Source: an optimization exercise on an open RTL-to-GDS flow (aim: small area). Production flows keep margins and buffers that such runs may drop.
Only simulation tests tie the RTL to the original design; equivalence was not proved.
The series may have gaps, and a smaller design here may also do less where the tests do not look.

## flow/design.v in outline (module list and top-level ports)
// module add_4: 7 lines
// module add_4c: 7 lines
// module mux3: 12 lines
// module mux4: 12 lines
// module mux5: 14 lines
// module fifo: 37 lines
// module risc_core: 61 lines
// module RF_Stage: 54 lines
// module RF: 330 lines
// module RF_stage_latch: 98 lines
// module fields_decoder: 125 lines
// module dep_check: 170 lines
// module exe_stage: 76 lines
// module ALU_input_sel: 289 lines
// module alu: 48 lines
// module adder: 68 lines
// module bitops: 73 lines
// module logic_block: 47 lines
// module rotate_shift: 88 lines
// module daa: 95 lines
// module daa_flags_out: 14 lines
// module alu_control: 283 lines
// module branch_unit: 49 lines
// module PC_update: 33 lines
// module flush_unit: 70 lines
// module interrupt_handler: 178 lines
// module EXE_result_mux: 28 lines
// module EXE_stage_latch: 85 lines
// module MEM_stage: 42 lines
// module MEM_stage_latch: 45 lines
// module memstage_ctrl: 91 lines
// module parity_F_correction: 23 lines
// module paging_handler: 30 lines
// module z80fetcher: 50 lines
// module z80_decoder: 32 lines
// module z80_Q: 179 lines
// module z80_I_decode: 815 lines
// module xlator: 183 lines
// module xlate_core: 2403 lines
// module uop_queue: 204 lines
// module translator_part: 25 lines
// module Processor: 35 lines
module Processor(CLK, RESET_b, WAIT_b, WR_b, RD_b, MREQ_b, IORQ_b, NMI_b, INT_b,
                 Data_OUT, Data_IN, Addr,
                 WAIT_F_b, Flush_b, FHRQ_b, Data_Fetch, Addr_Fetch);
  // ...
==> flow/run.sh <==
#!/bin/bash
# synth_recipe.tcl (not shown) runs the flow's synth.tcl, then flattens the netlist and writes it again
# the make line also repeats each setting of config.mk as NAME=value (left out here)
make -C /OpenROAD-flow-scripts/flow DESIGN_CONFIG=/design/flow/config.mk WORK_HOME=/design/flow/orfs CLKGATE_MAP_FILE= SYNTH_SCRIPT=/design/flow/synth_recipe.tcl finish
==> flow/config.mk <==
export PLATFORM = sky130hd
export DESIGN_NAME = Processor
export DESIGN_NICKNAME = Processor
export VERILOG_FILES = /design/flow/design.v
export SDC_FILE = /design/flow/constraint.sdc
export NUM_CORES = 4
export LEC_CHECK = 0
export CAP_MARGIN = 35
export CORE_MARGIN = 2
export CORE_UTILIZATION = 40
export SLEW_MARGIN = 35
==> flow/constraint.sdc <==
create_clock -name core_clock -period 20.0 [get_ports {CLK}]
set_input_delay 4.0000 -clock core_clock [delete_from_list [all_inputs] [get_ports {CLK}]]
set_output_delay 4.0000 -clock core_clock [all_outputs]
set_load 0.01 [all_outputs]
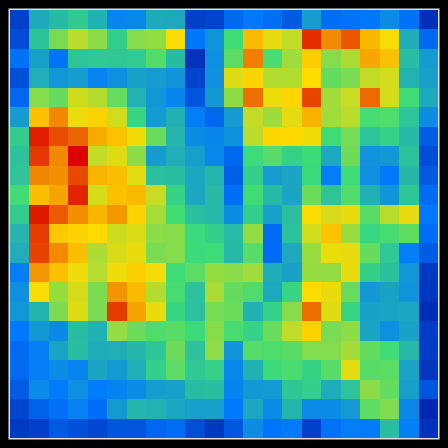
*Wiring heat map, run 1*
22 x 22 tiles, from dark blue (low) to red (high), scaled to the fullest tile. Values are wire area over tile area, all layers added.
mean over tiles = 0.37
densest ninth of the die = west
fullest tile = 0.76
tiles over half the peak = 44%
emptiest ninth of the die = south-west
final wirelength: 391 mm
GRT Util Overall: 40.5%
via count: 74.6k
routed len/inst: 35.4 um

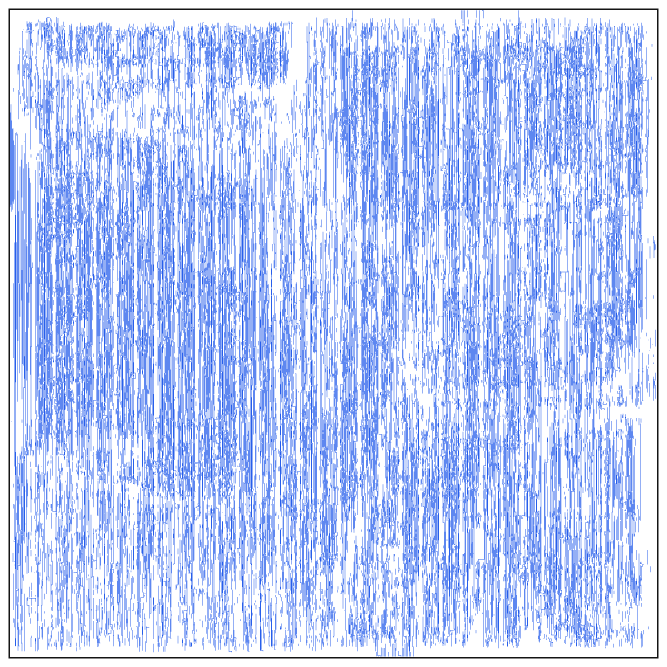
*Signal wires on met2, run 1*
Drawn at 1.5 px/um.
share of all routed wire = 43%
main direction = vertical
nets with wire on the layer = 7181
longest straight run = 179 um
wire length on this layer = 170 mm

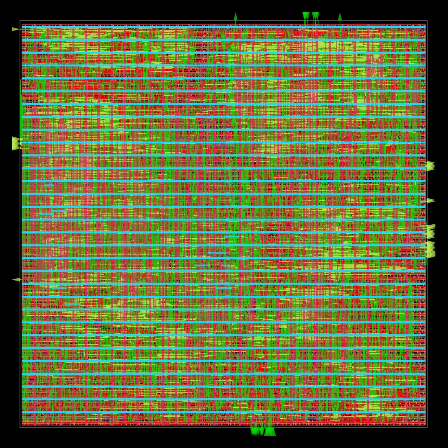
*Top view of the die, run 1*
Die Footprint: 186000 um^2
Util after Layout: 45.3%

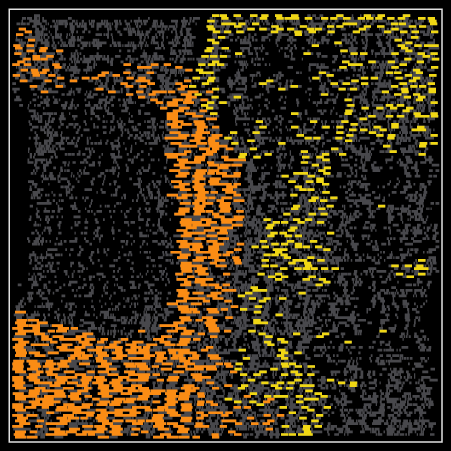
*Sequential cells colored by instance or generate block, run 1*
Drawn at 1 px/um.
CORE -> yellow  # flops 448
TRANSLATOR -> orange  # flops 734
Post-Layout Cell Count: 11.0k

==> results.json, run 1 <==
{
  "start_util_pct": 40.3,
  "critPathKind": "reg2out",
  "placed_area_um2": 77200,
  "core_area_um2": 181000,
  "tightest_slew_ns": 1.04,
  "ff2ff_path_depth": 48,
  "crit_chain": "nand2b_1 > o221ai_1 > o311a_1 > or4_1 > nand4_2 > o22ai_1 > or2_2 > inv_1 > and3_1 > o21ai_0 > a222oi_1 > nand4_1 > a31o_2 > nand2b_4 > and2_4 > inv_2 > clkdlybuf4s50_1",
  "critPathSlowestCell": "nand2b_1",
  "synth_area_per_cell_um2": 8.47,
  "setup_tns_ns": 0,
  "drive_gt1_share_pct": 10.5,
  "setup_viol": 0,
  "outcome": "timing/DRC/antenna clean",
  "netlist_area_um2": 73000,
  "wl_met2_mm": 170,
  "viasPerCell": 6.77,
  "clock_latency_ns": 0.80,
  "post-route-drc-count": 0,
  "fillCellCount": 17852,
  "first_pass_iters": 9,
  "largest_reg_flops": 140,
  "yosysTopAreaCell": "edfxtp_1",
  "postCtsSetupBuffers": 0,
  "synth_flop_cell": "dfxtp_1",
  "dieWidth_um": 431,
  "crit_fanout": 32,
  "top_usage_layer": "met2",
  "tritoncts": "done",
  "clkSinkCount": 1182
}
--- run 2: outline of the changes from run 1 ---
flow/design.v: 6608 -> 9359 lines; modules unchanged: 30
  RF_Stage: edited, 54 -> 55 lines
  RF: edited, 330 -> 324 lines
  RF_stage_latch: edited, 98 -> 89 lines
  logic_block: edited, 47 -> 29 lines
  EXE_stage_latch: edited, 85 -> 77 lines
  MEM_stage: edited, 42 -> 42 lines
  MEM_stage_latch: edited, 45 -> 45 lines
  z80_I_decode: edited, 815 -> 815 lines
  xlator: edited, 183 -> 488 lines
  xlate_core: edited, 2403 -> 2403 lines
  uop_queue: edited, 204 -> 281 lines
  xlate_core_sh: new, 2407 lines
  translator_part: edited, 25 -> 27 lines
==> module MEM_stage as of run 2 <==
module MEM_stage(Wr_id, Fmask, MEMctrl, Src1, Result, seqNPC, EOI, Flags, flush0, CLK, RST,  
                 D_addr, D_data_in, D_data_out, IORQ, MREQ, RD, WR, D_wait,                  
		 Wr_id_out, Fmask_out, Result_out, Flags_out, mem_pipe_stall, paging_RQ);    
input [4:0] Wr_id;
input [7:0] Fmask;
input [6:0] MEMctrl;
input [15:0] Src1;
input [15:0] Result;
input [15:0] seqNPC;
input EOI;
input [7:0] Flags;
input flush0;
input CLK, RST;
output [15:0] D_addr;
input  [7:0]  D_data_in;  
output [7:0]  D_data_out;  
output IORQ, MREQ;
output RD, WR;
input  D_wait;
output [4:0] Wr_id_out;
output [7:0] Fmask_out;
output [15:0] Result_out;
output [7:0] Flags_out;
output mem_pipe_stall;
output paging_RQ;
wire [7:0] flags_int;
wire [15:0] muxout_int;
assign D_addr = Result;    
assign D_data_out = Src1[7:0];    
assign IORQ = MEMctrl[2];
assign MREQ = MEMctrl[4];
assign RD   = MEMctrl[1];
assign WR   = MEMctrl[6];
paging_handler page(CLK, RST, MEMctrl[4], Result, MEMctrl[0], flush0, paging_RQ);	
assign mem_pipe_stall = D_wait & (MEMctrl[2]   | MEMctrl[4]  );
assign muxout_int = ((MEMctrl[3] == 1'b1) ? {D_data_in[7],D_data_in[7],D_data_in[7],D_data_in[7],D_data_in[7],D_data_in[7],D_data_in[7],D_data_in[7],D_data_in} : Result);
parity_F_correction parity(flags_int, Flags, D_data_in, MEMctrl[5]);
MEM_stage_latch thelatch(CLK,RST,
                       Wr_id,Fmask,muxout_int, flags_int,
                       mem_pipe_stall,
                       Wr_id_out,Fmask_out,Result_out,Flags_out);
endmodule
==> module RF_Stage as of run 2 <==
module RF_Stage(Iword, mem_pipe_stall, flush1, PCupdate, EXE_targetPC,
							MEM_Wr_id, MEM_Fmask, MEM_Result, MEM_Flags, CLK, RST, 
							opcode_help, Imm, Wr_id, Fmask, EOI, 
							Rd_data0, Rd0_id, Rd_data1, Rd1_id, seqNPC, pipe_stall, targetPC, bubble, EOI_RF_stage);
input [38:0] Iword;
input mem_pipe_stall;
input flush1;
input PCupdate;
input [15:0] EXE_targetPC;
input [4:0] MEM_Wr_id;
input [7:0] MEM_Fmask;		
input [15:0] MEM_Result;
input [7:0] MEM_Flags; 
input CLK;
input RST;
output [5:0] opcode_help;
output [15:0] Imm;
output [4:0] Wr_id;
output [7:0] Fmask;
output EOI;
output [15:0] Rd_data0;
output [4:0] Rd0_id;
output [15:0] Rd_data1;
output [4:0] Rd1_id;
output [15:0] seqNPC;
output pipe_stall;
output [15:0] targetPC;
output bubble;
output EOI_RF_stage;
wire [15:0] Imm_in;
wire [4:0] Wr_id_in;
wire [4:0] Rd0_id_in;
wire [4:0] Rd1_id_in;
wire [15:0] Rd_data0_in;
wire [15:0] Rd_data1_in;
wire flush_in;
wire [5:0] opcode_help;
fields_decoder fd(Iword, Rd0_id_in, Rd1_id_in, Imm_in, Wr_id_in);
or or1(pipe_stall, mem_pipe_stall, bubble);
wire [15:0] NULL;
wire [15:0] archPC;
PC_update pc_up(CLK, RST, Iword[38:36], archPC, targetPC, EXE_targetPC, PCupdate, pipe_stall);
RF r_file(CLK, RST, Rd0_id_in, Rd1_id_in, Rd_data0_in, Rd_data1_in, MEM_Wr_id, MEM_Result, MEM_Fmask, MEM_Flags);
dep_check dpchk(opcode_help, Wr_id, Fmask, Rd0_id_in, Rd1_id_in, bubble);
or or2(flush_in, bubble, flush1);
RF_stage_latch latch1(CLK,RST,
                      Iword[26:21],Wr_id_in,Iword[35:28],Imm_in,
                      Iword[27],Rd_data0_in,Rd0_id_in,
                      Rd_data1_in,Rd1_id_in,archPC,
                      flush_in,mem_pipe_stall,
                      opcode_help,Wr_id,Fmask,Imm,
                      EOI,Rd_data0,Rd0_id,
                      Rd_data1,Rd1_id,seqNPC);
buf buff1(EOI_RF_stage, Iword[27]);
endmodule
==> module RF_stage_latch as of run 2 <==
module RF_stage_latch(CLK,RST,
                      opcode_in,Wr_id_in,Fmask_in,IMM_in,
                      EOI_in,Rd_data0_in,Rd0_id_in,
                      Rd_data1_in,Rd1_id_in,seqNPC_in,
                      flush,stall,
                      opcode_out,Wr_id_out,Fmask_out,IMM_out,
                      EOI_out,Rd_data0_out,Rd0_id_out,
                      Rd_data1_out,Rd1_id_out,seqNPC_out);
input CLK,RST;
input [5:0] opcode_in;
input [4:0] Wr_id_in;
input [7:0] Fmask_in;
input [15:0] IMM_in;
input EOI_in;
input [15:0] Rd_data0_in;
input [4:0] Rd0_id_in;
input [15:0] Rd_data1_in;
input [4:0] Rd1_id_in;
input [15:0] seqNPC_in;
input flush,stall;
output  [5:0] opcode_out;
output [4:0] Wr_id_out;
output [7:0] Fmask_out;
output [15:0] IMM_out;
output EOI_out;
output [15:0] Rd_data0_out;
output [4:0] Rd0_id_out;
output [15:0] Rd_data1_out;
output [4:0] Rd1_id_out;
output [15:0] seqNPC_out;
reg [5:0] opcode_out;
reg [4:0] Wr_id_out;
reg [7:0] Fmask_out;
reg [15:0] IMM_out;
reg EOI_out;
reg [15:0] Rd_data0_out;
reg [4:0] Rd0_id_out;
reg [15:0] Rd_data1_out;
reg [4:0] Rd1_id_out;
assign seqNPC_out = seqNPC_in;
  always@(posedge CLK)
  begin
    if (RST == 1'b1)
    begin
      opcode_out <= 6'b000000;
      Wr_id_out <= 5'b00000;
      Fmask_out <= 8'b00000000;
      EOI_out <= 1'b0;
      Rd0_id_out <= 5'b00000;
      Rd1_id_out <= 5'b00000;
    end 
    else
      if (stall == 1'b1)  
      begin
        opcode_out <= opcode_out;
        Wr_id_out <= Wr_id_out;
        Fmask_out <= Fmask_out;
        EOI_out <= EOI_out; 
        Rd0_id_out <= Rd0_id_out;
        Rd1_id_out <= Rd1_id_out;
      end 
    else 
      if (flush == 1'b1)
      begin
        opcode_out <= 6'b000000;
        Wr_id_out <= 5'b00000;
        Fmask_out <= 8'b00000000;
        EOI_out <= 1'b0;
        Rd0_id_out <= 5'b00000;
        Rd1_id_out <= 5'b00000;
      end 
    else
        begin  
        opcode_out <= opcode_in;
        Wr_id_out <= Wr_id_in;
        Fmask_out <= Fmask_in;
        EOI_out <= EOI_in; 
        Rd0_id_out <= Rd0_id_in;
        Rd1_id_out <= Rd1_id_in;
      end 
  end
always@(posedge CLK)
  if (stall == 1'b0)
    begin
      IMM_out <= IMM_in;
      Rd_data0_out <= Rd_data0_in;
      Rd_data1_out <= Rd_data1_in;
    end
endmodule 
==> module logic_block as of run 2 <==
module logic_block (A, B, opp, OUT, flags) ;
input [15:0] A ;
input [15:0] B ;
input [1:0] opp ;
output [15:0] OUT ;
output [7:0] flags;
wire [15:0] A;
wire [15:0] B;
wire [1:0] opp;
reg [15:0] OUT;
reg [7:0] flags;
reg zero;
reg parity;
always @(*)
begin
	case(opp)
		2'b00:	OUT = A & B;	 
		2'b01:	OUT = A | B;	 
		2'b10:	OUT = A ^ B;	 
		default: OUT = ~A;	 
	endcase
	zero = ~|OUT;
	parity = ~^OUT;
	if (opp == 2'b11)
		flags = 8'b00010010;
	else
		flags = {OUT[7], zero, OUT[5], (opp == 2'b00), OUT[3], parity, 1'b0, 1'b0};
end 
endmodule 
==> module RF as of run 2 <==
module RF(CLK, RST, Rd0_id, Rd1_id, Rd_data0, Rd_data1, Wr_id, Wr_data, Fmask, F_data);
input CLK, RST;
input [4:0] Rd0_id, Rd1_id, Wr_id;
input [7:0] Fmask, F_data;
input [15:0] Wr_data;
output [15:0] Rd_data0, Rd_data1;
parameter
rR0 = 5'b00000,
rA  = 5'b01111,
rF  = 5'b01101,
rB  = 5'b00001,
rC  = 5'b00011,
rD  = 5'b00101,
rE  = 5'b00111,
rH  = 5'b01001,
rL  = 5'b01011,
rI  = 5'b00100,
rR  = 5'b01000,
rT0 = 5'b00010,
rT1 = 5'b00110,
rT2 = 5'b01010,
rT3 = 5'b01110,
rSP = 5'b11001,
rAF = 5'b11100,
rBC = 5'b10000,
rDE = 5'b10100,
rHL = 5'b11000,
rIX = 5'b10001,
rIY = 5'b10101,
rT10 = 5'b10010,
rT32 = 5'b11010,
rAFs = 5'b11111,   
rBCs = 5'b10011,   
rDEs = 5'b10111,   
rHLs = 5'b11011;   
parameter
ADD_op  	= 6'H00,
ADDI_op  	= 6'H01,
SUB_op  	= 6'H02,
ADD16_op  	= 6'H03,
ADDI16_op  	= 6'H04,
SUB16_op  	= 6'H05,
AND_op  	= 6'H06,
ANDI_op  	= 6'H07,
OR_op  		= 6'H08,
ORI_op  	= 6'H09,
XOR_op  	= 6'H0A,
XORI_op  	= 6'H0B,
NOT_op  	= 6'H0C,
SHIFTROTATE_op  = 6'H0D,
GET4_op  	= 6'H0E,
MERGE44_op  	= 6'H0F,
MVPC_op  	= 6'H10,
DAA_op  	= 6'H11,
GETBIT_op  	= 6'H12,
NGETBIT_op  	= 6'H13,
SETBIT_op  	= 6'H14,
NSETBIT_op  	= 6'H15,
J_op  		= 6'H20,
JR_op  		= 6'H21,
JC_op  		= 6'H22,
JRC_op  	= 6'H23,
BNE_op  	= 6'H24,
BEQ_op  	= 6'H25,
LD_op  		= 6'H30,
ST_op  		= 6'H31,
LIMM_op  	= 6'H16,
EI_op  		= 6'H17,
DI_op  		= 6'H18,
IM_op  		= 6'H19,
IN_op  		= 6'H32,
OUT_op  	= 6'H33,
SUBI_op     = 6'H1A,
SUBI16_op   = 6'H1B,
MVIFF_op    = 6'H1C,
IFF2IFF1_op = 6'H1D;
reg [15:0] Rd_data0, Rd_data1;
reg [7:0] FF_A, FF_F, FF_B, FF_C, FF_D, FF_E, FF_H, FF_L, FF_I, FF_R, FF_T0, FF_T1, FF_T2, FF_T3;
reg [15:0] FF_SP, FF_IX, FF_IY, FF_AFs, FF_BCs, FF_DEs, FF_HLs;
wire [15:0] Reg0;
assign Reg0 = 16'b0;
reg [7:0] nFF_A, nFF_F, nFF_B, nFF_C, nFF_D, nFF_E, nFF_H, nFF_L, nFF_I, nFF_R, nFF_T0, nFF_T1, nFF_T2, nFF_T3;
reg [15:0] nFF_SP, nFF_IX, nFF_IY, nFF_AFs, nFF_BCs, nFF_DEs, nFF_HLs;
always@(posedge CLK)
begin
  if(RST)
  begin
      FF_A <= 8'H00;
      FF_F <= 8'H40;
      FF_B <= 8'b0;
      FF_C <= 8'b0;
      FF_D <= 8'b0;
      FF_E <= 8'b0;
      FF_H <= 8'b0;
      FF_L <= 8'b0;
      FF_I <= 8'b0;
      FF_R <= 8'b0;
      FF_T0 <= 8'b0;
      FF_T1 <= 8'b0;
      FF_T2 <= 8'b0;
      FF_T3 <= 8'b0;
      FF_SP <= 16'HDFF0;
      FF_IX <= 16'HFFFF;
      FF_IY <= 16'HFFFF;
      FF_AFs <= 16'b0;
      FF_BCs <= 16'b0;
      FF_DEs <= 16'b0;
      FF_HLs <= 16'b0;
    end
  else
    begin
      FF_A <= nFF_A;
      FF_F <= nFF_F;
      FF_B <= nFF_B;
      FF_C <= nFF_C;
      FF_D <= nFF_D;
      FF_E <= nFF_E;
      FF_H <= nFF_H;
      FF_L <= nFF_L;
      FF_I <= nFF_I;
      FF_R <= nFF_R;
      FF_T0 <= nFF_T0;
      FF_T1 <= nFF_T1;
      FF_T2 <= nFF_T2;
      FF_T3 <= nFF_T3;
      FF_SP <= nFF_SP;
      FF_IX <= nFF_IX;
      FF_IY <= nFF_IY;
      FF_AFs <= nFF_AFs;
      FF_BCs <= nFF_BCs;
      FF_DEs <= nFF_DEs;
      FF_HLs <= nFF_HLs;
    end
end
function [15:0] SIGN_EXT;
input [7:0] i;
begin
  SIGN_EXT = {i[7],i[7],i[7],i[7],i[7],i[7],i[7],i[7],i[7:0]};
end
endfunction
task FWRITE;
input [7:0] FMASK;
input [7:0] FDATA;
begin
  nFF_F = (FF_F & (~FMASK)) | (FDATA & FMASK);
end
endtask
task REGWRITE;
input [4:0] REG_ID;
input [15:0] VALUE;
begin
  case(REG_ID)
    rR0:
      begin
      end
    rA:
      nFF_A = VALUE[7:0];
    rF:
      nFF_F = VALUE[7:0];
    rB:
      nFF_B = VALUE[7:0];
    rC:
      nFF_C = VALUE[7:0];
    rD:
      nFF_D = VALUE[7:0];
    rE:
      nFF_E = VALUE[7:0];
    rH:
      nFF_H = VALUE[7:0];
    rL:
      nFF_L = VALUE[7:0];
    rI:
      nFF_I = VALUE[7:0];
    rR:
      nFF_R = VALUE[7:0];
    rT0:
      nFF_T0 = VALUE[7:0];
    rT1:
      nFF_T1 = VALUE[7:0];
    rT2:
      nFF_T2 = VALUE[7:0];
    rT3:
      nFF_T3 = VALUE[7:0];
    rSP:
      nFF_SP = VALUE[15:0];
    rAF:
      begin
        nFF_A = VALUE[15:8];
        nFF_F = VALUE[7:0];
      end
    rBC:
      begin
        nFF_B = VALUE[15:8];
        nFF_C = VALUE[7:0];
      end
    rDE:
      begin
        nFF_D = VALUE[15:8];
        nFF_E = VALUE[7:0];
      end
    rHL:
      begin
        nFF_H = VALUE[15:8];
        nFF_L = VALUE[7:0];
      end
    rIX:
      nFF_IX = VALUE[15:0];
    rIY:
      nFF_IY = VALUE[15:0];
    rT10:
      begin
        nFF_T1 = VALUE[15:8];
        nFF_T0 = VALUE[7:0];
      end
    rT32:
      begin
        nFF_T3 = VALUE[15:8];
        nFF_T2 = VALUE[7:0];
      end
    rAFs:
      nFF_AFs = VALUE[15:0];
    rBCs:
      nFF_BCs = VALUE[15:0];
    rDEs:
      nFF_DEs = VALUE[15:0];
    rHLs:
      nFF_HLs = VALUE[15:0];
    default:
      begin
      end
  endcase
end
endtask
always @(*)
begin
  nFF_A = FF_A;
  nFF_F = FF_F;
  nFF_B = FF_B;
  nFF_C = FF_C;
  nFF_D = FF_D;
  nFF_E = FF_E;
  nFF_H = FF_H;
  nFF_L = FF_L;
  nFF_I = FF_I;
  nFF_R = FF_R;
  nFF_T0 = FF_T0;
  nFF_T1 = FF_T1;
  nFF_T2 = FF_T2;
  nFF_T3 = FF_T3;
  nFF_SP = FF_SP;
  nFF_IX = FF_IX;
  nFF_IY = FF_IY;
  nFF_AFs = FF_AFs;
  nFF_BCs = FF_BCs;
  nFF_DEs = FF_DEs;
  nFF_HLs = FF_HLs;
  FWRITE  (Fmask, F_data);
  REGWRITE(Wr_id, Wr_data);
end
function [7:0] RDLO;
input [4:0] REG_ID;
begin
  case(REG_ID)
    rA:   RDLO = nFF_A;
    rF:   RDLO = nFF_F;
    rB:   RDLO = nFF_B;
    rC:   RDLO = nFF_C;
    rD:   RDLO = nFF_D;
    rE:   RDLO = nFF_E;
    rH:   RDLO = nFF_H;
    rL:   RDLO = nFF_L;
    rI:   RDLO = nFF_I;
    rR:   RDLO = nFF_R;
    rT0:  RDLO = nFF_T0;
    rT1:  RDLO = nFF_T1;
    rT2:  RDLO = nFF_T2;
    rT3:  RDLO = nFF_T3;
    rSP:  RDLO = nFF_SP[7:0];
    rAF:  RDLO = nFF_F;
    rBC:  RDLO = nFF_C;
    rDE:  RDLO = nFF_E;
    rHL:  RDLO = nFF_L;
    rIX:  RDLO = nFF_IX[7:0];
    rIY:  RDLO = nFF_IY[7:0];
    rT10: RDLO = nFF_T0;
    rT32: RDLO = nFF_T2;
    rAFs: RDLO = nFF_AFs[7:0];
    rBCs: RDLO = nFF_BCs[7:0];
    rDEs: RDLO = nFF_DEs[7:0];
    rHLs: RDLO = nFF_HLs[7:0];
    default: RDLO = 8'b0;
  endcase
end
endfunction
function [7:0] RDHI16;
input [4:0] REG_ID;
begin
  case(REG_ID)
    rSP:  RDHI16 = nFF_SP[15:8];
    rAF:  RDHI16 = nFF_A;
    rBC:  RDHI16 = nFF_B;
    rDE:  RDHI16 = nFF_D;
    rHL:  RDHI16 = nFF_H;
    rIX:  RDHI16 = nFF_IX[15:8];
    rIY:  RDHI16 = nFF_IY[15:8];
    rT10: RDHI16 = nFF_T1;
    rT32: RDHI16 = nFF_T3;
    rAFs: RDHI16 = nFF_AFs[15:8];
    rBCs: RDHI16 = nFF_BCs[15:8];
    rDEs: RDHI16 = nFF_DEs[15:8];
    rHLs: RDHI16 = nFF_HLs[15:8];
    default: RDHI16 = 8'b0;
  endcase
end
endfunction
reg [7:0] lo0, lo1;
always @(*)
begin
  lo0 = RDLO(Rd0_id);
  lo1 = RDLO(Rd1_id);
  Rd_data0 = {(Rd0_id[4] ? RDHI16(Rd0_id) : {8{lo0[7]}}), lo0};
  Rd_data1 = {(Rd1_id[4] ? RDHI16(Rd1_id) : {8{lo1[7]}}), lo1};
end
endmodule
==> module MEM_stage_latch as of run 2 <==
module MEM_stage_latch(CLK,RST,
                       Wr_id_in,Fmask_in,Result_in,
                       Flags_in,stall,
                       Wr_id_out,Fmask_out,Result_out,Flags_out);
input CLK,RST;
input [4:0] Wr_id_in;
input [7:0] Fmask_in;
input [15:0] Result_in;
input [7:0] Flags_in;
input stall;
output [4:0] Wr_id_out;
output [7:0] Fmask_out;
output [15:0] Result_out;
output [7:0] Flags_out;
reg [4:0] Wr_id_out;
reg [7:0] Fmask_out;
reg [15:0] Result_out;
reg [7:0] Flags_out;
  always@(posedge CLK)
  begin 
    if (RST == 1'b1)
    begin
      Wr_id_out <= 4'b0000;
      Fmask_out <= 8'b00000000;
    end
    else
      if (stall == 1'b1)
      begin
        Wr_id_out <= Wr_id_out;
        Fmask_out <= Fmask_out;
      end
    else
      if (stall == 1'b0)
      begin
        Wr_id_out <= Wr_id_in;
        Fmask_out <= Fmask_in;
      end
  end
always@(posedge CLK)
  if (stall == 1'b0)
    begin
      Result_out <= Result_in;
      Flags_out <= Flags_in;
    end
endmodule 
==> flow/flow/run.sh (new file) <==
#!/bin/bash
# The standard layout, with clock-tree synthesis told to build fewer,
# larger leaf clusters and not to add dummy balancing loads.
set -euo pipefail
export CTS_ARGS="-sink_clustering_enable -repair_clock_nets -dont_use_dummy_load -buf_list sky130_fd_sc_hd__clkbuf_16 -sink_clustering_size 18 -sink_clustering_max_diameter 90"
bash standard.sh > standard.log 2>&1
==> flow/standard.sh (new file) <==
#!/bin/bash
# synth_recipe.tcl (not shown) runs the flow's synth.tcl, then flattens the netlist and writes it again
# the make line also repeats each setting of config.mk as NAME=value (left out here)
make -C /OpenROAD-flow-scripts/flow DESIGN_CONFIG=/design/flow/config.mk WORK_HOME=/design/flow/orfs CLKGATE_MAP_FILE= SYNTH_SCRIPT=/design/flow/synth_recipe.tcl "${@:-finish}"
--- a/flow/config.mk
+++ b/flow/config.mk
@@ -6,6 +6,8 @@
 export NUM_CORES = 4
 export LEC_CHECK = 0
+export ABC_AREA = 1
 export CAP_MARGIN = 35
 export CORE_MARGIN = 2
 export CORE_UTILIZATION = 40
+export GPL_TIMING_DRIVEN = 0
 export SLEW_MARGIN = 35
removed: flow/run.sh
==> run 2 against run 1 <==
Effect of this change: synthesized cell count shrank 4.2%; routed wire length shrank 22%; via count shrank 12%; clock skew grew 0.052 ns; area after synthesis shrank 24%; count of clock-buffer cells in the layout shrank 114; sequential share of layout area shrank 5.7 points; die area shrank 24%; maximum frequency shrank 15%; hold slack gained 0.027 ns; highest routed layer unchanged.
==> results.json, run 2 <==
{
  "outcome": "timing/DRC/antenna clean",
  "core_area_um2": 137000,
  "postCtsSetupBuffers": 0,
  "top_usage_layer": "met2",
  "setup_tns_ns": 0,
  "largest_reg_flops": 96,
  "ff2ff_path_depth": 50,
  "synth-compound-area-share_pct": 20.4,
  "drv_cap": 0,
  "clkSinkCount": 713,
  "die_area_um2": 141000,
  "synth_flop_cell": "dfxtp_1",
  "yosysTopAreaCell": "edfxtp_1",
  "placed_area_um2": 58800,
  "post-route-drc-count": 0,
  "cp-start-kind": "register",
  "synthSimpleGateAreaFrac_pct": 32.5,
  "sh_seq_area_pct": 29.1,
  "grt_use_met2_pct": 60.9,
  "viasPerCell": 6.40,
  "critPathKind": "reg2reg",
  "setup_viol": 0,
  "crit_fanout": 12,
  "clock_skew_ns": 0.0958,
  "portBuffers": 67,
  "first_pass_iters": 9,
  "ctsHoldBuffers": 0,
  "area_delta_synth_final_pct": 8.85,
  "synthAdderAreaFrac_pct": 4.26,
  "start_util_pct": 40.3,
  "clock_latency_ns": 0.69,
  "cts_resized": 0,
  "grtUsageMet3_pct": 10.3,
  "register_area_um2": 17500,
  "tightest_slew_ns": 1.09,
  "fillCellCount": 14740,
  "dp_hpwl_mm": 244,
  "drive_gt1_share_pct": 6.00,
  "wl_met2_mm": 124,
  "critPathSlowestCell": "a2111oi_0",
  "tritoncts": "done",
  "netlist_area_um2": 55200,
  "synth_area_per_cell_um2": 6.68,
  "path_common_cell": "nand2_1",
  "top_layer": "met5",
  "cts_buffers": 52,
  "drv_slew": 0,
  "cp-end-kind": "register",
  "yosysWarningCount": 33,
  "dieWidth_um": 376,
  "post-route-min-period_ns": 14.50,
  "final_cells": 10209
}
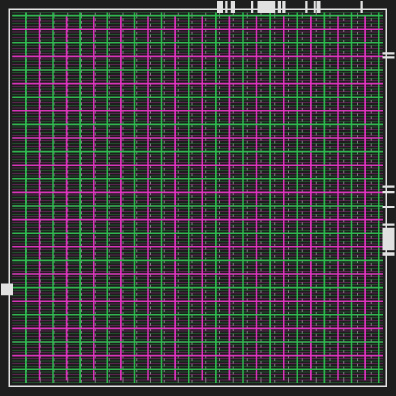
*PDN straps and rails, run 2*
Drawn at 1 px/um. Pins as bars on the die edge. Tap cells in gray.
VDD -> magenta
VSS -> green
met5 straps = 27
rows = 136
Die Ht: 376 um

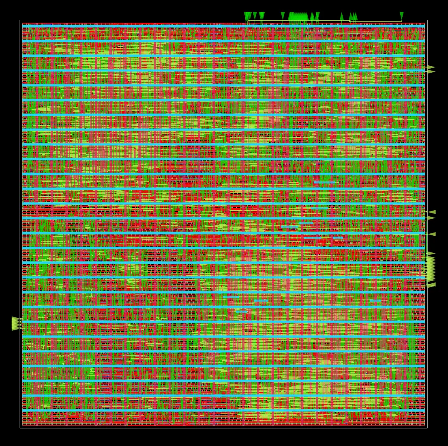
*Top view of the die, run 2*
Util after Layout: 43.8%
final wirelength: 304 mm
Final Cell Area: 60100 um^2

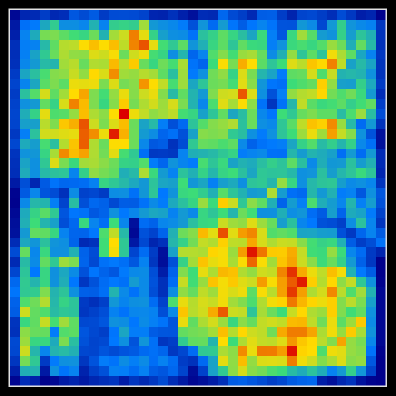
*Wiring heat map, run 2*
Drawn at 1 px/um. 38 x 38 tiles, from dark blue (low) to red (high), scaled to the fullest tile. Values are wire area over tile area, all layers added.
mean over tiles = 0.38
fullest tile = 0.89
emptiest ninth of the die = south-west
nearly empty tiles = 1.7%
tiles over half the peak = 39%
GRT Util Overall: 41.4%
routed len/inst: 29.8 um
via count: 65.4k

==> run 3: changes to the inputs <==
==> flow/run.sh (new file) <==
#!/bin/bash
# synth_recipe.tcl (not shown) runs the flow's synth.tcl, then flattens the netlist and writes it again
# the make line also repeats each setting of config.mk as NAME=value (left out here)
make -C /OpenROAD-flow-scripts/flow DESIGN_CONFIG=/design/flow/config.mk WORK_HOME=/design/flow/orfs CLKGATE_MAP_FILE= SYNTH_SCRIPT=/design/flow/synth_recipe.tcl finish
--- a/flow/config.mk
+++ b/flow/config.mk
@@ -10,4 +10,7 @@
 export CORE_MARGIN = 2
 export CORE_UTILIZATION = 40
+export CTS_BUF_LIST = sky130_fd_sc_hd__clkbuf_16
+export CTS_CLUSTER_DIAMETER = 90
+export CTS_CLUSTER_SIZE = 18
 export GPL_TIMING_DRIVEN = 0
 export SLEW_MARGIN = 35
removed: flow/flow/run.sh
removed: flow/standard.sh
==> run 3 against run 2 <==
Effect of this change: critical path depth unchanged; synthesized cell count unchanged; largest cell class unchanged; sequential cell count unchanged; critical endpoint unchanged.
==> results.json, run 3 <==
{
  "tritoncts": "done",
  "synth_flop_cell": "dfxtp_1",
  "top_usage_layer": "met2",
  "cts_resized": 0,
  "first_pass_iters": 9,
  "largest_reg_flops": 96,
  "signal_buffers": 378,
  "portBuffers": 67,
  "synthAdderAreaFrac_pct": 4.26,
  "drive_gt1_share_pct": 6.19,
  "setup_viol": 0,
  "ctsHoldBuffers": 0,
  "tightest_slew_ns": 1.13,
  "critPathKind": "reg2reg",
  "crit_fanout": 12,
  "viasPerCell": 6.39,
  "drv_cap": 0,
  "yosysWarningCount": 33,
  "clock_latency_ns": 0.71,
  "path_common_cell": "nand2_1",
  "cp-end-kind": "register",
  "synth-compound-area-share_pct": 20.4,
  "die_h_um": 376,
  "core_area_um2": 137000,
  "synth.most_common_cell": "nand2_1",
  "post-route-min-period_ns": 14.47,
  "sh_seq_area_pct": 28.9,
  "synth_nets": 8463,
  "setup_tns_ns": 0,
  "yosysTopAreaCell": "edfxtp_1",
  "wl_met2_mm": 125,
  "cp-start-kind": "register",
  "post-route-drc-count": 0,
  "ff2ff_path_depth": 50,
  "register_area_um2": 17500,
  "synth_common_cells": "nand2_1 (1618), nor2_1 (1397), inv_1 (940), o21ai_0 (551), dfxtp_1 (391)",
  "synthSimpleGateAreaFrac_pct": 32.5,
  "netlist_area_um2": 55200,
  "clock_skew_ns": 0.0643,
  "grtUsageMet3_pct": 10.4,
  "clkSinkCount": 713,
  "critPathSlowestCell": "a2111oi_0",
  "area_delta_synth_final_pct": 9.50,
  "start_util_pct": 40.3,
  "outcome": "timing/DRC/antenna clean",
  "dp_hpwl_mm": 244,
  "postCtsSetupBuffers": 0,
  "placed_area_um2": 58800,
  "cts_buffers": 52
}
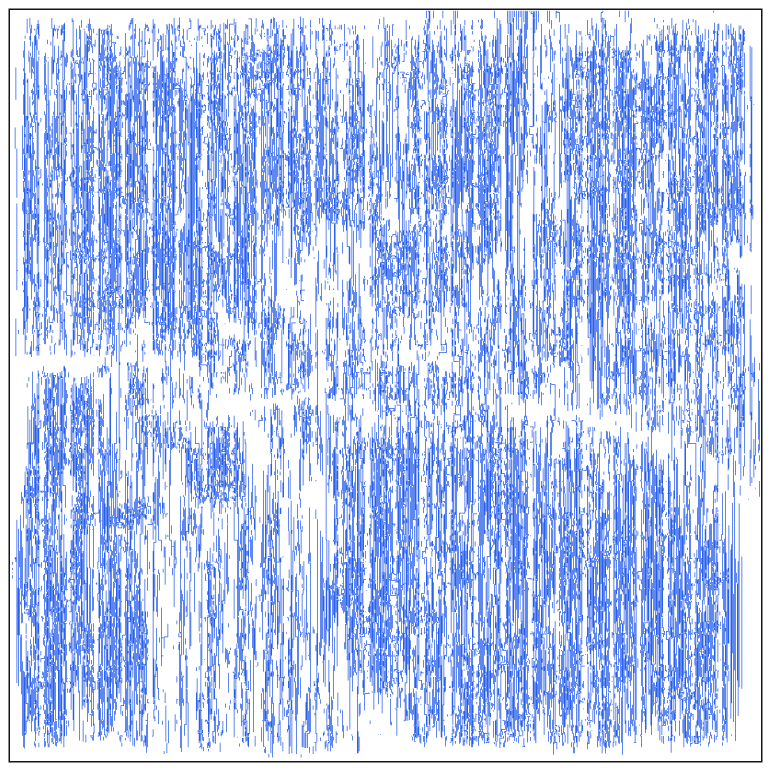
*Signal wires on met2, run 3*
Drawn at 2 px/um.
share of all routed wire = 41%
nets with wire on the layer = 7123
longest straight run = 115 um
main direction = vertical
final wirelength: 304 mm
GR Util met2: 61.1%
via count: 65.5k

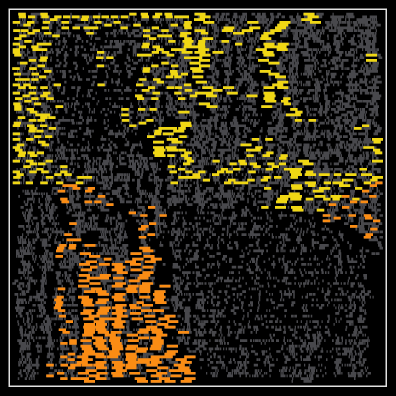
*Sequential cells colored by instance or generate block, run 3*
Drawn at 1 px/um.
TRANSLATOR -> orange  # flops 281
CORE -> yellow  # flops 432
Post-Layout Cell Count: 10.3k
Die Footprint: 141000 um^2
Util after Layout: 44.1%

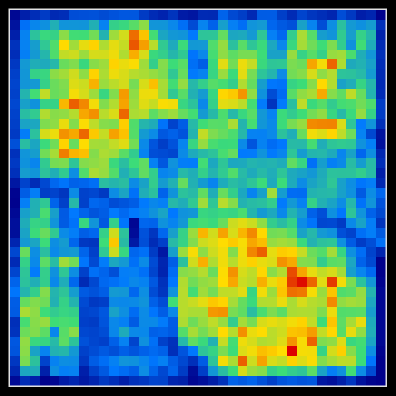
*Wiring heat map, run 3*
Drawn at 1 px/um. 38 x 38 tiles, from dark blue (low) to red (high), scaled to the fullest tile. Values are wire area over tile area, all layers added.
emptiest ninth of the die = south-west
tiles over half the peak = 37%
mean over tiles = 0.38
fullest tile = 0.90
nearly empty tiles = 1.6%
GRT Util Overall: 41.4%
routed len/inst: 29.7 um

--- run 4: outline of the changes from run 3 ---
flow/design.v: 9359 -> 12053 lines; modules unchanged: 39
  xlator: edited, 488 -> 564 lines
  uop_queue: edited, 281 -> 255 lines
  uop_gen: new, 5052 lines
  translator_part: edited, 27 -> 26 lines
  removed: xlate_core_sh
==> module xlator as of run 4 <==
module xlator (CLK, RST, flush, NMI, INT, I_word, I_word_rdy, z80_I_ID, Q_full,
               F_ID, F_word, WR_EN0, WR_EN1, WR_EN2, WR_EN3,
               xlator_stall);
input CLK, RST, flush, NMI, INT, I_word_rdy, Q_full;
input [31:0] I_word;
input [7:0] z80_I_ID;
output [7:0] F_ID;
output [23:0] F_word;
output WR_EN0, WR_EN1, WR_EN2, WR_EN3;  
output xlator_stall;
reg WR_EN0, WR_EN1, WR_EN2, WR_EN3;  
reg xlator_stall;
reg [1:0] curr_state, next_state;
reg [23:0] I_word_latch;	 
reg [7:0]  I_ID_latch;	     
wire [38:0] xlate0, xlate1, xlate2, xlate3, 
           xlate4, xlate5, xlate6, xlate7,
           xlate8, xlate9, xlate10, xlate11;
wire [11:0] xlate_valid;
wire [1:0]  num_frame;
xlate_core CORE ({I_word_latch, 8'b0}, I_ID_latch, xlate0, xlate1, xlate2, xlate3
                  , xlate4, xlate5, xlate6, xlate7, xlate8, xlate9
                  , xlate10, xlate11, xlate_valid, num_frame);
assign F_ID = FRAME_ID(I_ID_latch, curr_state);
assign F_word = I_word_latch;
reg xlate_outofsync;
parameter init_s = 2'b00, frame1_s = 2'b01, frame2_s = 2'b10, frame3_s = 2'b11;
parameter 
NOP	  = 21,
ADC_A_s_1 = 4,
ADC_A_s_2 = 38,
ADC_A_s_3 = 15,
ADC_A_s_4 = 217,
ADC_A_s_5 = 218,
ADC_HL_ss = 35,
ADD_A_HL  = 24,
ADD_A_IX_d = 210,
ADD_A_IY_d = 246,
ADD_A_n    = 192,
ADD_A_r    = 41,
ADD_HL_ss  = 61,
ADD_IX_pp  = 71,
ADD_IY_rr  = 70,
AND_s_1    = 46,
AND_s_2    = 195,
AND_s_3    = 26,
AND_s_4    = 208,
AND_s_5    = 244,
BIT_b_HL   = 121,
BIT_b_IX_d = 231,
BIT_b_IY_d = 167,
BIT_b_r    = 65,
CALL_cc_nn = 216,
CALL_nn    = 200,
CCF        = 10,
CP_s_1     = 43,
CP_s_2     = 203,
CP_s_3     = 25,
CP_s_4     = 211,
CP_s_5     = 247,
CPD        = 101,
CPDR       = 103,
CPI        = 102,
CPIR       = 98,
CPL        = 60,
DAA        = 57,
DEC_IX     = 88,
DEC_IY     = 73,
DEC_m_1    = 40,
DEC_m_2    = 8,
DEC_m_3    = 214,
DEC_m_4    = 242,
DEC_ss     = 19,
DI         = 16,
DJNZ_e     = 44,
EI         = 17,
EX_SP_HL   = 28,
EX_SP_IX   = 119,
EX_SP_IY   = 118,
EX_AF_AF   = 7,
EX_DE_HL   = 6,
EXX        = 3,
HALT       = 49,
IM0        = 85,
IM1        = 84,
IM2        = 92,
IN_A_n     = 76,
IN_r_C     = 64,
INC_HL     = 9,
INC_IX_d   = 215,
INC_IY_d   = 243,
INC_IX     = 89,
INC_IY     = 72,
INC_r      = 56,
INC_ss     = 18,
IND        = 87,
INDR       = 82,
INI        = 86,
INIR       = 83,
JP_HL      = 48,
JP_IX      = 78,
JP_IY      = 79,
JP_cc_nn   = 223,
JP_nn      = 254,
JR_NC_e    = 96,
JR_C_e     = 32,
JR_e       = 77,
JR_NZ_e    = 99,
JR_Z_e     = 97,
LD_BC_A    = 53,
LD_DE_A    = 52,
LD_HL_n    = 36,
LD_HL_r    = 55,
LD_IX_d_n  = 232,
LD_IX_d_r  = 249,
LD_IY_d_n  = 233,
LD_IY_d_r  = 248,
LD_nn_A    = 213,
LD_nn_dd   = 235,
LD_nn_HL   = 220,
LD_nn_IX   = 234,
LD_nn_IY   = 238,
LD_A_BC    = 50,
LD_A_DE    = 54,
LD_A_nn    = 212,
LD_A_I     = 66,
LD_A_R     = 67,
LD_dd_nn   = 239,
LD_dd_nn2  = 255,
LD_HL_nn   = 221,
LD_I_A     = 93,
LD_IX_nn   = 237,
LD_IX_nn2  = 171,
LD_IY_nn   = 236,
LD_IY_nn2  = 169,
LD_r_HL    = 51,
LD_r_IX_d  = 250,
LD_r_IY_d  = 251,
LD_R_A     = 95,
LD_r_r     = 23,
LD_r_n     = 94,
LD_SP_HL   = 22,
LD_SP_IX   = 90,
LD_SP_IY   = 91,
LDD        = 111,
LDDR       = 109,
LDI        = 108,
LDIR       = 100,
NEG        = 193,
OR_s_1     = 47,
OR_s_2     = 194,
OR_s_3     = 30,
OR_s_4     = 240,
OR_s_5     = 252,
OTDR       = 104,
OTIR       = 107,
OUT_C_r    = 68,
OUT_n_A    = 69,
OUTD       = 120,
OUTI       = 105,
POP_IX     = 114,
POP_IY     = 115,
POP_qq     = 29,
PUSH_IX    = 37,
PUSH_IY    = 39,
PUSH_qq    = 2,
RES_b_m_1  = 75,
RES_b_m_2  = 110,
RES_b_m_3  = 228,
RES_b_m_4  = 162,
RET        = 20,
RET_cc     = 13,
RETI       = 113,
RETN       = 112,
RL_m_1     = 196,
RL_m_2     = 126,
RL_m_3     = 227,
RL_m_4     = 172,
RLA        = 58,
RLC_HL     = 123,
RLC_IX_d   = 230,
RLC_IY_d   = 165,
RLC_r      = 199,
RLCA       = 63,
RLD        = 81,
RR_m_1     = 204,
RR_m_2     = 127,
RR_m_3     = 225,
RR_m_4     = 168,
RRA        = 59,
RRC_m_1    = 197,
RRC_m_2    = 122,
RRC_m_3    = 226,
RRC_m_4    = 164,
RRCA       = 62,
RRD        = 80,
RST_p      = 5,
SBC_A_s_1  = 12,
SBC_A_s_2  = 34,
SBC_A_s_3  = 14,
SBC_A_s_4  = 219,
SBC_A_s_5  = 222,
SBC_HL_ss  = 33,
SCF        = 11,
SET_b_HL   = 106,
SET_b_IX_d = 229,
SET_b_IY_d = 166,
SET_b_r    = 74,
SLA_m_1    = 205,
SLA_m_2    = 125,
SLA_m_3    = 224,
SLA_m_4    = 173,
SRA_m_1    = 207,
SRA_m_2    = 124,
SRA_m_3    = 160,
SRA_m_4    = 175,
SRL_m_1    = 206,
SRL_m_2    = 116,
SRL_m_3    = 161,
SRL_m_4    = 174,
SUB_s_1    = 42,
SUB_s_2    = 201,
SUB_s_3    = 27,
SUB_s_4    = 209,
SUB_s_5    = 245,
XOR_s_1    = 45,
XOR_s_2    = 198,
XOR_s_3    = 31,
XOR_s_4    = 241,
XOR_s_5    = 253;
parameter 
SLL_m_1			= 202,
SLL_m_2			= 117,
SLL_m_3			= 163,
SLL_m_4			= 170;
parameter
CALL_cc_nn_F2 = 128,
CALL_nn_F2 = 129,
CPD_F2 = 130,
CPDR_F2 = 131,
CPDR_F3 = 132,
CPI_F2 = 133,
CPIR_F2 = 134,
CPIR_F3 = 135,
EX_SP_HL_F2 = 136,
EX_SP_IX_F2 = 137,
EX_SP_IY_F2 = 138,
EXX_F2 = 139,
EXX_F3 = 140,
INDR_F2 = 141,
INIR_F2 = 142,
LDD_F2 = 143,
LDD_F3 = 144,
LDDR_F2 = 145,
LDDR_F3 = 146,
LDI_F2 = 147,
LDI_F3 = 148,
LDIR_F2 = 149,
LDIR_F3 = 150,
OTDR_F2 = 151,
OTIR_F2 = 152,
RET_cc_F2 = 153,
RLD_F2 = 154,
RRD_F2 = 155,
RST_p_F2 = 156,
INT_handler_F2 = 157,
NMI_handler_F2 = 158;
function [7:0] FRAME_ID;
input [7:0] id;
input [1:0] frame;
begin
  FRAME_ID = id;
  if (frame == 2'b10)
    case(id)
        CALL_cc_nn: FRAME_ID = CALL_cc_nn_F2;
        CALL_nn: FRAME_ID = CALL_nn_F2;
        CPD: FRAME_ID = CPD_F2;
        CPDR: FRAME_ID = CPDR_F2;
        CPI: FRAME_ID = CPI_F2;
        CPIR: FRAME_ID = CPIR_F2;
        EX_SP_HL: FRAME_ID = EX_SP_HL_F2;
        EX_SP_IX: FRAME_ID = EX_SP_IX_F2;
        EX_SP_IY: FRAME_ID = EX_SP_IY_F2;
        EXX: FRAME_ID = EXX_F2;
        INDR: FRAME_ID = INDR_F2;
        INIR: FRAME_ID = INIR_F2;
        LDD: FRAME_ID = LDD_F2;
        LDDR: FRAME_ID = LDDR_F2;
        LDI: FRAME_ID = LDI_F2;
        LDIR: FRAME_ID = LDIR_F2;
        OTDR: FRAME_ID = OTDR_F2;
        OTIR: FRAME_ID = OTIR_F2;
        RET_cc: FRAME_ID = RET_cc_F2;
        RLD: FRAME_ID = RLD_F2;
        RRD: FRAME_ID = RRD_F2;
        RST_p: FRAME_ID = RST_p_F2;
        INT_handler: FRAME_ID = INT_handler_F2;
        NMI_handler: FRAME_ID = NMI_handler_F2;
      default: FRAME_ID = id;
    endcase
  else if (frame == 2'b11)
    case(id)
        CPDR: FRAME_ID = CPDR_F3;
        CPIR: FRAME_ID = CPIR_F3;
        EXX: FRAME_ID = EXX_F3;
        LDD: FRAME_ID = LDD_F3;
        LDDR: FRAME_ID = LDDR_F3;
        LDI: FRAME_ID = LDI_F3;
        LDIR: FRAME_ID = LDIR_F3;
      default: FRAME_ID = id;
    endcase
end
endfunction
function [1:0] WORD_SHIFT;
input [7:0] id;
begin
  case(id)
    ADC_A_s_2: WORD_SHIFT = 2'd1;
    ADC_A_s_4: WORD_SHIFT = 2'd2;
    ADC_A_s_5: WORD_SHIFT = 2'd2;
    ADC_HL_ss: WORD_SHIFT = 2'd1;
    ADD_A_IX_d: WORD_SHIFT = 2'd2;
    ADD_A_IY_d: WORD_SHIFT = 2'd2;
    ADD_A_n: WORD_SHIFT = 2'd1;
    ADD_IX_pp: WORD_SHIFT = 2'd1;
    ADD_IY_rr: WORD_SHIFT = 2'd1;
    AND_s_2: WORD_SHIFT = 2'd1;
    AND_s_4: WORD_SHIFT = 2'd2;
    AND_s_5: WORD_SHIFT = 2'd2;
    BIT_b_HL: WORD_SHIFT = 2'd1;
    BIT_b_IX_d: WORD_SHIFT = 2'd2;
    BIT_b_IY_d: WORD_SHIFT = 2'd2;
    BIT_b_r: WORD_SHIFT = 2'd1;
    CALL_nn: WORD_SHIFT = 2'd1;
    CP_s_2: WORD_SHIFT = 2'd1;
    CP_s_4: WORD_SHIFT = 2'd2;
    CP_s_5: WORD_SHIFT = 2'd2;
    DEC_m_3: WORD_SHIFT = 2'd2;
    DEC_m_4: WORD_SHIFT = 2'd2;
    DJNZ_e: WORD_SHIFT = 2'd1;
    IN_A_n: WORD_SHIFT = 2'd1;
    IN_r_C: WORD_SHIFT = 2'd1;
    INC_IX_d: WORD_SHIFT = 2'd2;
    INC_IY_d: WORD_SHIFT = 2'd2;
    JP_nn: WORD_SHIFT = 2'd1;
    JR_NC_e: WORD_SHIFT = 2'd1;
    JR_C_e: WORD_SHIFT = 2'd1;
    JR_e: WORD_SHIFT = 2'd1;
    JR_NZ_e: WORD_SHIFT = 2'd1;
    JR_Z_e: WORD_SHIFT = 2'd1;
    LD_HL_n: WORD_SHIFT = 2'd1;
    LD_IX_d_n: WORD_SHIFT = 2'd2;
    LD_IX_d_r: WORD_SHIFT = 2'd1;
    LD_IY_d_n: WORD_SHIFT = 2'd2;
    LD_IY_d_r: WORD_SHIFT = 2'd1;
    LD_nn_A: WORD_SHIFT = 2'd1;
    LD_nn_dd: WORD_SHIFT = 2'd1;
    LD_nn_HL: WORD_SHIFT = 2'd1;
    LD_nn_IX: WORD_SHIFT = 2'd2;
    LD_nn_IY: WORD_SHIFT = 2'd2;
    LD_A_nn: WORD_SHIFT = 2'd1;
    LD_dd_nn: WORD_SHIFT = 2'd1;
    LD_HL_nn: WORD_SHIFT = 2'd1;
    LD_IX_nn: WORD_SHIFT = 2'd2;
    LD_IX_nn2: WORD_SHIFT = 2'd2;
    LD_IY_nn: WORD_SHIFT = 2'd2;
    LD_IY_nn2: WORD_SHIFT = 2'd2;
    LD_r_IX_d: WORD_SHIFT = 2'd1;
    LD_r_IY_d: WORD_SHIFT = 2'd1;
    OR_s_2: WORD_SHIFT = 2'd1;
    OR_s_4: WORD_SHIFT = 2'd2;
    OR_s_5: WORD_SHIFT = 2'd2;
    OUT_C_r: WORD_SHIFT = 2'd1;
    OUT_n_A: WORD_SHIFT = 2'd1;
    RES_b_m_1: WORD_SHIFT = 2'd1;
    RES_b_m_2: WORD_SHIFT = 2'd1;
    RES_b_m_3: WORD_SHIFT = 2'd2;
    RES_b_m_4: WORD_SHIFT = 2'd2;
    RL_m_1: WORD_SHIFT = 2'd1;
    RL_m_3: WORD_SHIFT = 2'd2;
    RL_m_4: WORD_SHIFT = 2'd2;
    RLC_IX_d: WORD_SHIFT = 2'd2;
    RLC_IY_d: WORD_SHIFT = 2'd2;
    RLC_r: WORD_SHIFT = 2'd1;
    RR_m_1: WORD_SHIFT = 2'd1;
    RR_m_3: WORD_SHIFT = 2'd2;
    RR_m_4: WORD_SHIFT = 2'd2;
    RRC_m_1: WORD_SHIFT = 2'd1;
    RRC_m_3: WORD_SHIFT = 2'd2;
    RRC_m_4: WORD_SHIFT = 2'd2;
    SBC_A_s_2: WORD_SHIFT = 2'd1;
    SBC_A_s_4: WORD_SHIFT = 2'd2;
    SBC_A_s_5: WORD_SHIFT = 2'd2;
    SBC_HL_ss: WORD_SHIFT = 2'd1;
    SET_b_HL: WORD_SHIFT = 2'd1;
    SET_b_IX_d: WORD_SHIFT = 2'd2;
    SET_b_IY_d: WORD_SHIFT = 2'd2;
    SET_b_r: WORD_SHIFT = 2'd1;
    SLA_m_1: WORD_SHIFT = 2'd1;
    SLA_m_3: WORD_SHIFT = 2'd2;
    SLA_m_4: WORD_SHIFT = 2'd2;
    SRA_m_1: WORD_SHIFT = 2'd1;
    SRA_m_3: WORD_SHIFT = 2'd2;
    SRA_m_4: WORD_SHIFT = 2'd2;
    SRL_m_1: WORD_SHIFT = 2'd1;
    SRL_m_3: WORD_SHIFT = 2'd2;
    SRL_m_4: WORD_SHIFT = 2'd2;
    SUB_s_2: WORD_SHIFT = 2'd1;
    SUB_s_4: WORD_SHIFT = 2'd2;
    SUB_s_5: WORD_SHIFT = 2'd2;
    XOR_s_2: WORD_SHIFT = 2'd1;
    XOR_s_4: WORD_SHIFT = 2'd2;
    XOR_s_5: WORD_SHIFT = 2'd2;
    SLL_m_1: WORD_SHIFT = 2'd1;
    SLL_m_3: WORD_SHIFT = 2'd2;
    SLL_m_4: WORD_SHIFT = 2'd2;
    default: WORD_SHIFT = 2'd0;
  endcase
end
endfunction
function [23:0] SHIFT_WORD;
input [31:0] w;
input [1:0] sh;
begin
  case(sh)
    2'd0: SHIFT_WORD = w[31:8];
    2'd1: SHIFT_WORD = w[23:0];
    2'd2: SHIFT_WORD = {w[15:0], 8'b0};
    default: SHIFT_WORD = {w[7:0], 16'b0};
  endcase
end
endfunction
parameter INT_handler = 0, NMI_handler = 1;
always@(posedge CLK)
begin
  if(RST == 1'b1)
    curr_state <= init_s;
  else if((NMI == 1'b1) || (INT == 1'b1))
    curr_state <= frame1_s;
  else if(flush == 1'b1)
    curr_state <= init_s;
  else
    curr_state <= next_state;
end
always@(posedge CLK)
begin
  if((RST == 1'b0) && ((NMI == 1'b1) || (INT == 1'b1)))
    I_ID_latch <= ((NMI == 1'b1) ? NMI_handler : INT_handler);
  else if((I_word_rdy == 1'b1) && (next_state == frame1_s) &&
          ((curr_state != frame1_s) || (Q_full == 1'b0)))
    I_ID_latch <= z80_I_ID;
  if((I_word_rdy == 1'b1) && (next_state == frame1_s) &&
     ((curr_state != frame1_s) || (Q_full == 1'b0)))
    I_word_latch <= SHIFT_WORD(I_word, WORD_SHIFT(z80_I_ID));
end
always @(*)
begin
  next_state <= init_s;
  xlate_outofsync <= 1'b0;
  xlator_stall <= 1'b0;
  case(curr_state)
    init_s:
      begin
        if(I_word_rdy == 1'b0)
          next_state <= init_s;
        else
          next_state <= frame1_s;
      end
    frame1_s:
      begin
        if(Q_full == 1'b1)
          begin
            next_state <= frame1_s;
            xlator_stall <= 1'b1;
          end
        else if(num_frame == 2'b01)
          begin
            if(I_word_rdy == 1'b1)
              next_state <= frame1_s;
            else
              next_state <= init_s;
          end
        else
          begin
            next_state <= frame2_s;
            xlator_stall <= 1'b1;
          end
      end   
    frame2_s:
      begin
        if(Q_full == 1'b1)
          begin
            next_state <= frame2_s;
            xlator_stall <= 1'b1;
          end
        else if(num_frame == 2'b10)
          begin
            if(I_word_rdy == 1'b1)
              next_state <= frame1_s;
            else
              next_state <= init_s;
          end
        else
          begin
            next_state <= frame3_s;
            xlator_stall <= 1'b1;
          end
      end
    frame3_s:
      begin
        if(Q_full == 1'b1)
          begin
            next_state <= frame3_s;
            xlator_stall <= 1'b1;
          end
        else if(num_frame == 2'b11)
          begin
            if(I_word_rdy == 1'b1)
              next_state <= frame1_s;
            else
              next_state <= init_s;
          end
        else
          begin
            next_state <= init_s;
            xlate_outofsync <= 1'b1;
          end
      end
    default: begin end
  endcase
end
always @(*)
begin
  WR_EN0 <= 1'b0;
  WR_EN1 <= 1'b0;
  WR_EN2 <= 1'b0;
  WR_EN3 <= 1'b0;
  case(curr_state)
    init_s: begin end
    frame1_s:
      begin
        WR_EN0 <= xlate_valid[0];
        WR_EN1 <= xlate_valid[1];
        WR_EN2 <= xlate_valid[2];
        WR_EN3 <= xlate_valid[3];
      end
    frame2_s:
      begin
        WR_EN0 <= xlate_valid[4];
        WR_EN1 <= xlate_valid[5];
        WR_EN2 <= xlate_valid[6];
        WR_EN3 <= xlate_valid[7];
      end
    frame3_s:
      begin
        WR_EN0 <= xlate_valid[8];
        WR_EN1 <= xlate_valid[9];
        WR_EN2 <= xlate_valid[10];
        WR_EN3 <= xlate_valid[11];
      end
    default: begin end
  endcase
end
endmodule
==> run 4 against run 3 <==
Effect of this change: first-iteration DRC count increased by 0.40%; still clean; critical endpoint unchanged; synthesized cell count shrank 2.4%; cell count shrank 2.3%; setup slack better by 0.60 ns; cell area is 2.7% lower; sequential cell count shrank 10; maximum frequency is 4.4% higher; non-clock buffer count decreased by 16.
==> results.json, run 4 <==
{
  "cp-end-kind": "register",
  "synth.most_common_cell": "nand2_1",
  "drive_gt1_share_pct": 5.12,
  "crit_fanout": 12,
  "wl_met2_mm": 127,
  "outcome": "timing/DRC/antenna clean",
  "tightest_slew_ns": 1.16,
  "netlist_area_um2": 53800,
  "placed_area_um2": 57200,
  "clock_skew_ns": 0.0548,
  "ff2ff_path_depth": 53,
  "drv_slew": 0,
  "sh_seq_area_pct": 29.2,
  "largest_reg_flops": 96,
  "cp-start-kind": "register",
  "core_area_um2": 133000,
  "portBuffers": 66,
  "grt_use_total_pct": 42.7,
  "clock_latency_ns": 0.70,
  "setup_viol": 0,
  "first_pass_iters": 7,
  "synthSimpleGateAreaFrac_pct": 31.3,
  "tritoncts": "done",
  "yosysWarningCount": 33,
  "drv_cap": 0,
  "cts_buffers": 50,
  "drt-wirelength-per-cell_um": 30.4,
  "fin_area_um2": 58800,
  "critPathSlowestCell": "nor2_1",
  "grt_pass1_wl_mm": 426,
  "dp_hpwl_mm": 245,
  "viasPerCell": 6.44,
  "post-route-util_pct": 44.1,
  "vias": 64537,
  "top_layer": "met5",
  "register_area_um2": 17200,
  "synth_area_per_cell_um2": 6.67,
  "synth_nets": 8267,
  "postCtsSetupBuffers": 0,
  "path_common_cell": "nand2_1",
  "synth_common_cells": "nand2_1 (1488), nor2_1 (1397), inv_1 (936), o21ai_0 (537), a21oi_1 (395)",
  "top_usage_layer": "met2",
  "signal_buffers": 362
}
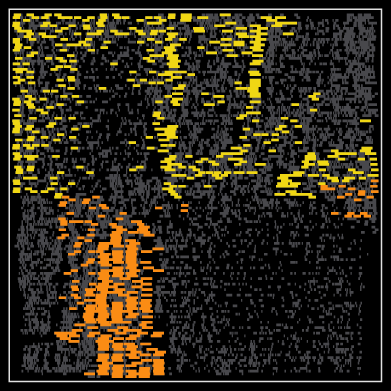
*Sequential cells colored by instance or generate block, run 4*
Drawn at 1 px/um.
CORE -> yellow  # flops 432
TRANSLATOR -> orange  # flops 271
Die Footprint: 137000 um^2
Post-Layout Cell Count: 10.0k

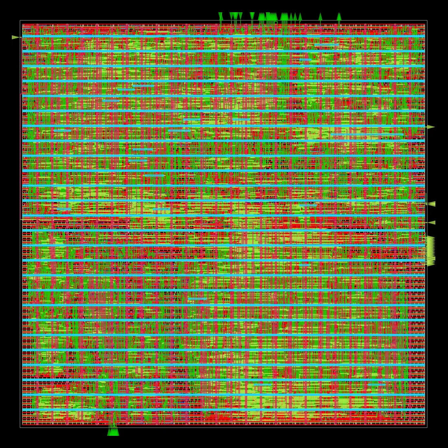
*Top view of the die, run 4*
chip width: 371 um
final wirelength: 305 mm

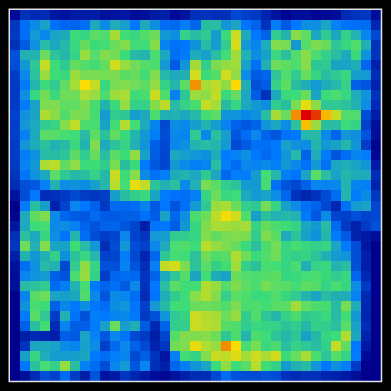
*Wiring heat map, run 4*
Drawn at 1 px/um. 37 x 37 tiles, from dark blue (low) to red (high), scaled to the fullest tile. Values are wire area over tile area, all layers added.
mean over tiles = 0.39
tiles over half the peak = 26%
fullest tile = 1.1
nearly empty tiles = 2.3%

==> run 5: changes to the inputs <==
==> flow/flow/run.sh (new file) <==
#!/bin/bash
# The standard layout (standard.sh) with two changes in how it is made:
# * logic mapping: ORFS's ABC area script is swapped for flow/abc_area.script,
#   which maps for area with ABC's area mapper (three rounds of choice
#   computation and area mapping) instead of the delay-oriented mapper and
#   its buffering and upsizing; the clock period here leaves ample slack.
#   Everything else in synthesis (and the register names and cells) is as in
#   the standard synthesis: only the copy of the ORFS scripts that
#   SCRIPTS_DIR points to differs, in that one file.
# * clock-tree synthesis builds larger leaf clusters with clkbuf_16 and adds
#   no dummy balancing loads.
set -euo pipefail
rm -rf scripts_area
cp -r "$FLOW_HOME/scripts" scripts_area
cp flow/abc_area.script scripts_area/abc_area.script
export SCRIPTS_DIR="$PWD/scripts_area"
export CTS_ARGS="-sink_clustering_enable -repair_clock_nets -dont_use_dummy_load -buf_list sky130_fd_sc_hd__clkbuf_16 -sink_clustering_size 18 -sink_clustering_max_diameter 90"
bash standard.sh > standard.log 2>&1
==> flow/flow/abc_area.script (new file) <==
strash
dch -f
amap
strash
dch -f
amap
strash
dch -f
amap
topo
==> flow/standard.sh (new file) <==
#!/bin/bash
# synth_recipe.tcl (not shown) runs the flow's synth.tcl, then flattens the netlist and writes it again
# the make line also repeats each setting of config.mk as NAME=value (left out here)
make -C /OpenROAD-flow-scripts/flow DESIGN_CONFIG=/design/flow/config.mk WORK_HOME=/design/flow/orfs CLKGATE_MAP_FILE= SYNTH_SCRIPT=/design/flow/synth_recipe.tcl "${@:-finish}"
--- a/flow/config.mk
+++ b/flow/config.mk
@@ -10,7 +10,4 @@
 export CORE_MARGIN = 2
 export CORE_UTILIZATION = 40
-export CTS_BUF_LIST = sky130_fd_sc_hd__clkbuf_16
-export CTS_CLUSTER_DIAMETER = 90
-export CTS_CLUSTER_SIZE = 18
 export GPL_TIMING_DRIVEN = 0
 export SLEW_MARGIN = 35
removed: flow/run.sh
==> run 5 against run 4 <==
Effect of this change: still clean on timing, DRC and antenna; die area shrank 9.9%; routed wire length decreased by 9.3%; cell area shrank 6.1%; first-iteration DRC count fell by 7.9%; maximum frequency is 19% lower; setup slack worse by 3.4 ns; utilization up 1.9 points; global-route usage rose by 0.36 points.
==> results.json, run 5 <==
{
  "outcome": "timing/DRC/antenna clean",
  "cp-start-kind": "register",
  "signal_buffers": 236,
  "cts_resized": 0,
  "drv_slew": 0,
  "grt_use_total_pct": 43.0,
  "netlist_area_um2": 48400,
  "setup_viol": 0,
  "clock_skew_ns": 0.102,
  "post-route-min-period_ns": 17.23,
  "fillCellCount": 12123,
  "synth_common_cells": "nor2_1 (1458), o22ai_1 (760), clkinv_1 (664), dfxtp_1 (391), nor3_1 (332)",
  "synth-compound-area-share_pct": 27.6,
  "largest_reg_flops": 96,
  "die_area_um2": 124000,
  "tritoncts": "done",
  "fin_area_um2": 55200,
  "yosysWarningCount": 33,
  "path_common_cell": "nor2_1",
  "top_layer": "met5",
  "sh_seq_area_pct": 31.2,
  "drv_cap": 0,
  "clkSinkCount": 703,
  "critPathKind": "reg2reg",
  "clock_latency_ns": 0.68,
  "cts_buffers": 51
}
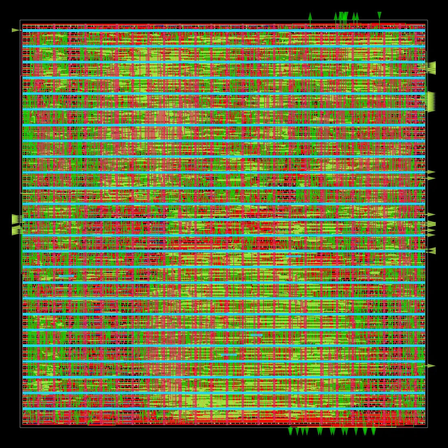
*Top view of the die, run 5*
Util after Layout: 46.0%
chip width: 352 um
Boundary Pins: 68
final wirelength: 276 mm

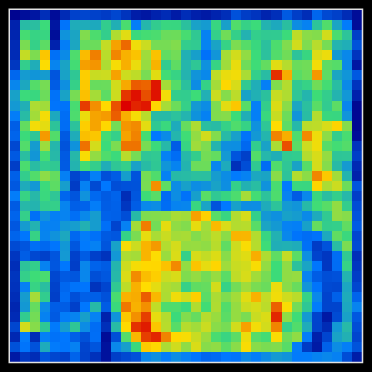
*Wiring heat map, run 5*
Drawn at 1 px/um. 35 x 35 tiles, from dark blue (low) to red (high), scaled to the fullest tile. Values are wire area over tile area, all layers added.
fullest tile = 0.88
mean over tiles = 0.39
tiles over half the peak = 42%
nearly empty tiles = 0.30%
emptiest ninth of the die = south-west

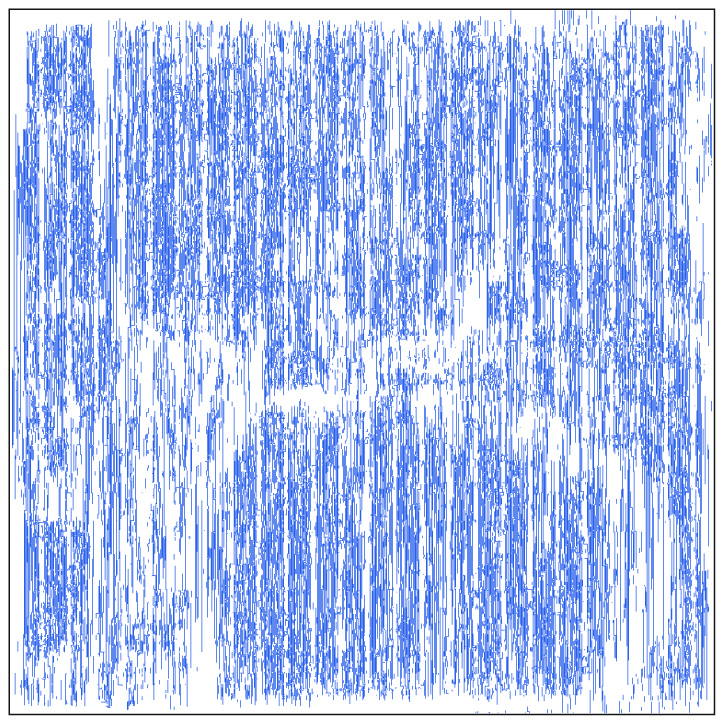
*Signal wires on met2, run 5*
Drawn at 2 px/um.
longest straight run = 133 um
main direction = vertical
share of all routed wire = 42%
via count: 58.9k
GR Util met2: 64.7%

==> run 6: changes to the inputs <==
--- a/flow/flow/run.sh
+++ b/flow/flow/run.sh
@@ -2,5 +2,5 @@
 # The standard layout (standard.sh) with two changes in how it is made:
 # * logic mapping: ORFS's ABC area script is swapped for flow/abc_area.script,
-#   which maps for area with ABC's area mapper (three rounds of choice
+#   which maps for area with ABC's area mapper (ten rounds of choice
 #   computation and area mapping) instead of the delay-oriented mapper and
 #   its buffering and upsizing; the clock period here leaves ample slack.
==> flow/flow/abc_area.script (replaced) <==
strash
dch -f
amap
strash
dch -f
amap
strash
dch -f
amap
strash
dch -f
amap
strash
dch -f
amap
strash
dch -f
amap
strash
dch -f
amap
strash
dch -f
amap
strash
dch -f
amap
strash
dch -f
amap
topo
==> run 6 against run 5 <==
Effect of this change: still clean; setup slack better by 0.37 ns; sequential cell count stayed put; cell area fell by 2.4%; cell count decreased by 3.0%; largest cell class unchanged; via count decreased by 3.8%; critical path depth decreased by 23; routed wire length is 7.6% lower; utilization is 0.38 points lower; area after synthesis decreased by 1.6%.
==> results.json, run 6 <==
{
  "synth-compound-area-share_pct": 28.3,
  "fin_area_um2": 53900,
  "outcome": "timing/DRC/antenna clean",
  "grt_use_total_pct": 40.2,
  "setup_viol": 0,
  "die_h_um": 349,
  "placed_area_um2": 52500,
  "critPathKind": "reg2out",
  "critPathSlowestCell": "nor2_1",
  "register_area_um2": 17200,
  "netlist_area_um2": 47600,
  "core_area_um2": 118000,
  "tritoncts": "done",
  "cts_resized": 0,
  "drt-total-wl_mm": 255,
  "viasPerCell": 7.01,
  "synth_flop_cell": "dfxtp_1",
  "sh_seq_area_pct": 31.9,
  "clkSinkCount": 703,
  "synth_nets": 6481,
  "largest_reg_flops": 96,
  "drive_gt1_share_pct": 5.19,
  "cts_buffers": 48,
  "post-route-drc-count": 0,
  "grt_use_met2_pct": 60.8,
  "cp-start-kind": "register",
  "first_pass_iters": 13,
  "post-route-min-period_ns": 16.86,
  "clock_latency_ns": 0.70,
  "wl_met2_mm": 108,
  "tightest_slew_ns": 1.10,
  "postCtsSetupBuffers": 0,
  "cp-end-kind": "output pin",
  "drv_slew": 0,
  "dieWidth_um": 349,
  "grtUsageMet3_pct": 9.04,
  "vias": 56645,
  "start_util_pct": 40.3,
  "synth.most_common_cell": "nor2_1",
  "crit_fanout": 24
}
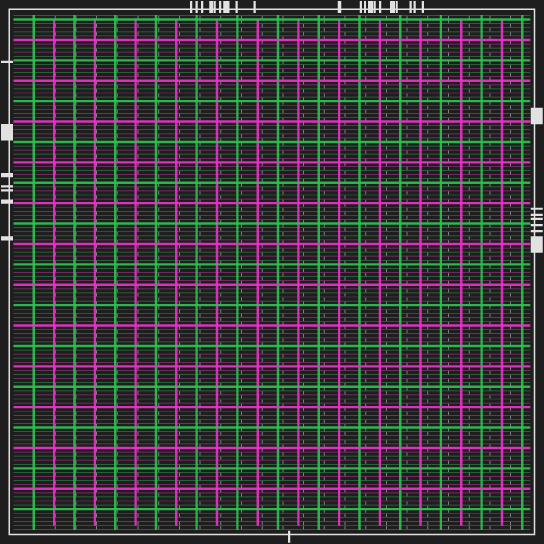
*PDN straps and rails, run 6*
Drawn at 1.5 px/um. Pins as bars on the die edge. Tap cells in gray.
VSS -> green
VDD -> magenta
met1 rails = 127
met5 straps = 25

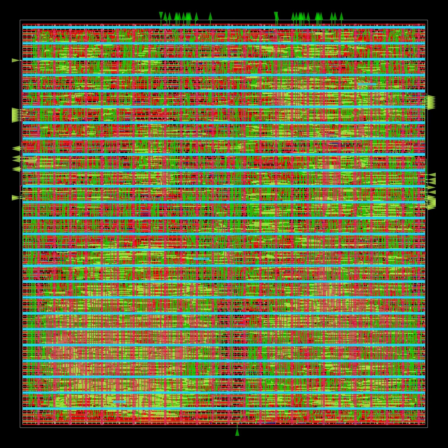
*Top view of the die, run 6*
Die Footprint: 122000 um^2
Util after Layout: 45.7%

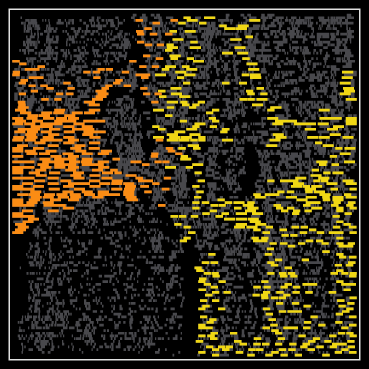
*Sequential cells colored by instance or generate block, run 6*
Drawn at 1 px/um.
CORE -> yellow  # flops 432
TRANSLATOR -> orange  # flops 271

==> run 7: changes to the inputs <==
--- a/flow/config.mk
+++ b/flow/config.mk
@@ -9,5 +9,5 @@
 export CAP_MARGIN = 35
 export CORE_MARGIN = 2
-export CORE_UTILIZATION = 40
+export CORE_UTILIZATION = 50
 export GPL_TIMING_DRIVEN = 0
 export SLEW_MARGIN = 35
==> run 7 against run 6 <==
Effect of this change: still clean; sequential cell count is the same; synthesized cell count stayed put; die area decreased by 20%; hold slack worse by 0.0025 ns; area after synthesis is the same; non-clock buffer count shrank 24; clock skew increased by 0.023 ns; global-route usage up 8.7 points; maximum frequency is 1.1% higher; cell count shrank 3.7%; critical endpoint unchanged.
==> results.json, run 7 <==
{
  "tapCellCount": 1265,
  "drive_gt1_share_pct": 4.69,
  "synth_common_cells": "nor2_1 (1394), o22ai_1 (753), clkinv_1 (672), dfxtp_1 (391), o21ai_0 (334)",
  "drt-wirelength-per-cell_um": 32.1,
  "core_area_um2": 94700,
  "netlist_area_um2": 47600,
  "cts_buffers": 48,
  "first_pass_iters": 14,
  "cts_resized": 0,
  "synthSimpleGateAreaFrac_pct": 25.3,
  "critPathSlowestCell": "nor2_1",
  "cp-start-kind": "register",
  "signal_buffers": 182,
  "path_common_cell": "clkinv_1",
  "clock_skew_ns": 0.144,
  "start_util_pct": 50.3,
  "ff2ff_path_depth": 47,
  "synth-compound-area-share_pct": 28.3,
  "io_pins": 68,
  "die_area_um2": 97800,
  "fin_area_um2": 53100,
  "placed_area_um2": 51700,
  "setup_tns_ns": 0,
  "yosysWarningCount": 33,
  "top_layer": "met5",
  "sh_seq_area_pct": 32.4,
  "area_delta_synth_final_pct": 11.5,
  "tritoncts": "done",
  "register_area_um2": 17200,
  "clkSinkCount": 703,
  "tightest_slew_ns": 1.23,
  "crit_fanout": 24,
  "cp-end-kind": "output pin",
  "final-clk-cell-share_pct": 2.26,
  "fillCellCount": 8759,
  "yosysTopAreaCell": "edfxtp_1",
  "synth.most_common_cell": "nor2_1",
  "outcome": "timing/DRC/antenna clean",
  "grt_pass1_wl_mm": 360,
  "dp_hpwl_mm": 185,
  "yosys_register_bits": 703,
  "post-route-drc-count": 0,
  "drv_slew": 0,
  "ctsHoldBuffers": 0,
  "critPathKind": "reg2out",
  "portBuffers": 67,
  "setup_viol": 0,
  "ys_seq_area_share_pct": 36.1,
  "largest_reg_flops": 96,
  "wl_met2_mm": 103,
  "clock_latency_ns": 0.72
}
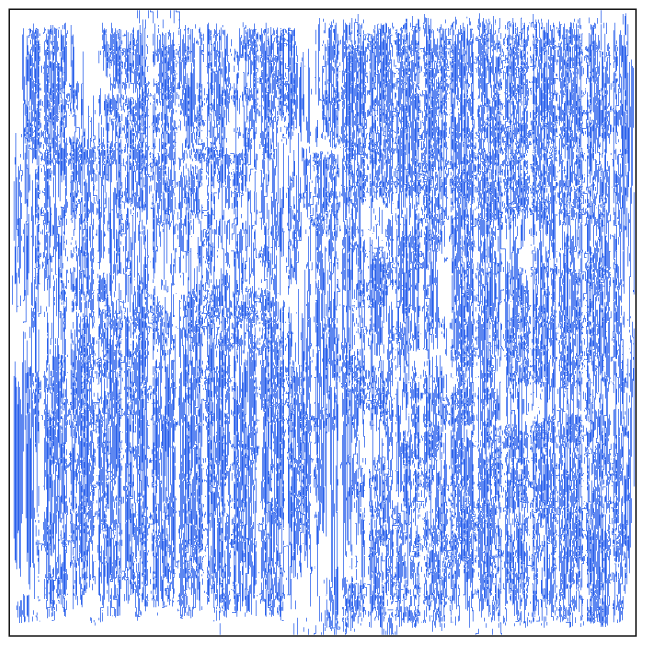
*Signal wires on met2, run 7*
Drawn at 2 px/um.
main direction = vertical
wire length on this layer = 103 mm
longest straight run = 105 um
nets with wire on the layer = 5796
via count: 58.7k
GR Util met2: 72.1%
final wirelength: 250 mm

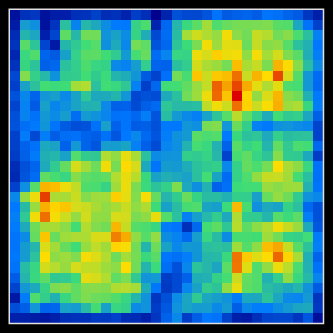
*Wiring heat map, run 7*
Drawn at 1 px/um. 31 x 31 tiles, from dark blue (low) to red (high), scaled to the fullest tile. Values are wire area over tile area, all layers added.
tiles over half the peak = 39%
densest ninth of the die = north-east
fullest tile = 1.1
emptiest ninth of the die = north-west

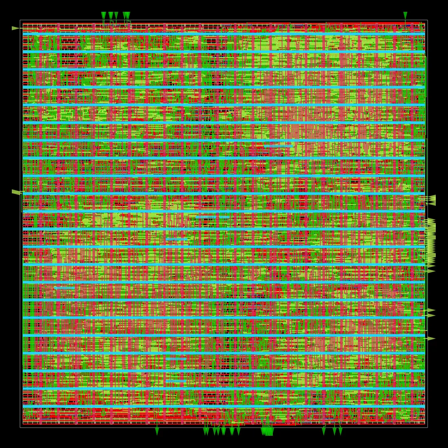
*Top view of the die, run 7*
chip width: 313 um
Post-Layout Cell Count: 7784
Die Ht: 313 um
Util after Layout: 56.1%

==> run 8: changes to the inputs <==
--- a/flow/design.v
+++ b/flow/design.v
@@ -2749,32 +2749,23 @@
 begin
   if((RST == 1'b1) || (flush == 1'b1))
-  begin
     curr_state <= init_s;
-    I_word <= 32'H0;	 
-  end	 
   else
-  begin
-    I_word <= I_word;    
-    if(I_wait == 1'b0)
-    begin
-      case(next_state)	 
-        init_s: begin	 
-          end
-        byte1_s: 		 
-          I_word[31:24] <= I_byte;
-        byte2_s:
-    	  I_word[23:16] <= I_byte;
-        byte3_s:
-       	  I_word[15:8]  <= I_byte;
-        byte4_s:
-    	  I_word[7:0]   <= I_byte;
-        stall_s: begin	 
-    	         end
-        default: begin	 
-    	         end
-      endcase
-    end
     curr_state <= next_state;
-  end
+end
+always@(posedge CLK)
+begin
+  if((RST == 1'b0) && (flush == 1'b0) && (I_wait == 1'b0))
+    case(next_state)	 
+      byte1_s: 		 
+        I_word[31:24] <= I_byte;
+      byte2_s:
+        I_word[23:16] <= I_byte;
+      byte3_s:
+        I_word[15:8]  <= I_byte;
+      byte4_s:
+        I_word[7:0]   <= I_byte;
+      default: begin	 
+               end
+    endcase
 end
 always @(*)  
==> run 8 against run 7 <==
Effect of this change: still clean; synthesized cell count fell by 1.5%; routed wire length fell by 0.95%; clock skew fell by 0.051 ns; maximum frequency rose by 1.4%; via count fell by 1.2%; die area fell by 0.21%; count of clock-buffer cells in the layout rose by 2; first-iteration DRC count rose by 2.7%; utilization rose by 0.064 points.
==> results.json, run 8 <==
{
  "final-clk-cell-share_pct": 2.36,
  "ctsHoldBuffers": 0,
  "cp-start-kind": "register",
  "synth_common_cells": "nor2_1 (1345), o22ai_1 (717), clkinv_1 (675), dfxtp_1 (359), edfxtp_1 (344)",
  "ys_seq_area_share_pct": 36.9,
  "cts_resized": 0,
  "top_usage_layer": "met2",
  "setup_viol": 0,
  "grt_use_met2_pct": 70.0,
  "first_pass_iters": 13,
  "io_pins": 68,
  "synth_flop_cell": "dfxtp_1",
  "tightest_slew_ns": 1.11,
  "post-route-util_pct": 56.2,
  "fillCellCount": 8689,
  "ff2ff_path_depth": 49,
  "synthAdderAreaFrac_pct": 4.97,
  "wl_met2_mm": 99.2,
  "postCtsSetupBuffers": 0,
  "tapCellCount": 1265,
  "drv_cap": 0,
  "top_layer": "met5",
  "cts_buffers": 50,
  "outcome": "timing/DRC/antenna clean",
  "critPathSlowestCell": "nor3_1",
  "synthSimpleGateAreaFrac_pct": 24.8,
  "area_delta_synth_final_pct": 11.7,
  "tritoncts": "done",
  "clkSinkCount": 703,
  "signal_buffers": 192,
  "post-route-drc-count": 0,
  "die_area_um2": 97600,
  "start_util_pct": 50.3,
  "portBuffers": 67,
  "largest_reg_flops": 96,
  "viasPerCell": 7.54,
  "register_area_um2": 17500,
  "critPathKind": "reg2out"
}
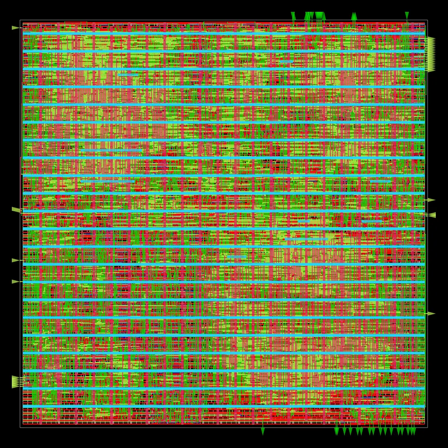
*Top view of the die, run 8*
Die Ht: 312 um
Post-Layout Cell Count: 7697
Final Cell Area: 53100 um^2

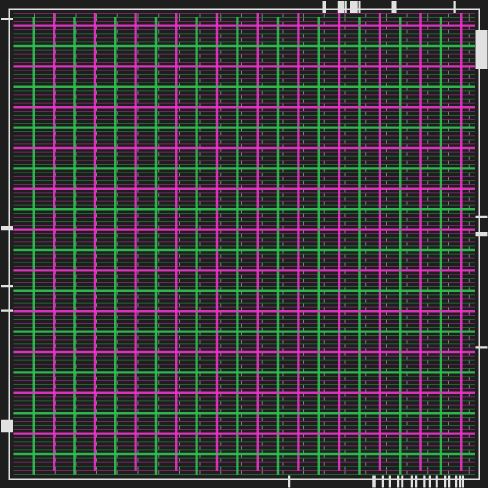
*PDN straps and rails, run 8*
Drawn at 1.5 px/um. Pins as bars on the die edge. Tap cells in gray.
VDD -> magenta
VSS -> green
tap cells = 1265
signal pins = 68
rows = 113
met1 rails = 114
met4 straps = 22
chip width: 312 um
Core ar.: 94600 um^2

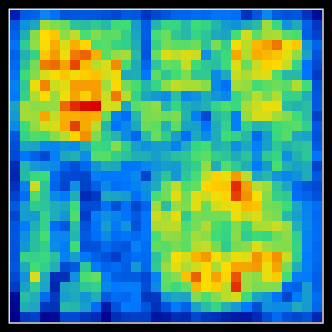
*Wiring heat map, run 8*
Drawn at 1 px/um. 31 x 31 tiles, from dark blue (low) to red (high), scaled to the fullest tile. Values are wire area over tile area, all layers added.
densest ninth of the die = north-west
emptiest ninth of the die = south-west
fullest tile = 1.1
mean over tiles = 0.48
via count: 58.1k
routed len/inst: 32.2 um
GRT Util Overall: 48.5%
final wirelength: 248 mm

==> run 9: changes to the inputs <==
--- a/flow/config.mk
+++ b/flow/config.mk
@@ -9,5 +9,5 @@
 export CAP_MARGIN = 35
 export CORE_MARGIN = 2
-export CORE_UTILIZATION = 50
+export CORE_UTILIZATION = 55
 export GPL_TIMING_DRIVEN = 0
 export SLEW_MARGIN = 35
==> run 9 against run 8 <==
Effect of this change: maximum frequency down 2.6%; cell count shrank 1.6%; die area fell by 9.0%; area after synthesis unchanged; hold slack better by 0.0059 ns; synthesized cell count did not move; critical path type is now reg2reg.
==> results.json, run 9 <==
{
  "setup_viol": 0,
  "outcome": "timing/DRC/antenna clean",
  "drive_gt1_share_pct": 4.45,
  "fillCellCount": 7480,
  "drv_slew": 0,
  "netlist_area_um2": 47500,
  "post-route-drc-count": 0,
  "synth-compound-area-share_pct": 28.0,
  "tritoncts": "done",
  "clock_skew_ns": 0.0931,
  "postCtsSetupBuffers": 0,
  "placed_area_um2": 51300,
  "synth_common_cells": "nor2_1 (1345), o22ai_1 (717), clkinv_1 (675), dfxtp_1 (359), edfxtp_1 (344)",
  "tapCellCount": 1144,
  "tightest_slew_ns": 1.10,
  "largest_reg_flops": 96,
  "ys_seq_area_share_pct": 36.9,
  "cp-start-kind": "register",
  "ctsHoldBuffers": 0,
  "sh_seq_area_pct": 33.2,
  "grt_use_total_pct": 51.5,
  "cts_buffers": 49,
  "drv_cap": 0,
  "top_usage_layer": "met2",
  "synthAdderAreaFrac_pct": 4.97,
  "critPathSlowestCell": "clkinv_1",
  "ff2ff_path_depth": 51,
  "synth_flop_cell": "dfxtp_1",
  "setup_tns_ns": 0,
  "grtUsageMet3_pct": 19.5,
  "synth_nets": 6385,
  "clock_latency_ns": 0.67,
  "yosysTopAreaCell": "edfxtp_1",
  "cp-end-kind": "register",
  "path_common_cell": "clkinv_1",
  "start_util_pct": 55.6,
  "cts_resized": 0,
  "drt-wirelength-per-cell_um": 31.6,
  "post-route-min-period_ns": 16.89,
  "critPathKind": "reg2reg"
}
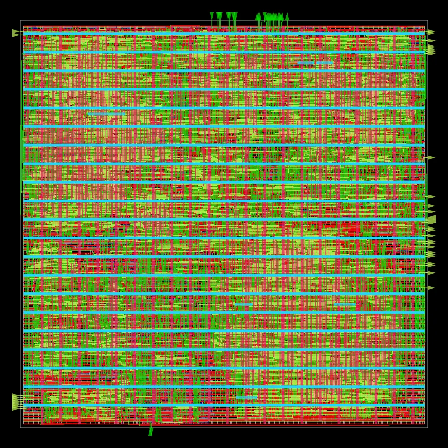
*Top view of the die, run 9*
Post-Layout Cell Count: 7571
Final Cell Area: 52800 um^2

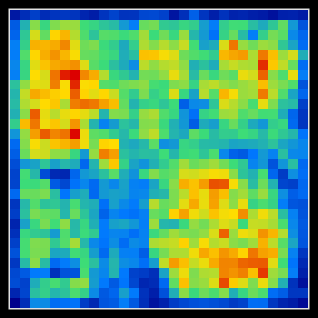
*Wiring heat map, run 9*
Drawn at 1 px/um. 30 x 30 tiles, from dark blue (low) to red (high), scaled to the fullest tile. Values are wire area over tile area, all layers added.
densest ninth of the die = north-west
tiles over half the peak = 48%
nearly empty tiles = 0.10%
emptiest ninth of the die = south-west
fullest tile = 1.1
final wirelength: 239 mm
via count: 59.1k

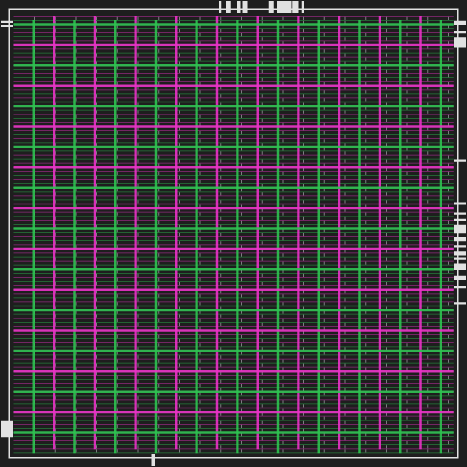
*PDN straps and rails, run 9*
Drawn at 1.5 px/um. Pins as bars on the die edge. Tap cells in gray.
VSS -> green
VDD -> magenta
met5 straps = 21
tap cells = 1144
chip width: 298 um
Core ar.: 85400 um^2
Die Ht: 298 um

## afterwards: timing with drivers on the ports
How much do the figures lean on ideal ports? The routed layouts below were timed once more, with nothing changed but the port constraints. Step 1: set_driving_cell puts a clkbuf_16 on CLK and a buf_2 on each other input, an assumption about the parent block. Step 2 also shifts input and output timing later by t, the mid clock arrival at the registers, as if the neighbouring blocks saw the same clock. Three values: ideal ports, drivers, drivers and shift; two values: the first two.
run | t, ns | setup WS [ns] | worst slew at a driven data input, ns
run 1 | 0.875 | 7.696 / 7.604 / 7.800 | 0.19
run 2 | 0.728 | 5.498 / 5.498 / 5.498 | 0.11
run 3 | 0.756 | 5.527 / 5.527 / 5.527 | 0.11
run 4 | 0.751 | 6.131 / 6.131 / 6.131 | 0.15
run 5 | 0.705 | 2.771 / 2.771 / 2.771 | 0.05
run 6 | 0.714 | 3.143 / 3.071 / 3.785 | 0.04
run 7 | 0.729 | 3.326 / 3.250 / 3.362 | 0.05
run 8 | 0.724 | 3.551 / 3.481 / 3.619 | 0.04
run 9 | 0.703 | 3.110 / 3.110 / 3.110 | 0.05
After both steps setup and hold are still met in every run listed.
